What follows belongs to an exercise in optimizing a design on an open flow for small area, a short achievable clock period and few clock cycles per item; a production flow would make more cautious choices. At most, simulation tests tie the RTL to the original design; equivalence was not proved. The series may have gaps, and a smaller design here may also do less where the tests do not look. Only the layout flow was run in run 8; the RTL was not checked for function there.

run_1/m3.png
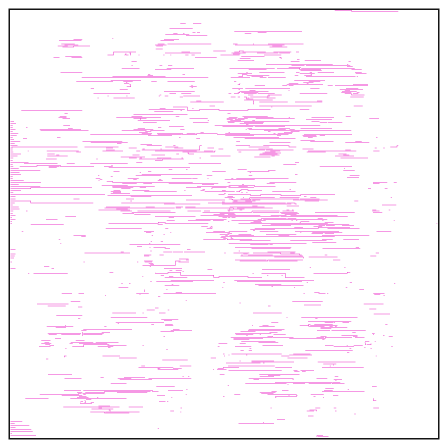
run_1/clock_nets.png
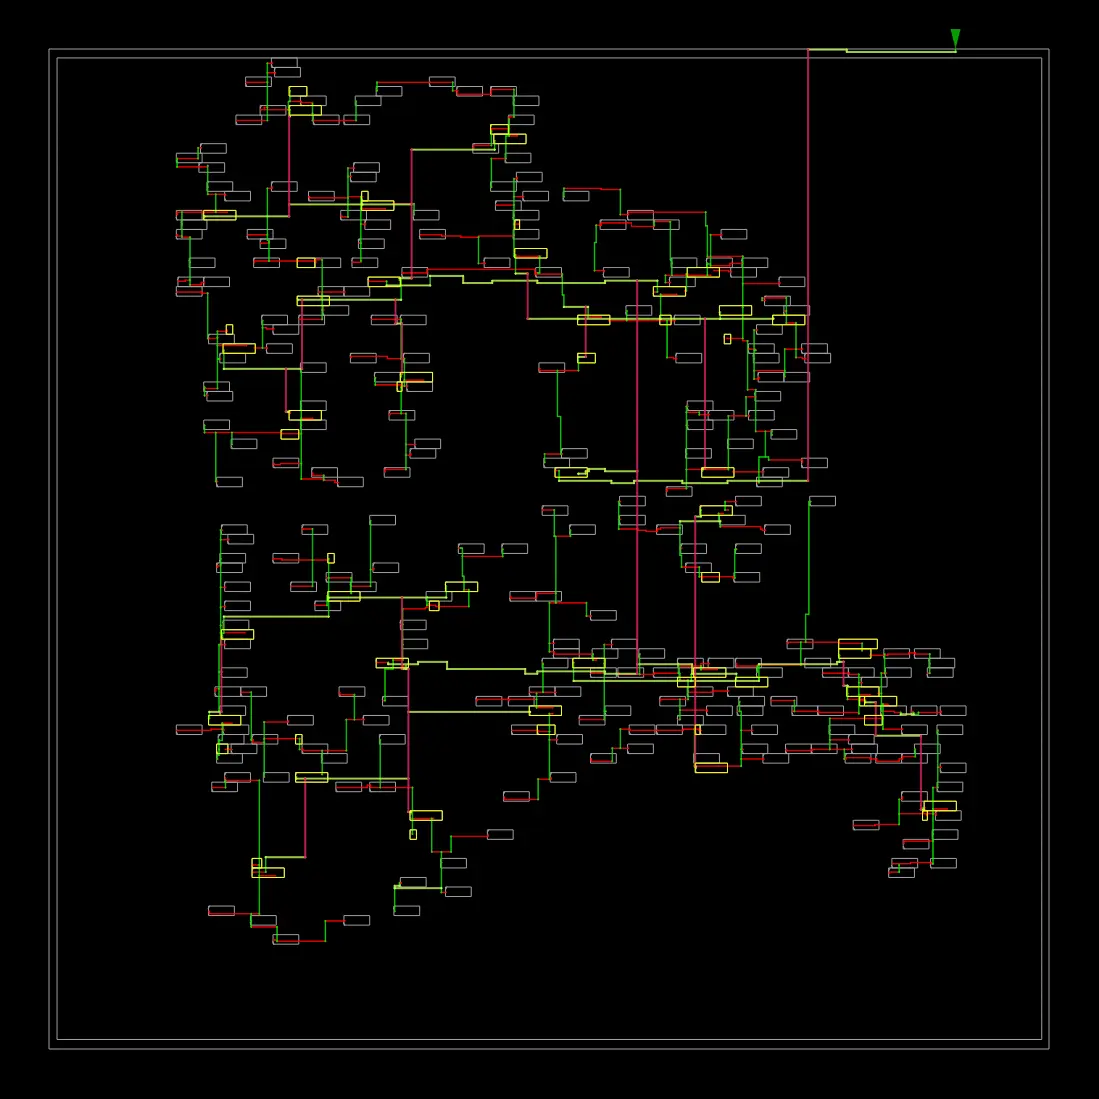
run_1/m4.png
Cells faint in the background.
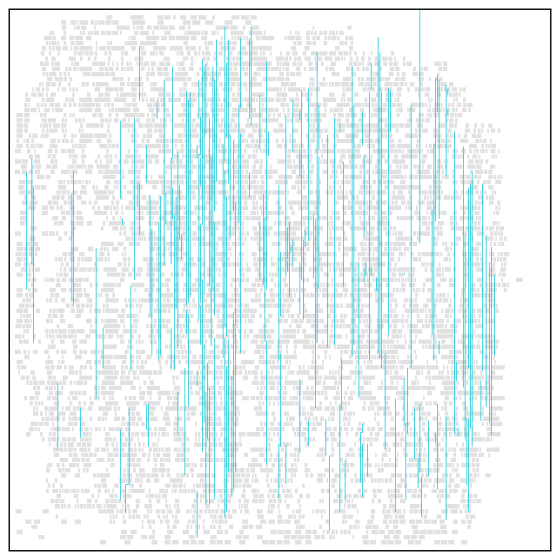
**config.mk**
```make
export PLATFORM = sky130hd
export DESIGN_NAME = MDU
export DESIGN_NICKNAME = MDU
export VERILOG_FILES = /design/flow/design.v
export SDC_FILE = /design/flow/constraint.sdc
export NUM_CORES = 4
export LEC_CHECK = 0
export CAP_MARGIN = 20
export CORE_MARGIN = 2
export CORE_UTILIZATION = 40
export SETUP_SLACK_MARGIN = 0.5
export SLEW_MARGIN = 20
```
**constraint.sdc**
```tcl
create_clock -name core_clock -period 8.0 [get_ports {clock}]
set_input_delay 1.6000 -clock core_clock [delete_from_list [all_inputs] [get_ports {clock}]]
set_output_delay 1.6000 -clock core_clock [all_outputs]
set_load 0.01 [all_outputs]
```
**design.v**
```verilog
module MDU(
  input         clock,
  input         reset,
  input  [3:0]  io_mdu_op,
  input         io_rv64,
  input  [63:0] io_src1,
  input  [63:0] io_src2,
  output        io_result_ok,
  output [63:0] io_result,
  input         io_is_lsu,
  input         io_lsu_ok
);
  wire  w_signed = io_mdu_op == 4'h5 | io_mdu_op == 4'h7;
  wire [63:0] op_src1 = io_rv64 ? {{32{w_signed & io_src1[31]}}, io_src1[31:0]} : io_src1;
  wire [63:0] op_src2 = io_rv64 ? {{32{w_signed & io_src2[31]}}, io_src2[31:0]} : io_src2;
  wire  src1_is_neg = op_src1[63];  
  wire  src2_is_neg = op_src2[63];  
  wire [63:0] _src1_abs_T = ~op_src1;  
  wire [63:0] _src1_abs_T_2 = _src1_abs_T + 64'h1;  
  wire [63:0] src1_abs = src1_is_neg ? _src1_abs_T_2 : op_src1;  
  wire [63:0] _src2_abs_T = ~op_src2;  
  wire [63:0] _src2_abs_T_2 = _src2_abs_T + 64'h1;  
  wire [63:0] src2_abs = src2_is_neg ? _src2_abs_T_2 : op_src2;  
  wire  is_mul = io_mdu_op == 4'h1 | io_mdu_op == 4'h2 | io_mdu_op == 4'h3 | io_mdu_op == 4'h4;  
  wire  is_div = io_mdu_op == 4'h5 | io_mdu_op == 4'h6 | io_mdu_op == 4'h7 | io_mdu_op == 4'h8;  
  wire  _src1_need_neg_T_5 = 4'h3 == io_mdu_op ? src1_is_neg : 4'h2 == io_mdu_op & src1_is_neg;  
  wire  _src1_need_neg_T_7 = 4'h4 == io_mdu_op ? 1'h0 : _src1_need_neg_T_5;  
  wire  _src1_need_neg_T_9 = 4'h5 == io_mdu_op ? src1_is_neg : _src1_need_neg_T_7;  
  wire  _src1_need_neg_T_11 = 4'h6 == io_mdu_op ? 1'h0 : _src1_need_neg_T_9;  
  wire  _src1_need_neg_T_13 = 4'h7 == io_mdu_op ? src1_is_neg : _src1_need_neg_T_11;  
  wire  src1_need_neg = 4'h8 == io_mdu_op ? 1'h0 : _src1_need_neg_T_13;  
  wire [63:0] src1_final = src1_need_neg ? src1_abs : op_src1;  
    wire  _src2_need_neg_T_5 = 4'h3 == io_mdu_op ? 1'h0 : 4'h2 == io_mdu_op & src2_is_neg;  
  wire  _src2_need_neg_T_7 = 4'h4 == io_mdu_op ? 1'h0 : _src2_need_neg_T_5;  
  wire  _src2_need_neg_T_9 = 4'h5 == io_mdu_op ? src2_is_neg : _src2_need_neg_T_7;  
  wire  _src2_need_neg_T_11 = 4'h6 == io_mdu_op ? 1'h0 : _src2_need_neg_T_9;  
  wire  _src2_need_neg_T_13 = 4'h7 == io_mdu_op ? src2_is_neg : _src2_need_neg_T_11;  
  wire  src2_need_neg = 4'h8 == io_mdu_op ? 1'h0 : _src2_need_neg_T_13;  
  wire [63:0] src2_final = src2_need_neg ? src2_abs : op_src2;  
  wire  is_rem = io_mdu_op == 4'h7 | io_mdu_op == 4'h8;
  wire  result_is_neg = is_rem ? src1_need_neg : (src1_need_neg ^ src2_need_neg) & (is_mul | |op_src2);
  reg [1:0] state;  
  reg [5:0] count;  
  wire [5:0] count_reverse = 6'h3f - count;  
  reg [127:0] result_reg;  
  reg [127:0] divisor_reg;  
  reg [63:0] div_result_reg;  
  reg  wait_lsu;  
  wire  _GEN_0 = io_is_lsu & state == 2'h0 | wait_lsu;  
  wire  _T_2 = 2'h0 == state;  
  wire [127:0] _result_reg_T = {64'h0,src1_final};  
  wire [128:0] _result_reg_T_1 = {_result_reg_T, 1'h0};  
  wire [127:0] _divisor_reg_T = {src2_final,64'h0};  
  wire [128:0] _GEN_3 = is_div ? _result_reg_T_1 : {{1'd0}, result_reg};  
  wire [63:0] _GEN_5 = is_div ? 64'h0 : div_result_reg;  
  wire [128:0] _GEN_7 = is_mul ? 129'h0 : _GEN_3;  
  wire [63:0] _GEN_9 = is_mul ? div_result_reg : _GEN_5;  
  wire  _T_3 = 2'h1 == state;  
  wire [63:0] _T_4 = src2_final >> count_reverse;  
  wire [128:0] _result_reg_T_2 = {result_reg, 1'h0};  
  wire [128:0] _GEN_38 = {{65'd0}, src1_final};  
  wire [128:0] _result_reg_T_4 = _result_reg_T_2 + _GEN_38;  
  wire [128:0] _GEN_10 = _T_4[0] ? _result_reg_T_4 : _result_reg_T_2;  
  wire  _T_7 = count == 6'h3f;  
  wire [5:0] _count_T_1 = count + 6'h1;  
  wire [1:0] _GEN_11 = count == 6'h3f ? 2'h3 : state;  
  wire [5:0] _GEN_12 = count == 6'h3f ? count : _count_T_1;  
  wire  _T_8 = 2'h2 == state;  
  wire  _T_12 = result_reg[127:64] >= divisor_reg[127:64];  
  wire [127:0] _result_reg_T_7 = result_reg - divisor_reg;  
  wire [64:0] _div_result_reg_T = {div_result_reg, 1'h0};  
  wire [64:0] _div_result_reg_T_2 = _div_result_reg_T + 65'h1;  
  wire [127:0] _GEN_13 = result_reg[127:64] >= divisor_reg[127:64] ? _result_reg_T_7 : result_reg;  
  wire [64:0] _GEN_14 = result_reg[127:64] >= divisor_reg[127:64] ? _div_result_reg_T_2 : _div_result_reg_T;  
  wire [128:0] _result_reg_T_10 = {_result_reg_T_7, 1'h0};  
  wire [128:0] _GEN_15 = _T_12 ? _result_reg_T_10 : _result_reg_T_2;  
  wire [128:0] _GEN_18 = _T_7 ? {{1'd0}, _GEN_13} : _GEN_15;  
  wire [64:0] _GEN_19 = _T_7 ? _GEN_14 : _GEN_14;  
  wire  _T_16 = 2'h3 == state;  
  wire [1:0] _GEN_21 = ~wait_lsu | wait_lsu & io_lsu_ok ? 2'h0 : state;  
  wire [5:0] _GEN_22 = ~wait_lsu | wait_lsu & io_lsu_ok ? 6'h0 : count;  
  wire [1:0] _GEN_23 = _T_16 ? _GEN_21 : state;  
  wire [5:0] _GEN_24 = _T_16 ? _GEN_22 : count;  
  wire [128:0] _GEN_26 = _T_8 ? _GEN_18 : {{1'd0}, result_reg};  
  wire [64:0] _GEN_27 = _T_8 ? _GEN_19 : {{1'd0}, div_result_reg};  
  wire [128:0] _GEN_29 = _T_3 ? _GEN_10 : _GEN_26;  
  wire [64:0] _GEN_32 = _T_3 ? {{1'd0}, div_result_reg} : _GEN_27;  
  wire [128:0] _GEN_34 = _T_2 ? _GEN_7 : _GEN_29;  
  wire [64:0] _GEN_36 = _T_2 ? {{1'd0}, _GEN_9} : _GEN_32;  
  wire [63:0] _tmp_result_T_1 = ~result_reg[63:0];  
  wire [63:0] _tmp_result_T_3 = _tmp_result_T_1 + 64'h1;  
  wire [63:0] _tmp_result_T_5 = result_is_neg ? _tmp_result_T_3 : result_reg[63:0];  
  wire [63:0] _tmp_result_T_7 = ~result_reg[127:64];  
  wire [63:0] _tmp_result_T_9 = _tmp_result_T_7 + {63'h0, result_reg[63:0] == 64'h0};  
  wire [63:0] _tmp_result_T_11 = result_is_neg ? _tmp_result_T_9 : result_reg[127:64];  
  wire [63:0] _tmp_result_T_24 = ~div_result_reg;  
  wire [63:0] _tmp_result_T_26 = _tmp_result_T_24 + 64'h1;  
  wire [63:0] _tmp_result_T_27 = result_is_neg ? _tmp_result_T_26 : div_result_reg;  
  wire [63:0] _tmp_result_T_45 = 4'h1 == io_mdu_op ? _tmp_result_T_5 : 64'h0;  
  wire [63:0] _tmp_result_T_47 = 4'h2 == io_mdu_op ? _tmp_result_T_11 : _tmp_result_T_45;  
  wire [63:0] _tmp_result_T_49 = 4'h3 == io_mdu_op ? _tmp_result_T_11 : _tmp_result_T_47;  
  wire [63:0] _tmp_result_T_51 = 4'h4 == io_mdu_op ? _tmp_result_T_11 : _tmp_result_T_49;  
  wire [63:0] _tmp_result_T_53 = 4'h5 == io_mdu_op ? _tmp_result_T_27 : _tmp_result_T_51;  
  wire [63:0] _tmp_result_T_55 = 4'h6 == io_mdu_op ? _tmp_result_T_27 : _tmp_result_T_53;  
  wire [63:0] _tmp_result_T_57 = 4'h7 == io_mdu_op ? _tmp_result_T_11 : _tmp_result_T_55;  
  wire [63:0] tmp_result = 4'h8 == io_mdu_op ? _tmp_result_T_11 : _tmp_result_T_57;  
  wire [31:0] io_result_hi = tmp_result[31] ? 32'hffffffff : 32'h0;  
  wire [31:0] io_result_lo = tmp_result[31:0];  
  wire [63:0] _io_result_T_2 = {io_result_hi,io_result_lo};  
  assign io_result_ok = state == 2'h3;  
  assign io_result = io_rv64 ? _io_result_T_2 : tmp_result;  
  always @(posedge clock) begin
    if (reset) begin  
      state <= 2'h0;  
    end else if (_T_2) begin  
      if (is_mul) begin  
        state <= 2'h1;  
      end else if (is_div) begin  
        state <= 2'h2;  
      end
    end else if (_T_3) begin  
      state <= _GEN_11;
    end else if (_T_8) begin  
      state <= _GEN_11;
    end else begin
      state <= _GEN_23;
    end
    if (reset) begin  
      count <= 6'h0;  
    end else if (!(_T_2)) begin  
      if (_T_3) begin  
        count <= _GEN_12;
      end else if (_T_8) begin  
        count <= _GEN_12;
      end else begin
        count <= _GEN_24;
      end
    end
    if (reset) begin  
      result_reg <= 128'h0;  
    end else begin
      result_reg <= _GEN_34[127:0];
    end
    if (reset) begin  
      divisor_reg <= 128'h0;  
    end else if (_T_2) begin  
      if (!(is_mul)) begin  
        if (is_div) begin  
          divisor_reg <= _divisor_reg_T;  
        end
      end
    end
    if (reset) begin  
      div_result_reg <= 64'h0;  
    end else begin
      div_result_reg <= _GEN_36[63:0];
    end
    if (reset) begin  
      wait_lsu <= 1'h0;  
    end else if (io_lsu_ok) begin  
      wait_lsu <= 1'h0;  
    end else begin
      wait_lsu <= _GEN_0;
    end
  end
endmodule
```
**run.sh**
```bash
#!/bin/bash
# synth_recipe.tcl (not shown) runs the flow's synth.tcl, then flattens the netlist and writes it again
# the make line also repeats each setting of config.mk as NAME=value (left out here)
make -C /OpenROAD-flow-scripts/flow DESIGN_CONFIG=/design/flow/config.mk WORK_HOME=/design/flow/orfs CLKGATE_MAP_FILE= SYNTH_SCRIPT=/design/flow/synth_recipe.tcl finish
```
==> impl_metrics.toml, run 1 <==
[timing]
timing.hold.ws_ns = 0.4536
rsz0062_at_grt = "true"
setup_viol = 0
tns_ns = 0
fin_ws_ns = 0.4763
worst_slew_pin_slew_ns = 1.055
clock_skew_ns = 0.03605

[synth]
ys_seq_area_frac = 0.1675
synthesis.area_um2 = 31680
synth-async-reset-ratio = 0
yosys_warnings = 1
synth_fp_nets = 4917
synth.avg_cell_area_um2 = 6.828

[cells_and_area]
final_nets = 5049
fin_util = 0.4762
instances_no_fill = 5847
areaGrowthSynthToFinish_pct = 18.35

[drt]
drtIter0Drc = 4025
via_per_inst = 6.456
wl_um = 143800
first_pass_iters = 6
wire_per_inst_um = 24.59
drc_errors = 0

[global_route]
antenna_found_initial = 1
grt_pass1_wl_um = 216700
grt_max_degree = 89
grtUsageTotal = 0.3389

[floorplan]
die_y_um = 285.4
die_area_um2 = 81470
num_rows = 103
ios = 202
core_area_um2 = 78740

[setup_path]
critPathKind = "in -> out"
worstPathRequired_ns = 6.40
crit_fanout = 32
critPathSlowestCell = "clkdlybuf4s50_1"
worstSetupStartpointType = "input pin"

[clocking]
clock_latency_ns = 0.56
ctsHoldBuffers = 0
cts_tree = "yes"
cts_root_buf = "clkbuf_16"

[hold_path]
hold_class = "reg -> reg"

[place]
place_inst = 5768

[outcome]
status = "finished clean"
Testbench counts for the RTL of run 1, summed over its fixed seeds: cycles 158,400, ops 2,400.
## Picture notes: m3.png
wire length on this layer	11000 um
share of all routed wire	7.6%
main direction	horizontal

## Picture notes: clock_nets.png
total CTS buffers: 35
CTS Sinks: 265

## Picture notes: m4.png
share of all routed wire	7.4%
main direction	vertical
wire length on this layer	10600 um

[run 1: layout make-up]
cell class / count / area [um2]
Sequential cell: 265 / 5305
Fill cell: 8057 / 41250
Clock inverter: 11 / 92.59
Antenna cell: 2 / 5.005
Tap cell: 1050 / 1314
Multi-Input combinational cell: 3869 / 25150
Inverter: 143 / 536.8
Timing Repair Buffer: 458 / 4074
Clock buffer: 49 / 1018
[run 1: path summary, 6_finish.rpt]
check | from | end | slack [ns] | depth (start not counted)
max | io_src2[13] | io_result[47] | 0.48 | 15
min | divisor_reg[126] | divisor_reg[126] | 0.45 | 2
max reg2reg | result_reg[64] | result_reg[115] | 2.48 | 17
min reg2reg | divisor_reg[126] | divisor_reg[126] | 0.45 | 2
[run 1: cell usage after synthesis (all sizes together) (15+ instances only)]
master / number / area, um2
nor2: 464 / 1742
a21oi: 461 / 2318
nand2: 423 / 1588
o21ai: 363 / 1817
clkbuf: 321 / 1206
dfxtp: 265 / 5305
xnor2: 210 / 1839
xor2: 166 / 1454
inv: 142 / 533.0
nor3: 140 / 711.9
ha: 138 / 1727
nand3: 122 / 615.6
a22oi: 91 / 683.2
a21o: 88 / 668.1
a221oi: 88 / 777.0
a31oi: 86 / 538.0
nand4: 82 / 513.0
a211oi: 79 / 593.1
and3: 66 / 412.9
nor4: 65 / 474.2
o31ai: 60 / 450.4
or3: 58 / 362.9
o211ai: 43 / 322.8
buf: 42 / 201.4
and2: 40 / 250.2
nand2b: 40 / 250.2
o21bai: 36 / 270.3
o221ai: 36 / 315.3
mux2: 33 / 371.6
or4: 32 / 247.7
mux2i: 29 / 290.3
nor2b: 26 / 162.7
o41ai: 22 / 200.2
o21a: 20 / 150.1
o22ai: 20 / 125.1
a311oi: 19 / 166.4
a32oi: 17 / 148.9
and4: 16 / 140.1
a2111oi: 15 / 156.4
or2: 15 / 93.84
[run 1: worst max-delay path: cells and delay by family]
| family | cells | cell delay (ns) |
|---|---|---|
| AND/OR/NAND/NOR | 5 | 1.54 |
| XOR/XNOR | 1 | 0.16 |
| AO/OA/AOI/OAI | 5 | 1.13 |
| buffers and inverters | 4 | 1.47 |
[run 1: layer usage]
metal  track usage  part of all wire  up-vias
met2        0.5402              0.44     1856
met5             0                 0        -
met3       0.04681             0.077      398
met1        0.4315              0.41    17940
met4        0.2127             0.074        0
li1              -                 -    17560
[run 1: cells by family after synthesis]
logic type,after synthesis,synth area share
AOI/OAI and AO/OA,1660,0.3402
DFF,265,0.1675
adders and majority gates,140,0.05577
and+or+nand+nor,1630,0.2496
buffers and inverters,506,0.06137
xor gates and xnor gates,376,0.1039
muxes,63,0.02160
[run 1: repair_timing]
| action | in CTS | in global routing |
|---|---|---|
| gates cloned | 0 | 0 |
| resized for setup | 86 | 80 |
| pin swaps | 28 | 32 |
| setup endpoints to repair | 46 | 90 |
| buffers inserted | 7 | 10 |
--- run 2 (changed files replaced; the others as in run 1) ---
==> design.v <==
module MDU(
  input         clock,
  input         reset,
  input  [3:0]  io_mdu_op,
  input         io_rv64,
  input  [63:0] io_src1,
  input  [63:0] io_src2,
  output        io_result_ok,
  output [63:0] io_result,
  input         io_is_lsu,
  input         io_lsu_ok
);
  localparam K   = 8;           
  localparam NCH = 64 / K;      
  localparam CW  = 3;           
  localparam W   = 66 + K;      
  localparam RD  = 2;           
  localparam DW  = 68;          
  wire op_mul   = io_mdu_op == 4'h1;
  wire op_mulh  = io_mdu_op == 4'h2 | io_mdu_op == 4'h3 | io_mdu_op == 4'h4;
  wire op_div   = io_mdu_op == 4'h5 | io_mdu_op == 4'h6 | io_mdu_op == 4'h7 | io_mdu_op == 4'h8;
  wire op_valid = op_mul | op_mulh | op_div;
  wire div_sgn  = io_mdu_op == 4'h5 | io_mdu_op == 4'h7;
  wire div_rem  = io_mdu_op == 4'h7 | io_mdu_op == 4'h8;
  wire a_sgn    = io_mdu_op == 4'h2 | io_mdu_op == 4'h3;   
  wire b_sgn    = io_mdu_op == 4'h2;                       
  reg          busy;       
  reg          negc;       
  reg          done;       
  reg          first;      
  reg          lsu_seen;
  reg  [6:0]   cnt;
  reg  [W-1:0] T;          
  reg  [63:0]  X;          
  reg  [DW-1:0] Y;         
  reg          x_ext;      
  reg          o_mul, o_mulh, o_div, o_rem, o_neg, o_w, o_bsgn;
  wire idle     = ~busy & ~negc & ~done;
  wire start    = idle & op_valid;
  wire complete = done & (~io_is_lsu | lsu_seen | io_lsu_ok);
  wire [63:0] bm = (op_mul & io_rv64) ? {{32{io_src2[31]}}, io_src2[31:0]} : io_src2;
  wire [NCH:0] fits;    
  genvar g;
  generate
    for (g = 1; g < NCH; g = g + 1) begin : g_fit
      assign fits[g] = &bm[63:K*g-1] | ~|bm[63:K*g-1];
    end
  endgenerate
  assign fits[0] = 1'b0;
  assign fits[NCH] = 1'b1;
  reg  [CW-1:0] top_chunk;
  integer j;
  always @(*) begin
    top_chunk = NCH - 1;
    for (j = NCH - 1; j >= 1; j = j - 1)
      if (fits[j]) top_chunk = j - 1;
  end
  wire [CW-1:0] cidx   = cnt[CW-1:0];
  wire [K-1:0]  chunk  = Y[cidx*K +: K] & {K{~negc}};
  wire          negtop = o_mul ? first : (o_bsgn & (cidx == NCH - 1));
  wire [W-1:0]  a_ext  = {{(W-64){x_ext}}, X};
  wire [63:0]   dres   = o_rem ? X : T[63:0];
  wire [W-1:0]  acc_in = negc ? {{(W-64){1'b1}}, ~dres} :
                         first ? {W{1'b0}} :
                         o_mul ? {T[W-1-K:0], {K{1'b0}}} : {{K{T[W-1]}}, T[W-1:K]};
  reg  [W-1:0]  pp_sum;
  integer i;
  always @(*) begin
    pp_sum = acc_in + {{(W-1){1'b0}}, negc};
    for (i = 0; i < K - 1; i = i + 1)
      pp_sum = pp_sum + ((a_ext & {W{chunk[i]}}) << i);
    pp_sum = pp_sum + (((a_ext ^ {W{negtop}}) & {W{chunk[K-1]}}) << (K - 1))
                    + ({{(W-1){1'b0}}, negtop & chunk[K-1]} << (K - 1));
  end
  wire [63:0] da = io_rv64 ? {{32{div_sgn & io_src1[31]}}, io_src1[31:0]} : io_src1;
  wire [63:0] db = io_rv64 ? {{32{div_sgn & io_src2[31]}}, io_src2[31:0]} : io_src2;
  wire        sa = div_sgn & da[63];
  wire        sb = div_sgn & db[63];
  wire [63:0] absA = sa ? -da : da;
  wire [63:0] absB = sb ? -db : db;
  wire [63:0] ia = da ^ {64{sa}};
  wire [63:0] ib = db ^ {64{sb}};
  reg  [6:0]  blA0, blB;
  integer m;
  always @(*) begin
    blA0 = 7'd0; blB = 7'd0;
    for (m = 0; m < 64; m = m + 1) begin
      if (ia[m]) blA0 = m + 1;
      if (ib[m]) blB = m + 1;
    end
  end
  wire [6:0]  blA     = blA0 + {6'd0, sa};
  wire        divzero = ~|db;
  wire [6:0]  sdiff   = blA - blB;
  wire        noiter  = divzero | (blA < blB);
  wire [6:0]  sp      = sdiff | (RD - 1);           
  wire [6:0]  ncyc    = (sdiff + RD) / RD;
  wire [DW-1:0] Dinit = {{(DW-64){1'b0}}, absB} << sp;
  wire        neg_d   = div_rem ? sa : (sa ^ sb) & ~divzero;
  reg  [63:0] Rn;
  reg  [RD-1:0] qb;
  reg  [DW:0] df;
  integer u;
  always @(*) begin
    Rn = X;
    for (u = 0; u < RD; u = u + 1) begin
      df = {{(DW-63){1'b0}}, Rn} - {1'b0, Y >> u};
      qb[RD-1-u] = ~df[DW];
      if (~df[DW]) Rn = df[63:0];
    end
  end
  wire mul_last = o_mul ? cidx == 0 : cidx == NCH - 1;
  wire div_last = cnt == 7'd1;
  always @(posedge clock) begin
    if (reset) begin
      busy <= 1'b0;
      negc <= 1'b0;
      done <= 1'b0;
      lsu_seen <= 1'b0;
    end else begin
      lsu_seen <= ~complete & (lsu_seen | io_lsu_ok);
      if (complete) done <= 1'b0;
      if (start) begin
        busy <= ~(op_div & noiter);
        negc <= op_div & noiter & neg_d;
        done <= op_div & noiter & ~neg_d;
      end else if (busy) begin
        if (o_div ? div_last : mul_last) begin
          busy <= 1'b0;
          negc <= o_div & o_neg;
          done <= ~(o_div & o_neg);
        end
      end else if (negc) begin
        negc <= 1'b0;
        done <= 1'b1;
      end
    end
    if (start) begin
      o_mul  <= op_mul;
      o_mulh <= op_mulh;
      o_div  <= op_div;
      o_rem  <= div_rem;
      o_w    <= io_rv64;
      o_neg  <= neg_d;
      o_bsgn <= b_sgn;
      first  <= 1'b1;
      if (op_div) begin
        cnt <= ncyc;
        X <= absA;
        Y <= Dinit;
        T <= {W{divzero}};
        x_ext <= 1'b0;
      end else begin
        cnt <= op_mul ? {{(7-CW){1'b0}}, top_chunk} : 7'd0;
        X <= io_src1;
        Y <= {{(DW-64){1'b0}}, bm};
        x_ext <= a_sgn & io_src1[63];
      end
    end else if (busy) begin
      first <= 1'b0;
      if (o_div) begin
        cnt <= cnt - 1'b1;
        T[63:0] <= {T[63-RD:0], qb};
        X <= Rn;
        Y <= Y >> RD;
      end else begin
        cnt <= o_mul ? cnt - 1'b1 : cnt + 1'b1;
        T <= pp_sum;
      end
    end else if (negc) begin
      T <= pp_sum;
      o_rem <= 1'b0;
    end
  end
  wire [63:0] res = (o_div & o_rem) ? X : (o_mulh ? T[K+63:K] : T[63:0]);
  assign io_result    = o_w ? {{32{res[31]}}, res[31:0]} : res;
  assign io_result_ok = done;
endmodule
run_2/m1.png
Bar = 100 um. Cells faint in the background.
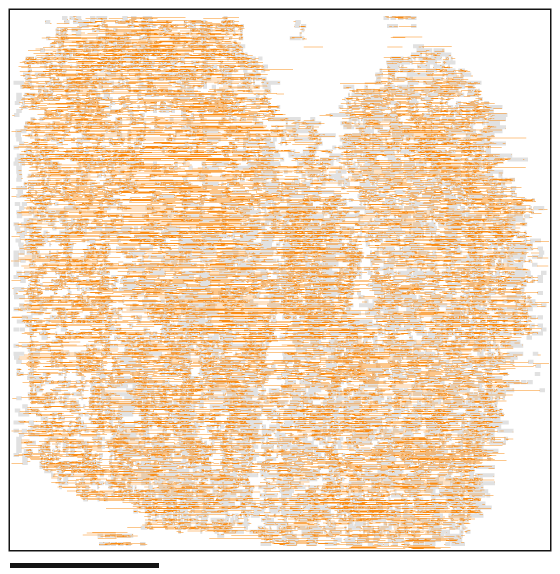
longest straight run	135 um
nets with wire on the layer	7420
wire length on this layer	94.7 mm
share of all routed wire	41%

run_2/m4.png
Cells faint in the background.
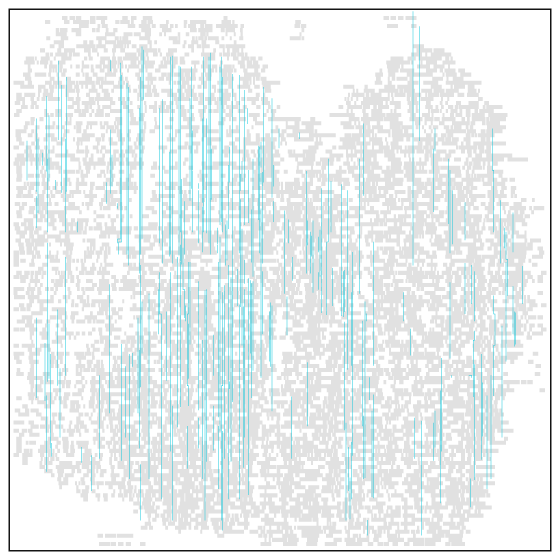
main direction	vertical
longest straight run	220 um
wire length on this layer	13300 um
share of all routed wire	5.8%

==> run 2 against run 1 <==
Against the previous run: critical path depth up 14; fmax down 3.8%; critical endpoint is now T[73]; largest cell class unchanged.
==> impl_metrics.toml, run 2 <==
[outcome]
status = "finished clean"

[global_route]
grt_max_degree = 150
antenna_found_initial = 9
grtUsageTotal = 0.3304
grt_pass1_wl_um = 331700

[timing]
setup_viol = 0
clock_skew_ns = 0.03232
tns_ns = 0
rsz0062_at_grt = "true"
fin_ws_ns = 0.1757
timing.hold.ws_ns = 0.5230

[synth]
synth.area.top_cells = "fa_1, edfxtp_1, ha_1"
synth_xor_area_frac = 0.05862
synth_fp_nets = 7414
netlist_top_cells_count = "nand2_1, a21oi_1, fa_1, inv_1, clkbuf_1"
synth-simple-area-share = 0.1883
yosysMostFrequentCell = "nand2_1"
yosys_warnings = 1
synth_top_family_by_area = "adder cells"
synthesis.area_um2 = 51570
synth-async-reset-ratio = 0
yosys.area_share.adder = 0.2568
synth_compound_area_frac = 0.2206

[place]
place_inst = 8544

[drt]
via_per_inst = 6.133
drtIter0Drc = 5413

[cells_and_area]
fill_cells = 12030
fin_util = 0.5086
multiInputGateArea_um2 = 43810
seqCellArea_um2 = 6740
instances_no_fill = 8761
final_nets = 7982

[setup_path]
worstSetupStartpointType = "flip-flop"
critPathSlowestCell = "fa_1"
worstPathRequired_ns = 8.36
crit_fanout = 8
reg2reg_slack_ns = 0.18

[clocking]
cts_root_buf = "clkbuf_16"
cts_buffers = 31
cts_tree = "yes"
ctsHoldBuffers = 0

[hold_path]
hold_class = "reg -> reg"

[floorplan]
die_y_um = 363.1
die_area_um2 = 131800
core_area_um2 = 127700
Testbench counts for the RTL of run 2, summed over its fixed seeds: cycles 17,893, ops 2,400.
==> run 2: cell types whose count changed after synthesis, moves of 111 or more <==
cell      before  now
clkbuf_1     320  431
fa_1           2  481
ha_1         138  289
nand2_1      423  814
and2_1        36  219
dfxtp_1      265    5
mux2i_1       29  238
inv_1        142  445
edfxtp_1       0  221
==> run 2: area by class of cell <==
cell class | count | area share
diodes | 1 | 0.00003853
clock buffers | 35 | 0.01218
clock inverters | 21 | 0.003256
inverters | 448 | 0.02605
multi-input cells | 5321 | 0.6746
flip-flops and latches | 226 | 0.1038
well taps | 1662 | 0.03202
repair buffers | 1047 | 0.1481
==> run 2: timing repair <==
item / CTS / global route
pin swaps: 68 / 228
endpoints found under the hold margin: 0 / 0
resized for setup: 154 / 468
setup buffers: 70 / 70
setup endpoints to repair: 115 / 144
gates cloned: 10 / 9
==> run 2: worst paths after layout <==
path             from  cells after the start  endpoint
max            cnt[0]                     29     T[73]
min reg2reg  lsu_seen                      2  lsu_seen
min          lsu_seen                      2  lsu_seen
max reg2reg    cnt[0]                     29     T[73]
==> run 2: critical path: cells and delay by family, from the launching register on <==
kind / cells / cell delay [ns]
fa+ha+maj: 6 / 2.70
compound gates: 12 / 2.26
buf+inv: 5 / 0.81
mux: 2 / 0.72
simple gates: 3 / 0.50
flops: 1 / 0.40
xor+xnor: 1 / 0.13
==> run 2: layer usage <==
layer	part of all wire	wire length [um]	GRT usage
met1	0.41	94700	0.4570
met2	0.44	100600	0.5142
met3	0.087	19810	0.04247
met4	0.058	13340	0.1495
met5	0.00025	58	0
==> run 2: cells by family (layout without fill, tap and decap cells) <==
kind of cell / Yosys count / in the layout
fa+ha+maj: 770 / 770
mux: 346 / 346
other cells: 0 / 1
simple gates: 2076 / 2077
xor+xnor: 343 / 343
flops: 226 / 226
compound gates: 1785 / 1785
buf+inv: 961 / 1551
## Run 3: files that changed since run 2, shown whole
==> design.v <==
module MDU(
  input         clock,
  input         reset,
  input  [3:0]  io_mdu_op,
  input         io_rv64,
  input  [63:0] io_src1,
  input  [63:0] io_src2,
  output        io_result_ok,
  output [63:0] io_result,
  input         io_is_lsu,
  input         io_lsu_ok
);
  localparam K   = 8;           
  localparam NCH = 64 / K;      
  localparam CW  = 3;           
  localparam W   = 64 + K;      
  localparam DW  = 68;          
  wire op_mul   = io_mdu_op == 4'h1;
  wire op_mulh  = io_mdu_op == 4'h2 | io_mdu_op == 4'h3 | io_mdu_op == 4'h4;
  wire op_div   = io_mdu_op == 4'h5 | io_mdu_op == 4'h6 | io_mdu_op == 4'h7 | io_mdu_op == 4'h8;
  wire op_valid = op_mul | op_mulh | op_div;
  wire div_sgn  = io_mdu_op == 4'h5 | io_mdu_op == 4'h7;
  wire div_rem  = io_mdu_op == 4'h7 | io_mdu_op == 4'h8;
  wire a_sgn    = div_sgn | io_mdu_op == 4'h2 | io_mdu_op == 4'h3;   
  wire b_sgn    = div_sgn | io_mdu_op == 4'h2;                       
  reg          busy;       
  reg          algn;       
  reg          fin;        
  reg          negc;       
  reg          done;       
  reg          first;      
  reg          lsu_seen;
  reg  [6:0]   cnt;        
  reg  [NCH-1:0] sel;      
  reg  [63:0]  X;          
  reg  [DW-1:0] Y;         
  reg  [W-1:0] S, C;       
  reg          z;          
  reg  [6:0]   blA, blB;   
  reg          dz;         
  reg          o_mul, o_mulh, o_div, o_rem, o_neg, o_w;
  wire idle     = ~busy & ~algn & ~fin & ~negc & ~done;
  wire start    = idle & op_valid;
  wire early;             
  wire rok      = done | early;
  wire complete = rok & (~io_is_lsu | lsu_seen | io_lsu_ok);
  wire [63:0] xa = (io_rv64 & op_div) ? {{32{div_sgn & io_src1[31]}}, io_src1[31:0]} : io_src1;
  wire [63:0] yb = io_rv64 ? {{32{(div_sgn | op_mul) & io_src2[31]}}, io_src2[31:0]} : io_src2;
  wire        sA = a_sgn & xa[63];
  wire        sB = b_sgn & yb[63];
  wire [63:0] absX = sA ? -xa : xa;
  wire [63:0] absY = sB ? -yb : yb;
  wire [NCH:0] fits;
  genvar g;
  generate
    for (g = 1; g < NCH; g = g + 1) begin : g_fit
      assign fits[g] = &yb[63:K*g-1] | ~|yb[63:K*g-1];
    end
  endgenerate
  assign fits[0] = 1'b0;
  assign fits[NCH] = 1'b1;
  reg  [CW-1:0] top_chunk;
  integer j;
  always @(*) begin
    top_chunk = NCH - 1;
    for (j = NCH - 1; j >= 1; j = j - 1)
      if (fits[j]) top_chunk = j - 1;
  end
  wire [63:0] ia = xa ^ {64{sA}};
  wire [63:0] ib = yb ^ {64{sB}};
  reg  [6:0]  bla0, blb0;
  integer m;
  always @(*) begin
    bla0 = 7'd0; blb0 = 7'd0;
    for (m = 0; m < 64; m = m + 1) begin
      if (ia[m]) bla0 = m + 1;
      if (ib[m]) blb0 = m + 1;
    end
  end
  wire [6:0]  bla_n   = bla0 + {6'd0, sA};
  wire        divzero = ~|yb;
  wire        neg_st  = op_div ? (div_rem ? sA : (sA ^ sB) & ~divzero) : op_mulh & (sA ^ sB);
  wire [K:0]    lo_sum = {1'b0, S[K-1:0]} + {1'b0, C[K-1:0]};
  wire          c_low  = lo_sum[K];
  wire          lo_zero = ~|lo_sum[K-1:0];
  reg  [K-1:0]  chunk;
  integer h;
  always @(*) begin
    chunk = {K{1'b0}};
    for (h = 0; h < NCH; h = h + 1)
      chunk = chunk | (Y[h*K +: K] & {K{sel[h]}});
  end
  wire          negtop = first;    
  wire [W-1:0]  accS = o_mul ? {S[W-1-K:0], {K{1'b0}}} : {{K{1'b0}}, S[W-1:K]};
  wire [W-1:0]  accC = o_mul ? {C[W-1-K:0], negtop & chunk[K-1], {(K-1){1'b0}}}
                             : {{K{1'b0}}, C[W-1:K]};
  wire [W-1:0]  xr   = {{(W-64){1'b0}}, X};
  wire [W-1:0]  rows [0:K-1];
  generate
    for (g = 0; g < K; g = g + 1) begin : g_row
      if (g == K - 1)
        assign rows[g] = ((xr ^ {W{negtop}}) & {W{chunk[g]}}) << g;
      else if (g == 1)
        assign rows[g] = ((xr & {W{chunk[g]}}) << g) | {{(W-1){1'b0}}, ~o_mul & c_low};
      else
        assign rows[g] = (xr & {W{chunk[g]}}) << g;
    end
  endgenerate
  function [2*W-1:0] csa(input [W-1:0] a, input [W-1:0] b, input [W-1:0] c);
    csa = {((a & b) | (a & c) | (b & c)) << 1, a ^ b ^ c};
  endfunction
  wire [2*W-1:0] l1a = csa(accS, accC, rows[0]);
  wire [2*W-1:0] l1b = csa(rows[1], rows[2], rows[3]);
  wire [2*W-1:0] l1c = csa(rows[4], rows[5], rows[6]);
  wire [2*W-1:0] l2a = csa(l1a[W-1:0], l1a[2*W-1:W], l1b[W-1:0]);
  wire [2*W-1:0] l2b = csa(l1b[2*W-1:W], l1c[W-1:0], l1c[2*W-1:W]);
  wire [2*W-1:0] l3a = csa(l2a[W-1:0], l2a[2*W-1:W], l2b[W-1:0]);
  wire [2*W-1:0] l4a = csa(l3a[W-1:0], l3a[2*W-1:W], l2b[2*W-1:W]);
  wire [2*W-1:0] l5a = csa(l4a[W-1:0], l4a[2*W-1:W], rows[K-1]);
  wire [W-1:0]   tS  = l5a[W-1:0];
  wire [W-1:0]   tC  = l5a[2*W-1:W];
  wire          dstep = busy & o_div;
  wire [63:0]   nv    = o_rem ? X : S[63:0];
  wire [DW-1:0] ap = dstep ? {{(DW-64){1'b0}}, X} :
                     negc  ? {{(DW-64){1'b0}}, ~nv} : S[DW-1:0];
  wire [DW-1:0] aq = dstep ? ~Y : fin ? C[DW-1:0] : {DW{1'b0}};
  wire          acin = dstep | (negc & (o_mulh ? z : 1'b1));
  wire [DW+1:0] asum2 = {1'b0, ap, 1'b1} + {1'b0, aq, acin};    
  wire [DW:0]   asum = asum2[DW+1:1];
  wire          q    = asum[DW];       
  wire mul_last = o_mul ? sel[0] : ~|sel;
  wire div_last = cnt == 7'd1;
  wire [6:0] sdiff = blA - blB;
  wire       noiter = dz | (blA < blB);    
  assign early = algn & noiter & ~(o_rem & o_neg);
  always @(posedge clock) begin
    if (reset) begin
      busy <= 1'b0;
      algn <= 1'b0;
      fin  <= 1'b0;
      negc <= 1'b0;
      done <= 1'b0;
      lsu_seen <= 1'b0;
    end else begin
      lsu_seen <= ~complete & (lsu_seen | io_lsu_ok);
      if (complete) done <= 1'b0;
      if (start) begin
        busy <= ~op_div;
        algn <= op_div;
      end
      if (algn) begin
        algn <= 1'b0;
        busy <= ~noiter;
        negc <= noiter & (o_rem ? o_neg : 1'b0);
        done <= early & ~complete;
      end
      if (busy & (o_div ? div_last : mul_last)) begin
        busy <= 1'b0;
        fin  <= ~o_div;
        negc <= o_div & o_neg;
        done <= o_div & ~o_neg;
      end
      if (fin) begin
        fin  <= 1'b0;
        negc <= o_neg;
        done <= ~o_neg;
      end
      if (negc) begin
        negc <= 1'b0;
        done <= 1'b1;
      end
    end
    if (start) begin
      o_mul  <= op_mul;
      o_mulh <= op_mulh;
      o_div  <= op_div;
      o_rem  <= div_rem;
      o_w    <= io_rv64;
      o_neg  <= neg_st;
      first  <= op_mul;
      z      <= 1'b1;
      X      <= absX;
      Y      <= {{(DW-64){1'b0}}, absY};
      S      <= {W{op_div & divzero}};
      C      <= {W{1'b0}};
      blA    <= bla_n;
      blB    <= blb0;
      dz     <= divzero;
      sel    <= op_mul ? ({{(NCH-1){1'b0}}, 1'b1} << top_chunk) : {{(NCH-1){1'b0}}, 1'b1};
    end
    if (algn) begin
      Y   <= Y << sdiff;
      cnt <= sdiff + 7'd1;
    end
    if (busy) begin
      first <= 1'b0;
      if (o_div) begin
        cnt <= cnt - 7'd1;
        if (q) X <= asum[63:0];
        Y <= Y >> 1;
        S <= {S[W-2:0], q};
      end else begin
        sel <= o_mul ? sel >> 1 : sel << 1;
        S <= tS;
        C <= tC;
        z <= z & lo_zero;
      end
    end
    if (fin | negc) begin
      S[63:0] <= asum[63:0];
      o_rem <= 1'b0;
    end
  end
  wire [63:0] res = o_rem ? X : S[63:0];
  assign io_result    = o_w ? {{32{res[31]}}, res[31:0]} : res;
  assign io_result_ok = rok;
endmodule
run_3/m3.png
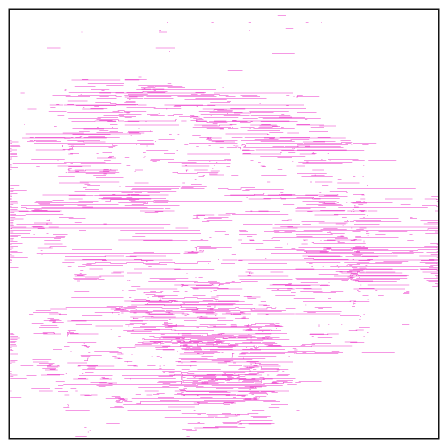
share of all routed wire	11%
wire length on this layer	23.6 mm
nets with wire on the layer	941

run_3/m4.png
Cells faint in the background.
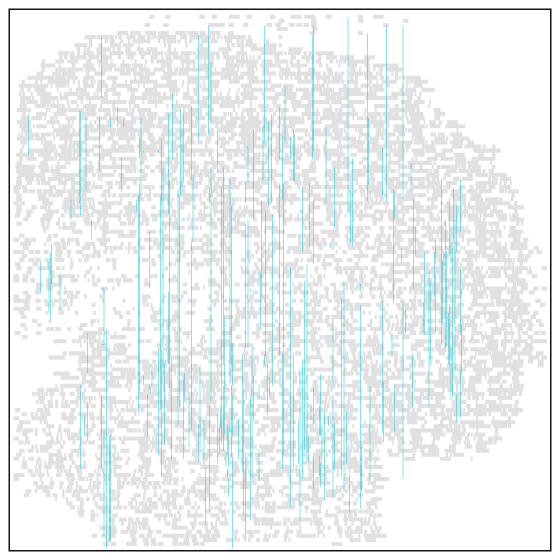
longest straight run	182 um
wire length on this layer	11100 um

==> run 3 against run 2 <==
Against the previous run: cell count decreased by 10%; core utilization decreased by 7.3 points; via count decreased by 9.6%; register-to-register slack improved by 1.4 ns; clock-buffer cell count increased by 23; first-iteration DRC count increased by 22%; die area decreased by 0.43%; design area decreased by 14%; non-clock buffer count decreased by 767; synthesized area decreased by 0.44%; fmax increased by 22%; highest routed layer unchanged.
==> impl_metrics.toml, run 3 <==
[hold_path]
whs_path_depth = 2
hold_class = "reg -> reg"

[global_route]
grt_max_degree = 87
grt_pass1_wl_um = 318300

[synth]
synth.area.top_cells = "fa_1, dfxtp_1, and2_1"
synth-simple-area-share = 0.1951
yosys_warnings = 1
synth_top_family_by_area = "adder cells"
synth_fp_nets = 7159
netlist_top_cells_count = "nand2_1, inv_1, fa_1, and2_1, nor2_1"
yosysMostFrequentCell = "nand2_1"
synth_compound_area_frac = 0.1971

[clocking]
cts_resized = 0
ctsHoldBuffers = 0
cts_tree = "yes"
post_cts.repair.setup_buffers = 0
cts_root_buf = "clkbuf_16"
cts_buffers = 42

[setup_path]
critPathSlowestCell = "a22o_2"
worstPathRequired_ns = 8.42
cp.depth = 16
r2r_cells = 16
worst-path-buf-inv = 1
crit_fanout = 63

[timing]
tns_ns = 0
setup_viol = 0
rsz0062_at_grt = "false"
fin_ws_ns = 1.570

[drt]
drtIter0Drc = 6630
via_per_inst = 6.168

[floorplan]
die_y_um = 362.3
core_area_um2 = 127500

[cells_and_area]
final_nets = 6952

[outcome]
status = "finished clean"
Testbench counts for the RTL of run 3, summed over its fixed seeds: cycles 25,048, ops 2,400.
## run 3: cell count changes after synthesis, moves of 50 or more
| cell | previous run | this run |
|---|---|---|
| and2_1 | 219 | 478 |
| dfxtp_1 | 5 | 228 |
| nand2_1 | 814 | 633 |
| ha_1 | 289 | 120 |
| inv_1 | 445 | 596 |
| edfxtp_1 | 221 | 92 |
| mux2_2 | 88 | 197 |
| a21oi_1 | 516 | 410 |
| nor3_1 | 155 | 81 |
| a211oi_1 | 49 | 116 |
| xnor2_1 | 246 | 196 |
## run 3: area by class of cell
cell class,count,area (um2),share of cell area
Sequential cell,320,7337,0.1320
Clock buffer,58,1266,0.02278
Inverter,601,2268,0.04082
Antenna cell,4,10.01,0.0001801
Clock inverter,20,177.7,0.003197
Multi-Input combinational cell,4935,39790,0.7159
Tap cell,1662,2079,0.03742
Timing Repair Buffer,280,2650,0.04768
## run 3: final timing paths
kind,endpoint,slack (ns),startpoint
setup reg to reg,X[14],1.57,o_div
setup / recovery,X[14],1.57,o_div
hold / removal,C[71],0.46,C[71]
hold reg to reg,C[71],0.46,C[71]
## run 3: cell families after synthesis
logic type / after synthesis
XOR/XNOR: 263
adder cells (fa/ha/maj): 635
buffers and inverters: 1132
AND/OR/NAND/NOR: 2017
multiplexers: 443
flip-flops: 320
AO/OA/AOI/OAI: 1577
## run 3: worst min-delay path, delay by kind of cell (launching register included)
kind / cells / cell delay, ns
flip-flops: 1 / 0.31
AND/OR/NAND/NOR: 1 / 0.05
AO/OA/AOI/OAI: 1 / 0.06
## run 3: layer usage
| layer | wire length, um | part of all wire | GRT usage | vias up |
|---|---|---|---|---|
| met3 | 23630 | 0.11 | 0.06870 | 460 |
| li1 | - | - | - | 21340 |
| met5 | 98 | 0.00046 | 0 | - |
| met1 | 91110 | 0.42 | 0.4628 | 23920 |
| met4 | 11130 | 0.052 | 0.1385 | 18 |
| met2 | 89030 | 0.41 | 0.4640 | 2865 |
## run 3: stage by stage
| step | util | hold slack (ns) | std cells |
|---|---|---|---|
| 6_report | 0.4358 | 0.4635 | 7880 |
| 5_1_grt | 0.4358 | 0.4863 | 7878 |
| 4_1_cts | 0.4357 | 0.4611 | 7876 |
| 3_5_place_dp | 0.4244 | 0.4543 | 7798 |
| 3_3_place_gp | 0.4244 | 0.4471 | 7798 |
| 2_1_floorplan | - | 0.4335 | 6387 |
## Run 4: files that changed since run 3, shown whole
==> design.v <==
module MDU(
  input         clock,
  input         reset,
  input  [3:0]  io_mdu_op,
  input         io_rv64,
  input  [63:0] io_src1,
  input  [63:0] io_src2,
  output        io_result_ok,
  output [63:0] io_result,
  input         io_is_lsu,
  input         io_lsu_ok
);
  localparam K   = 8;           
  localparam NCH = 64 / K;      
  localparam CW  = 3;           
  localparam W   = 74;          
  localparam DW  = 68;          
  localparam YW  = 72;          
  localparam [63:0] KC = 64'h5555555555555556;   
  wire op_mul   = io_mdu_op == 4'h1;
  wire op_mulh  = io_mdu_op == 4'h2 | io_mdu_op == 4'h3 | io_mdu_op == 4'h4;
  wire op_div   = io_mdu_op == 4'h5 | io_mdu_op == 4'h6 | io_mdu_op == 4'h7 | io_mdu_op == 4'h8;
  wire op_valid = op_mul | op_mulh | op_div;
  wire div_sgn  = io_mdu_op == 4'h5 | io_mdu_op == 4'h7;
  wire div_rem  = io_mdu_op == 4'h7 | io_mdu_op == 4'h8;
  wire ma_sgn   = io_mdu_op == 4'h2 | io_mdu_op == 4'h3;   
  wire mb_sgn   = io_mdu_op == 4'h2;                       
  reg          busy;       
  reg          algn;       
  reg          fin;        
  reg          negc;       
  reg          done;       
  reg          lsu_seen;
  reg  [6:0]   cnt;        
  reg  [NCH:0] sel;        
  reg  [63:0]  X;          
  reg          xe;         
  reg  [YW-1:0] Y;         
  reg  [W-1:0] S, C;       
  reg          n3p;        
  reg  [6:0]   blA, blB;   
  reg          dz;         
  reg          o_mul, o_mulh, o_div, o_rem, o_neg, o_w;
  reg          o_qc;       
  wire idle     = ~busy & ~algn & ~fin & ~negc & ~done;
  wire start    = idle & op_valid;
  wire early;             
  wire rok      = done | early;
  wire complete = rok & (~io_is_lsu | lsu_seen | io_lsu_ok);
  wire [63:0] xa = (io_rv64 & op_div) ? {{32{div_sgn & io_src1[31]}}, io_src1[31:0]} : io_src1;
  wire [63:0] yb = io_rv64 ? {{32{(div_sgn | op_mul) & io_src2[31]}}, io_src2[31:0]} : io_src2;
  wire        sA = div_sgn & xa[63];
  wire        sB = div_sgn & yb[63];
  wire [63:0] absX = sA ? -xa : xa;
  wire [63:0] absY = sB ? -yb : yb;
  wire [NCH:0] fits;
  genvar g;
  generate
    for (g = 1; g < NCH; g = g + 1) begin : g_fit
      assign fits[g] = &yb[63:K*g-1] | ~|yb[63:K*g-1];
    end
  endgenerate
  assign fits[0] = 1'b0;
  assign fits[NCH] = 1'b1;
  reg  [CW-1:0] top_chunk;
  integer j;
  always @(*) begin
    top_chunk = NCH - 1;
    for (j = NCH - 1; j >= 1; j = j - 1)
      if (fits[j]) top_chunk = j - 1;
  end
  wire [64:0] ia = sA ? {~xa, 1'b1} : {1'b0, xa};
  wire [63:0] ib = yb ^ {64{sB}};
  reg  [6:0]  bla0, blb0;
  integer m;
  always @(*) begin
    bla0 = 7'd0; blb0 = 7'd0;
    for (m = 0; m < 65; m = m + 1)
      if (ia[m]) bla0 = m + 1;
    for (m = 0; m < 64; m = m + 1)
      if (ib[m]) blb0 = m + 1;
  end
  wire        divzero = ~|yb;
  wire        neg_st  = div_rem ? sA : (sA ^ sB) & ~divzero;
  wire [NCH:0]  sel_st = op_mul ? ({{NCH{1'b0}}, 1'b1} << top_chunk) : {{NCH{1'b0}}, 1'b1};
  wire [NCH:0]  sel_nx = o_mul ? sel >> 1 : sel << 1;
  wire [YW-1:0] ybx    = {{(YW-64){mb_sgn & yb[63]}}, yb};
  wire [YW-1:0] ysrc   = busy ? Y : ybx;
  wire [NCH:0]  ssrc   = busy ? sel_nx : sel_st;
  reg  [K:0]    cb;
  integer h;
  always @(*) begin
    cb = {(K+1){1'b0}};
    for (h = 0; h <= NCH; h = h + 1)
      cb = cb | ({ysrc[h*K +: K], (h == 0) ? 1'b0 : ysrc[h*K-1]} & {(K+1){ssrc[h]}});
  end
  wire [3:0]    b_one, b_two, b_neg;
  generate
    for (g = 0; g < 4; g = g + 1) begin : g_benc
      wire y0 = cb[2*g], y1 = cb[2*g+1], y2 = cb[2*g+2];
      assign b_one[g] = y1 ^ y0;
      assign b_two[g] = (y2 & ~y1 & ~y0) | (~y2 & y1 & y0);
      assign b_neg[g] = y2 & ~(y1 & y0);
    end
  endgenerate
  reg  [3:0]    bo, bt, bneg;
  wire          flush = sel[NCH];
  wire [65:0]   ax    = {xe, X, 1'b0};    
  wire [65:0]   a1    = {xe, xe, X};      
  wire [65:0]   brow [0:3];
  generate
    for (g = 0; g < 4; g = g + 1) begin : g_booth
      wire [65:0] mg = ({66{bo[g]}} & a1) | ({66{bt[g]}} & ax);
      wire [65:0] r  = mg ^ {66{bneg[g]}};
      assign brow[g] = {~r[65], r[64:0]};    
    end
  endgenerate
  wire [K:0]    lo_sum = {1'b0, S[K-1:0]} + {1'b0, C[K-1:0]} + {2'b0, n3p, 6'b0};
  wire          c_low  = lo_sum[K];
  wire [W-1:0]  accS = o_mul ? {S[W-1-K:0], {K{1'b0}}} : {{K{1'b0}}, S[W-1:K]};
  wire [W-1:0]  accC = o_mul ? {C[W-1-K:0], 1'b0, bneg[3], 6'b0} : {{K{1'b0}}, C[W-1:K]};
  wire [W-1:0]  row0 = {{(W-66){1'b0}}, brow[0]};
  wire [W-1:0]  row1 = flush ? {{(W-64){1'b0}}, KC}
                             : {{(W-68){1'b0}}, brow[1], 2'b00};
  wire [W-1:0]  row2 = flush ? {W{1'b0}}
                             : {{(W-70){1'b0}}, brow[2], 1'b0, bneg[1], 1'b0, bneg[0]};
  wire [W-1:0]  row3 = flush ? {{(W-1){1'b0}}, ~o_mul & c_low}
                             : {{(W-72){1'b0}}, brow[3], 1'b0, bneg[2], 3'b000, ~o_mul & c_low};
  function [2*W-1:0] csa(input [W-1:0] a, input [W-1:0] b, input [W-1:0] c);
    csa = {((a & b) | (a & c) | (b & c)) << 1, a ^ b ^ c};
  endfunction
  wire [2*W-1:0] l1a = csa(accS, accC, row0);
  wire [2*W-1:0] l1b = csa(row1, row2, row3);
  wire [2*W-1:0] l2a = csa(l1a[W-1:0], l1a[2*W-1:W], l1b[W-1:0]);
  wire [2*W-1:0] l3a = csa(l2a[W-1:0], l2a[2*W-1:W], l1b[2*W-1:W]);
  wire [W-1:0]   tS  = l3a[W-1:0];
  wire [W-1:0]   tC  = l3a[2*W-1:W];
  wire [DW:0]   dsub = {{(DW-63){1'b0}}, X} - {1'b0, Y[DW-1:0]};
  wire          q    = ~dsub[DW];      
  wire [63:0]   nv   = o_rem ? X : C[63:0];
  wire [63:0]   ap   = negc ? ~nv : S[63:0];
  wire [63:0]   aq   = negc ? 64'd0 : C[63:0];
  wire [64:0]   asum2 = {ap, 1'b1} + {aq, negc};    
  wire [63:0]   asum = asum2[64:1];
  wire mul_last = o_mul ? sel[0] : flush;
  wire div_last = cnt == 7'd1;
  wire [6:0] blAn  = blA;                 
  wire [6:0] sdiff = blAn - blB;
  reg        lt;
  reg        eqh;
  integer    e;
  always @(*) begin
    lt = 1'b0;
    eqh = 1'b1;
    for (e = 6; e >= 0; e = e - 1) begin
      lt  = lt | (eqh & ~blAn[e] & blB[e]);
      eqh = eqh & ~(blAn[e] ^ blB[e]);
    end
  end
  wire       noiter = dz | lt;             
  assign early = algn & noiter & ~(o_rem & o_neg);
  always @(posedge clock) begin
    if (reset) begin
      busy <= 1'b0;
      algn <= 1'b0;
      fin  <= 1'b0;
      negc <= 1'b0;
      done <= 1'b0;
      lsu_seen <= 1'b0;
    end else begin
      lsu_seen <= ~complete & (lsu_seen | io_lsu_ok);
      if (complete) done <= 1'b0;
      if (start) begin
        busy <= ~op_div;
        algn <= op_div;
      end
      if (algn) begin
        algn <= 1'b0;
        busy <= ~noiter;
        negc <= noiter & o_rem & o_neg;
        done <= early & ~complete;
      end
      if (busy & (o_div ? div_last : mul_last)) begin
        busy <= 1'b0;
        fin  <= ~o_div;
        negc <= o_div & o_neg;
        done <= o_div & ~o_neg;
      end
      if (fin | negc) begin
        fin  <= 1'b0;
        negc <= 1'b0;
        done <= 1'b1;
      end
    end
    if (idle) begin
      blA <= bla0;
      blB <= blb0;
      dz  <= divzero;
    end
    if (start | busy) begin
      bo   <= b_one;
      bt   <= b_two;
      bneg <= b_neg;
    end
    if (start) begin
      o_mul  <= op_mul;
      o_mulh <= op_mulh;
      o_div  <= op_div;
      o_rem  <= div_rem;
      o_w    <= io_rv64;
      o_neg  <= neg_st;
      n3p    <= 1'b0;
      S      <= {W{1'b0}};
      C      <= {W{op_div & divzero}};
      o_qc   <= op_div;
      sel    <= sel_st;
      if (op_div) begin
        X  <= absX;
        xe <= 1'b0;
        Y  <= {{(YW-64){1'b0}}, absY};
      end else begin
        X  <= io_src1;
        xe <= ma_sgn & io_src1[63];
        Y  <= {{(YW-64){mb_sgn & yb[63]}}, yb};
      end
    end
    if (algn) begin
      Y   <= Y << sdiff;
      cnt <= sdiff + 7'd1;
    end
    if (busy) begin
      if (o_div) begin
        cnt <= cnt - 7'd1;
        if (q) X <= dsub[63:0];
        Y <= Y >> 1;
        C <= {C[W-2:0], q};
      end else begin
        sel <= sel_nx;
        S <= tS;
        C <= tC;
        n3p <= bneg[3];
      end
    end
    if (fin | negc) begin
      S[63:0] <= asum[63:0];
      o_rem <= 1'b0;
      o_qc  <= 1'b0;
    end
  end
  wire [63:0] res = o_rem ? X : o_qc ? C[63:0] : S[63:0];
  assign io_result    = o_w ? {{32{res[31]}}, res[31:0]} : res;
  assign io_result_ok = rok;
endmodule
==> config.mk <==
export PLATFORM = sky130hd
export DESIGN_NAME = MDU
export DESIGN_NICKNAME = MDU
export VERILOG_FILES = /design/flow/design.v
export SDC_FILE = /design/flow/constraint.sdc
export NUM_CORES = 4
export LEC_CHECK = 0
export CAP_MARGIN = 20
export CORE_MARGIN = 2
export CORE_UTILIZATION = 70
export SETUP_SLACK_MARGIN = 3.3
export SLEW_MARGIN = 20
==> run 4 against run 3 <==
Against the previous run: the flow now stops in global routing; synthesized area is 1.9% higher; synthesized cell count is 6.8% higher.
==> impl_metrics.toml, run 4 <==
[outcome]
status = "did not finish"
haltStage = "global routing"
stop_error = "[ERROR GRT-0232] Routing congestion too high. Check the congestion heatmap in the GUI."

[place]
port_buffers = 201
place.gp.congestion = 1.104
dpl.hpwl_um = 168000

[synth]
syn_inst = 6824
yosysMostFrequentCell = "nand2_1"
synth.avg_cell_area_um2 = 7.669
yosys.area.top_type = "fa_1"
ys_seq_area_frac = 0.1507
yosys_warnings = 1
synth_top_cell_area_share = 0.1041
synthesis.area_um2 = 52330
synth_fp_nets = 7406
yosys_most_used_dff = "dfxtp_1"
synth.area.top_cells = "fa_1, dfxtp_1, xnor2_1"
netlist_top_cells_count = "nand2_1, a21oi_1, nor2_1, inv_1, clkbuf_1"
synth-async-reset-ratio = 0

[clocking]
cts_max_path_buffers = 3
cts_root_buf = "clkbuf_16"
clkSinkCount = 341
cts_buffers = 46
htree_levels = 2

[floorplan]
dieWidth_um = 277.4
num_rows = 100
die_y_um = 277.4
initial_core_util = 0.7053
ios = 202

[timing]
crit_endpoint = "bt[2]$_DFFE_PP_/D"
worst-ep-kind = "register input"

[global_route]
grt_max_degree = 191
grtUsageTotal = 0.7668
grt.overflow.total = 54
Testbench counts for the RTL of run 4, summed over its fixed seeds: cycles 24,935, ops 2,400.
## run 4: worst max-delay path by stage
stage / start / to / slack (ns) / cells past startpoint
2_1_floorplan: o_rem / S[63] / 3.30 / 18
3_3_place_gp: io_mdu_op[0] / blA[0] / 1.24 / 14
3_5_place_dp: io_mdu_op[0] / blA[0] / 1.09 / 14
4_1_cts: io_src1[31] / blA[0] / 3.27 / 12
## run 4: per-stage QoR
| step | hold WS, ns | cells | utilization | setup WS [ns] |
|---|---|---|---|---|
| detailed placement | 0.4653 | 7509 | 0.7338 | 1.093 |
| floorplan | 0.4335 | 6824 | - | 3.301 |
| CTS | 0.4810 | 7646 | 0.7692 | 3.268 |
| global placement | 0.4427 | 7509 | 0.7338 | 1.239 |
## run 4: cells by family after synthesis
group | synth area share
AND/OR/NAND/NOR | 0.1780
XOR/XNOR | 0.08234
AO/OA/AOI/OAI | 0.2427
multiplexers | 0.1204
flip-flops | 0.1507
buffers and inverters | 0.08036
adder cells (fa/ha/maj) | 0.1454
## run 4: what timing repair did
| action | 4_1_cts |
|---|---|
| pin swaps | 38 |
| setup endpoints to repair | 249 |
| buffers inserted | 46 |
| hold buffers | 0 |
| gates resized for setup | 160 |
| gates cloned | 7 |
## run 4: layer usage
| layer | GRT overflow | GRT usage |
|---|---|---|
| met1 | 2 | 0.7848 |
| met2 | 29 | 0.9041 |
| met3 | 3 | 0.6426 |
| met4 | 20 | 0.7178 |
| met5 | 0 | 0.3627 |
==> inputs of run 5 (changes only) <==
--- a/config.mk
+++ b/config.mk
@@ -9,4 +9,4 @@
 export CORE_MARGIN = 2
-export CORE_UTILIZATION = 70
-export SETUP_SLACK_MARGIN = 3.3
+export CORE_UTILIZATION = 50
+export SETUP_SLACK_MARGIN = 3.8
 export SLEW_MARGIN = 20
run_5/m2.png
Cells faint in the background.
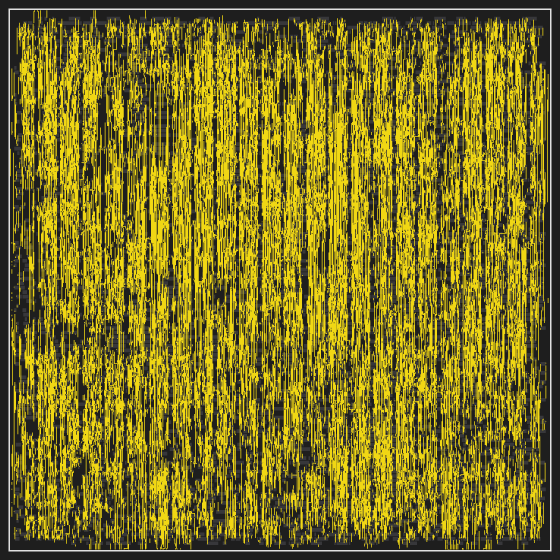
nets with wire on the layer	6098
share of all routed wire	42%
longest straight run	239 um

run_5/m3.png
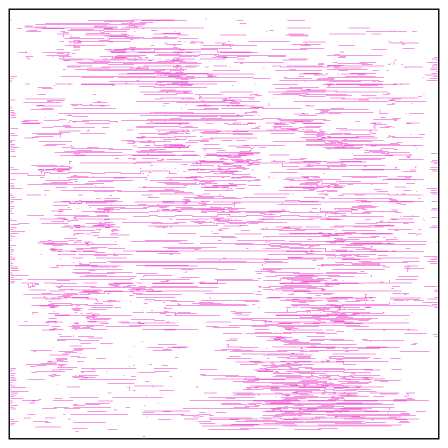
longest straight run	141 um
nets with wire on the layer	1215
share of all routed wire	13%

==> run 5 against run 4 <==
Against the previous run: synthesized area is the same; now clean on timing, DRC and antenna; synthesized cell count unchanged.
==> impl_metrics.toml, run 5 <==
[clocking]
cts_tree = "yes"
cts_root_buf = "clkbuf_16"
clkSinkCount = 341
ctsHoldBuffers = 0
cts_max_path_buffers = 3
htree_levels = 2

[floorplan]
dieWidth_um = 327.5
ios = 202
core_area_um2 = 103600
num_rows = 118

[synth]
synth_top_cell_area_share = 0.1041
yosys_warnings = 1
synthesis.area_um2 = 52330
syn_inst = 6824
ys_seq_area_frac = 0.1507
synth.area.top_cells = "fa_1, dfxtp_1, xnor2_1"
yosys_most_used_dff = "dfxtp_1"
synth.avg_cell_area_um2 = 7.669
synth-async-reset-ratio = 0

[global_route]
grt_pass1_vias = 51270
grt.overflow.total = 0
grt_max_degree = 163
grtUsageTotal = 0.4444

[setup_path]
worstPathRequired_ns = 8.48
cpMostUsedCell = "buf_6"
crit_fanout = 8

[timing]
slew_headroom = 0.06761
fin_crit_sh = 0.5789

[outcome]
status = "finished clean"

[hold_path]
holdPathEnd = "S[72]"

[place]
place.gp.congestion = 1.034
run 5: cell counts after synthesis:
No cell type changed its count.
run 5: final cells by class:
| cell class | count | area [um2] |
|---|---|---|
| Multi-Input combinational cell | 5391 | 42930 |
| Clock inverter | 31 | 344.1 |
| Timing Repair Buffer | 634 | 6420 |
| Inverter | 496 | 1922 |
| Sequential cell | 341 | 7935 |
| Tap cell | 1380 | 1727 |
| Timing Repair inverter | 1 | 5.005 |
| Antenna cell | 9 | 22.52 |
| Fill cell | 9623 | 41070 |
| Clock buffer | 57 | 1269 |
run 5: stage by stage:
| stage | std cells | setup slack [ns] | instance area (um2) | util |
|---|---|---|---|---|
| finish | 8340 | 3.368 | 62570 | 0.6037 |
| global route | 8333 | 3.242 | 62550 | 0.6035 |
| CTS | 8203 | 3.433 | 59900 | 0.5780 |
| detailed placement | 7939 | 1.563 | 55330 | 0.5338 |
| global placement | 7939 | 1.634 | 55330 | 0.5338 |
| floorplan | 6824 | 3.304 | 52760 | - |
run 5: how the worst max path moves through the flow:
stage               slack, ns  cells after the start           end   startpoint
global placement         1.63                     11         bo[3]  io_src2[31]
global route             3.24                     15         bt[3]      io_rv64
floorplan                3.30                     12         bo[0]      io_rv64
finish                   3.37                     16         bt[3]  io_src2[46]
CTS                      3.43                     12  io_result_ok       blA[1]
detailed placement       1.56                     11         bo[3]  io_src2[31]
run 5: kinds of logic after synthesis:
family | Yosys count | share of synthesized area
AO/OA/AOI/OAI | 1953 | 0.2427
AND/OR/NAND/NOR | 1950 | 0.1780
buffers and inverters | 1103 | 0.08036
multiplexers | 540 | 0.1204
XOR/XNOR | 492 | 0.08234
adder cells (fa/ha/maj) | 445 | 0.1454
flip-flops | 341 | 0.1507
run 5: metal layers:
metal	up-vias	global-route usage	share of wire
met5	-	0	0.00029
met4	12	0.2514	0.067
met3	743	0.1079	0.13
met2	4161	0.6447	0.42
met1	27360	0.6021	0.39
li1	24440	-	-
run 5: worst reg2reg max path: stages, from the launching register on:
cell and delay [ns]:
edfxtp_1 0.55, buf_6 0.19, buf_6 0.11, fa_4 0.75
buf_4 0.20, buf_12 0.13, o21ai_0 0.70, nor2_2 0.26
nor2_1 0.25, a21oi_4 0.13, nand2_1 0.14, o21ai_0 0.24
nor2_1 0.17, a31oi_1 0.08, a222oi_1 0.33, a21oi_1 0.11
run 5: repair_timing:
item | 4_1_cts | 5_1_grt
cloned | 21 | 15
resized for setup | 456 | 448
endpoints found under the setup margin | 476 | 333
endpoints found under the hold margin | 0 | 0
pin swaps | 115 | 148
buffers inserted | 155 | 113
==> inputs of run 6 (changes only) <==
--- a/config.mk
+++ b/config.mk
@@ -9,4 +9,4 @@
 export CORE_MARGIN = 2
-export CORE_UTILIZATION = 50
-export SETUP_SLACK_MARGIN = 3.8
+export CORE_UTILIZATION = 60
+export SETUP_SLACK_MARGIN = 3.6
 export SLEW_MARGIN = 20
run_6/m4.png
Cells faint in the background.
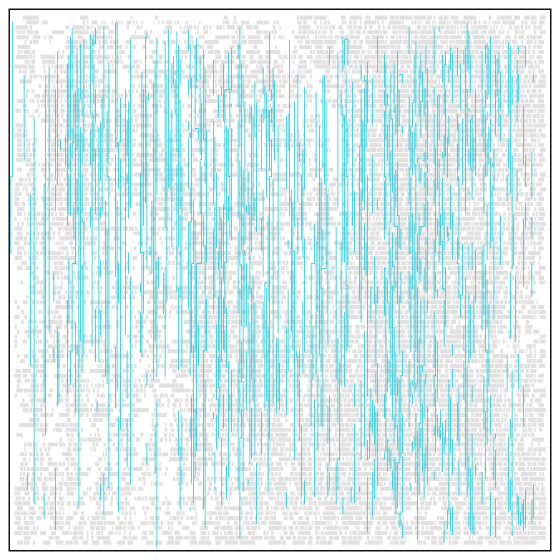
nets with wire on the layer	486
longest straight run	233 um
main direction	vertical
share of all routed wire	9.9%
wire length on this layer	25.0 mm

run_6/clock_nets.png
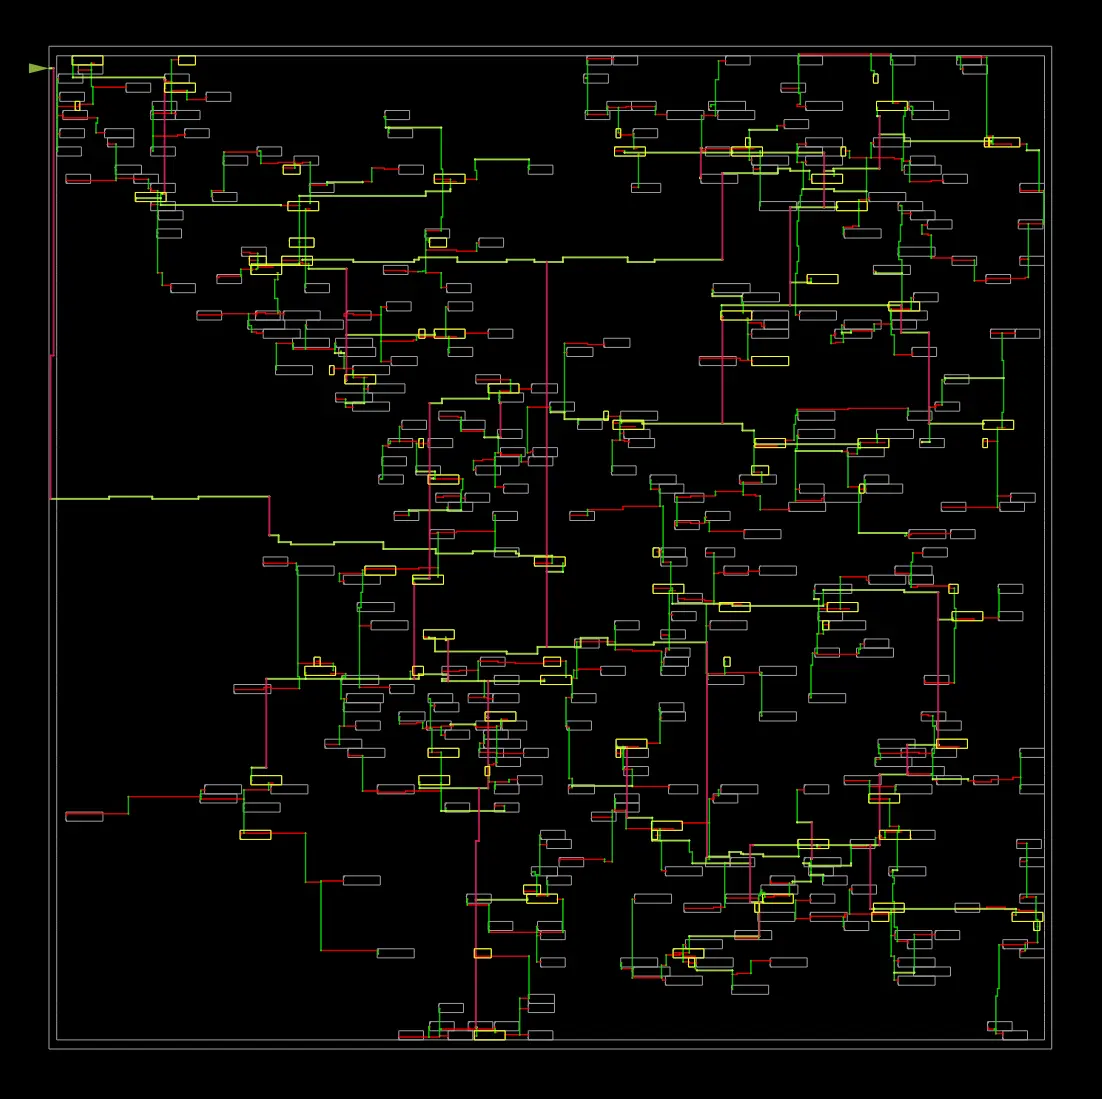
Clock Latency Late Sink: 0.68 ns
CLK BUF: 70
CTS Sinks: 341
total CTS buffers: 46

==> run 6 against run 5 <==
Against the previous run: synthesized area unchanged; critical path depth decreased by 4; worst setup slack improved by 0.030 ns; synthesized cell count unchanged; design area decreased by 4.1%; critical path type is now reg -> out.
==> impl_metrics.toml, run 6 <==
[outcome]
status = "finished clean"

[timing]
fin_crit_sh = 0.5752
clock_skew_ns = 0.05174
slew_headroom = 0.1144
setup_viol = 0
fin_ws_ns = 3.398

[cells_and_area]
instances_no_fill = 7983
final_common_cell = "nand2_1"
seqCellArea_um2 = 7928
multiInputGateArea_um2 = 41950
fill_cells = 6889
postLayoutCellArea_um2 = 60030

[clocking]
htree_levels = 2
cts_max_path_buffers = 3
cts_root_buf = "clkbuf_16"
cts_tree = "yes"
ctsHoldBuffers = 0

[synth]
ys_seq_area_frac = 0.1507
synth-edff-count = 106
synth.area.top_cells = "fa_1, dfxtp_1, xnor2_1"
synth.avg_cell_area_um2 = 7.669
yosys_warnings = 1
yosys_most_used_dff = "dfxtp_1"
synth-async-reset-ratio = 0
synth_top_cell_area_share = 0.1041
synthesis.area_um2 = 52330
syn_inst = 6824

[global_route]
grt.overflow.total = 0
grt_max_degree = 152
antenna_found_initial = 18
grtUsageTotal = 0.5344
grt_pass1_vias = 54640

[setup_path]
path_cells = "ha_4, nand2_2, o22ai_2, nand2_1, o21ai_2, a21oi_2, o22ai_2, a2bb2oi_2, nor2b_1, o31a_1, a21o_4, buf_6"
worstPathRequired_ns = 6.40
crit_fanout = 3
cpMostUsedCell = "o22ai_2"

[floorplan]
core_area_um2 = 86620
ios = 202
dieWidth_um = 299.3
die_y_um = 299.3
num_rows = 108
die_area_um2 = 89600

[place]
dpl.hpwl_um = 171600
place.gp.congestion = 1.075
placed_area_um2 = 54800
place_inst = 7697
post-place-ws_ns = 1.685

[drt]
wl_um = 252100
==> run 6: cell type report <==
type | instances | share of cell area
Clock buffer | 70 | 0.02395
Multi-Input combinational cell | 5385 | 0.6988
Antenna cell | 11 | 0.0004586
Clock inverter | 16 | 0.002022
Tap cell | 1155 | 0.02407
Inverter | 496 | 0.03141
Timing Repair Buffer | 509 | 0.08723
Sequential cell | 341 | 0.1321
==> run 6: cell families (layout without fill, tap and decap cells) <==
| kind of cell | count (synthesis) | count (layout) | share of synthesized area |
|---|---|---|---|
| adders and majority gates | 445 | 445 | 0.1454 |
| muxes | 540 | 540 | 0.1204 |
| buffers and inverters | 1103 | 1091 | 0.08036 |
| other | 0 | 11 | 0 |
| DFF | 341 | 341 | 0.1507 |
| AOI/OAI and AO/OA | 1953 | 1954 | 0.2427 |
| xor gates and xnor gates | 492 | 493 | 0.08234 |
| and+or+nand+nor | 1950 | 1953 | 0.1780 |
==> run 6: final timing paths <==
kind / slack (ns) / cells after the start / to / startpoint
worst max register to register: 3.43 / 17 / S[63] / o_rem
worst min register to register: 0.47 / 2 / S[67] / S[67]
worst min-delay path: 0.47 / 2 / S[67] / S[67]
worst max-delay path: 3.40 / 12 / io_result_ok / blA[1]
==> run 6: worst register-to-register path: stages (launching register included) <==
cell and delay [ns]:
dfxtp_4 0.37, buf_8 0.16, buf_4 0.15, mux2i_1 0.13
mux2_4 0.30, ha_4 0.23, a211o_1 0.36, a2111oi_4 0.37
nor4_2 0.11, o31a_1 0.38, o211ai_1 0.31, nand4_1 0.30
a21boi_2 0.34, o31ai_4 0.13, a2111oi_4 0.39, o31ai_2 0.14
xnor2_1 0.17, a21oi_1 0.09
==> run 6: what timing repair did <==
action / 4_1_cts / 5_1_grt
setup endpoints to repair: 327 / 243
resized for setup: 328 / 254
cloned: 18 / 5
pin swaps: 76 / 93
setup buffers: 94 / 72
==> run 6: routing by layer <==
metal / global-route usage / vias to the layer above / wire length (um)
met1: 0.6598 / 27520 / 85560
met3: 0.2045 / 1573 / 41940
met5: 0.001587 / - / 144
met4: 0.3973 / 20 / 24960
met2: 0.7545 / 5708 / 99450
li1: - / 24150 / -
==> run 6: through the flow <==
stage	hold slack [ns]	util
2_1_floorplan	0.4335	-
5_1_grt	0.4877	0.6928
6_report	0.4686	0.6930
4_1_cts	0.4632	0.6755
3_3_place_gp	0.4441	0.6326
3_5_place_dp	0.4567	0.6326
==> inputs of run 7 (changes only) <==
--- a/config.mk
+++ b/config.mk
@@ -12 +12,2 @@
 export SLEW_MARGIN = 20
+export TNS_END_PERCENT = 20
run_7/m3.png
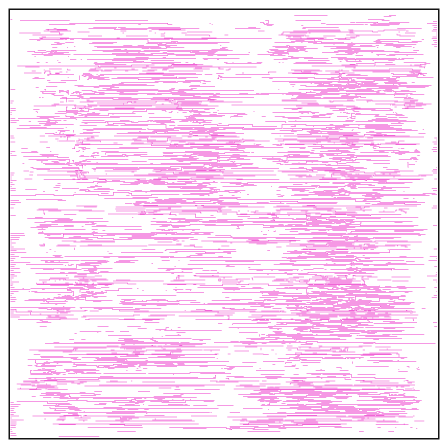
nets with wire on the layer	1340
longest straight run	148 um
wire length on this layer	39.9 mm
share of all routed wire	16%
main direction	horizontal

run_7/m2.png
Cells faint in the background.
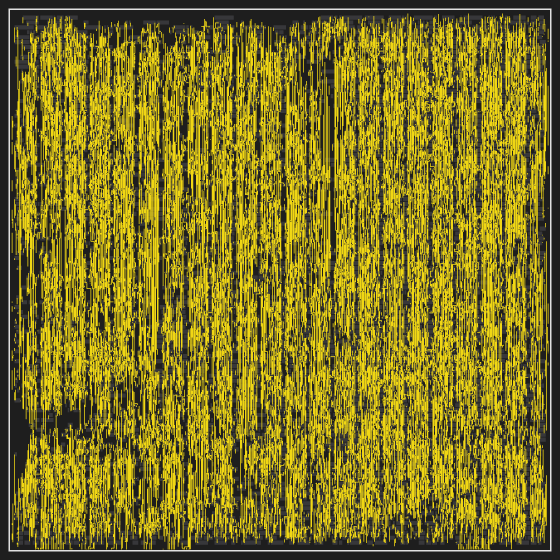
main direction	vertical
nets with wire on the layer	6087

==> run 7 against run 6 <==
Against the previous run: still clean on timing, DRC and antenna; critical path type unchanged; synthesized cell count is the same; core utilization shrank 1.1 points; critical path depth shrank 8; synthesized area is the same.
==> impl_metrics.toml, run 7 <==
[synth]
synthesis.area_um2 = 52330
yosys_most_used_dff = "dfxtp_1"
ys_seq_area_frac = 0.1507
yosys_warnings = 1
syn_inst = 6824
synth-async-reset-ratio = 0
synth.area.top_cells = "fa_1, dfxtp_1, xnor2_1"
synth_top_cell_area_share = 0.1041

[global_route]
grt_pass1_vias = 53260
antenna_found_initial = 17
grtUsageTotal = 0.5156

[setup_path]
worstPathRequired_ns = 6.40
r2r-end = "Y[63]"
reg2reg_slack_ns = 3.47
cp-endpoint = "io_result[15]"
crit_fanout = 40
r2r_cells = 13

[place]
place_inst = 7692
dpl.hpwl_um = 168200
placed_area_um2 = 54660

[hold_path]
whs_path_depth = 2

[floorplan]
die_y_um = 299.3
dieWidth_um = 299.3

[clocking]
clkSinkCount = 341
cts_root_buf = "clkbuf_16"

[cells_and_area]
fill_cells = 7160
seqCellArea_um2 = 7940
final_common_cell = "nand2_1"
instances_no_fill = 7951
postLayoutCellArea_um2 = 59050

[drt]
wl_um = 242900

[timing]
slew_headroom = 0.06466
setup_viol = 0

[outcome]
status = "finished clean"
[run 7: cell counts after synthesis]
Identical to the previous run, type by type.
[run 7: area by class of cell]
cell class	count	share of cell area
diodes	13	0.0005509
repair buffers	475	0.07741
clock inverters	18	0.002903
well taps	1155	0.02447
inverters	496	0.03253
clock buffers	68	0.02244
flip-flops and latches	341	0.1345
multi-input cells	5385	0.7052
[run 7: how the worst min path moves through the flow]
stage / start / to / slack (ns)
floorplan: S[66] / S[66] / 0.43
global placement: S[72] / S[72] / 0.45
detailed placement: S[70] / S[70] / 0.46
CTS: S[70] / S[70] / 0.46
global route: S[70] / S[70] / 0.50
finish: S[70] / S[70] / 0.47
[run 7: repair_timing]
item	CTS	global route
setup buffers	76	74
pin swaps	53	73
setup endpoints to repair	344	266
gates cloned	7	2
resized for setup	246	256
[run 7: worst max-delay path, cell delays in order (launching register included)]
cell and delay [ns]:
dfxtp_4 0.62, buf_12 0.37, mux2i_1 0.14, o21ai_0 0.55, clkdlybuf4s50_1 0.66
[run 7: cell families (layout without fill, tap and decap cells)]
group	count (synthesis)	count (layout)	share of synthesized area
other	0	13	0
DFF	341	341	0.1507
muxes	540	540	0.1204
buffers and inverters	1103	1057	0.08036
adders and majority gates	445	445	0.1454
and+or+nand+nor	1950	1952	0.1780
xor gates and xnor gates	492	492	0.08234
AOI/OAI and AO/OA	1953	1956	0.2427
[run 7: layer usage]
layer | wire [um] | share of wire | vias up | global-route usage
met5 | 92 | 0.00038 | - | 0
li1 | - | - | 24090 | -
met1 | 83000 | 0.34 | 26890 | 0.6326
met3 | 39940 | 0.16 | 1349 | 0.2000
met2 | 98120 | 0.40 | 5199 | 0.7470
met4 | 21760 | 0.090 | 12 | 0.3481
[run 7: stage by stage]
step           setup WS (ns)  utilization
5_1_grt                3.422       0.6815
4_1_cts                3.464       0.6651
3_5_place_dp           1.286       0.6310
2_1_floorplan          3.304            -
3_3_place_gp           1.398       0.6310
6_report               3.365       0.6817
==> inputs of run 8 (changes only) <==
--- a/design.v
+++ b/design.v
@@ -55,3 +55,4 @@
   wire [63:0] absY = sB ? -yb : yb;
-  wire [NCH:0] fits;
+  wire [63:0] xs = io_rv64 ? {{32{io_src1[31]}}, io_src1[31:0]} : io_src1;
+  wire [NCH:0] fits, fitx;
   genvar g;
@@ -60,2 +61,3 @@
       assign fits[g] = &yb[63:K*g-1] | ~|yb[63:K*g-1];
+      assign fitx[g] = &xs[63:K*g-1] | ~|xs[63:K*g-1];
     end
@@ -64,9 +66,18 @@
   assign fits[NCH] = 1'b1;
-  reg  [CW-1:0] top_chunk;
+  assign fitx[0] = 1'b0;
+  assign fitx[NCH] = 1'b1;
+  reg  [CW-1:0] top_y, top_x;
   integer j;
   always @(*) begin
-    top_chunk = NCH - 1;
-    for (j = NCH - 1; j >= 1; j = j - 1)
-      if (fits[j]) top_chunk = j - 1;
-  end
+    top_y = NCH - 1;
+    top_x = NCH - 1;
+    for (j = NCH - 1; j >= 1; j = j - 1) begin
+      if (fits[j]) top_y = j - 1;
+      if (fitx[j]) top_x = j - 1;
+    end
+  end
+  wire          swp = op_mul & (top_x < top_y);
+  wire [CW-1:0] top_chunk = swp ? top_x : top_y;
+  wire [63:0]   mx = swp ? yb : io_src1;      
+  wire [63:0]   my = swp ? xs : yb;           
   wire [64:0] ia = sA ? {~xa, 1'b1} : {1'b0, xa};
@@ -86,3 +97,3 @@
   wire [NCH:0]  sel_nx = o_mul ? sel >> 1 : sel << 1;
-  wire [YW-1:0] ybx    = {{(YW-64){mb_sgn & yb[63]}}, yb};
+  wire [YW-1:0] ybx    = {{(YW-64){mb_sgn & my[63]}}, my};
   wire [YW-1:0] ysrc   = busy ? Y : ybx;
@@ -221,5 +232,5 @@
       end else begin
-        X  <= io_src1;
+        X  <= mx;
         xe <= ma_sgn & io_src1[63];
-        Y  <= {{(YW-64){mb_sgn & yb[63]}}, yb};
+        Y  <= ybx;
       end
==> run 8 against run 7 <==
Against the previous run: the flow now stops in global routing; synthesized area rose by 5.3%; synthesized cell count rose by 8.0%.
==> impl_metrics.toml, run 8 <==
[outcome]
status = "did not finish"
haltStage = "global routing"
stop_error = "[ERROR GRT-0232] Routing congestion too high. Check the congestion heatmap in the GUI."

[synth]
yosys_most_used_dff = "dfxtp_1"
synth.avg_cell_area_um2 = 7.476
yosysMostFrequentCell = "nand2_1"
syn_inst = 7369
synth_cell_types = 112
synth_top_cell_area_share = 0.09885
synth_fp_nets = 7953
synth-async-reset-ratio = 0
yosys_warnings = 1
ys_seq_area_frac = 0.1432
yosys.area.top_type = "fa_1"
synthesis.area_um2 = 55090
synth-edff-count = 106
synth.area.top_cells = "fa_1, dfxtp_1, xnor2_1"
netlist_top_cells_count = "nand2_1, nor2_1, a21oi_1, clkbuf_1, inv_1"

[clocking]
cts_buffers = 46
ctsHoldBuffers = 0
cts_max_path_buffers = 3
clkSinkCount = 341
cts_root_buf = "clkbuf_16"

[floorplan]
initial_core_util = 0.6028
die_y_um = 307.0
dieWidth_um = 307.0
ios = 202
num_rows = 111

[place]
place.gp.congestion = 1.192
dpl.hpwl_um = 204200

[global_route]
grt.overflow.total = 35
grt_max_degree = 159
grtUsageTotal = 0.7752
antenna_found_initial = 66

[timing]
worst-ep-kind = "register input"
crit_endpoint = "bt[1]$_DFFE_PP_/D"
## run 8: cell count changes after synthesis, moves of 34 or more
| cell | previous run | this run |
|---|---|---|
| mux2i_1 | 293 | 259 |
| a21oi_1 | 510 | 569 |
| o21ai_0 | 379 | 448 |
| nor2_1 | 510 | 585 |
| nand3_1 | 129 | 168 |
| o211ai_1 | 31 | 74 |
| nand2_1 | 583 | 732 |
## run 8: worst max path at each step
stage                startpoint    end  slack [ns]  depth (start not counted)
detailed placement  io_src1[55]  bo[1]        0.63                         18
global placement    io_src1[55]  bo[1]        0.58                         18
floorplan               io_rv64  bo[2]        2.44                         18
CTS                     io_rv64  bt[1]        2.30                         22
## run 8: cells by family after synthesis
family	synth area share
xor+xnor	0.07059
mux	0.1096
simple gates	0.1923
flops	0.1432
fa+ha+maj	0.1386
buf+inv	0.07943
compound gates	0.2663
## run 8: per-layer routing
metal | overflow | GRT usage
met5 | 4 | 0.4047
met4 | 14 | 0.7654
met3 | 7 | 0.6222
met2 | 9 | 0.9301
met1 | 1 | 0.7786
## run 8: metrics by stage
stage | std cells | util | instance area (um2) | hold WS [ns] | setup slack, ns
after floorplan | 7369 | - | 55290 | 0.4335 | 2.441
after global placement | 8336 | 0.6375 | 58260 | 0.4414 | 0.5777
after detailed placement | 8336 | 0.6376 | 58260 | 0.4587 | 0.6281
after CTS | 8643 | 0.7040 | 64330 | 0.4646 | 2.295
## run 8: timing repair
action / CTS
pin swaps: 164
setup buffers: 196
setup endpoints to repair: 374
gates resized for setup: 688
gates cloned: 25

-- port drivers added, routing unchanged --
How much do the figures lean on ideal ports? The routed layouts below were timed once more, with nothing changed but the port constraints.
Step 1 assumes that a clkbuf_16 drives the clock port and a buf_2 every other input.
Step 2 moves the port delays by t, midway between the first and last clock arrival at a register: inputs arrive t later, outputs are due t later. That takes back most of the time a late clock gives input paths.
Slacks: no drivers / after step 1 / after step 2; pairs: no drivers / after step 1.
run | shift t [ns] | setup slack, ns | worst slew at a driven data input, ns
run 1 | 0.609 | 0.476 / 0.447 / 0.179 | 0.06
run 2 | 0.698 | 0.176 / 0.176 / 0.104 | 0.23
run 3 | 0.652 | 1.570 / 1.570 / 1.090 | 0.16
run 5 | 0.733 | 3.368 / 3.403 / 2.670 | 0.12
run 6 | 0.734 | 3.398 / 3.323 / 2.711 | 0.16
run 7 | 0.693 | 3.365 / 3.292 / 2.809 | 0.09
After both steps every run listed still meets setup and hold. For run 5, which loses most, drivers alone change the setup slack by +0.035 ns; drivers and shift together by -0.698 ns.
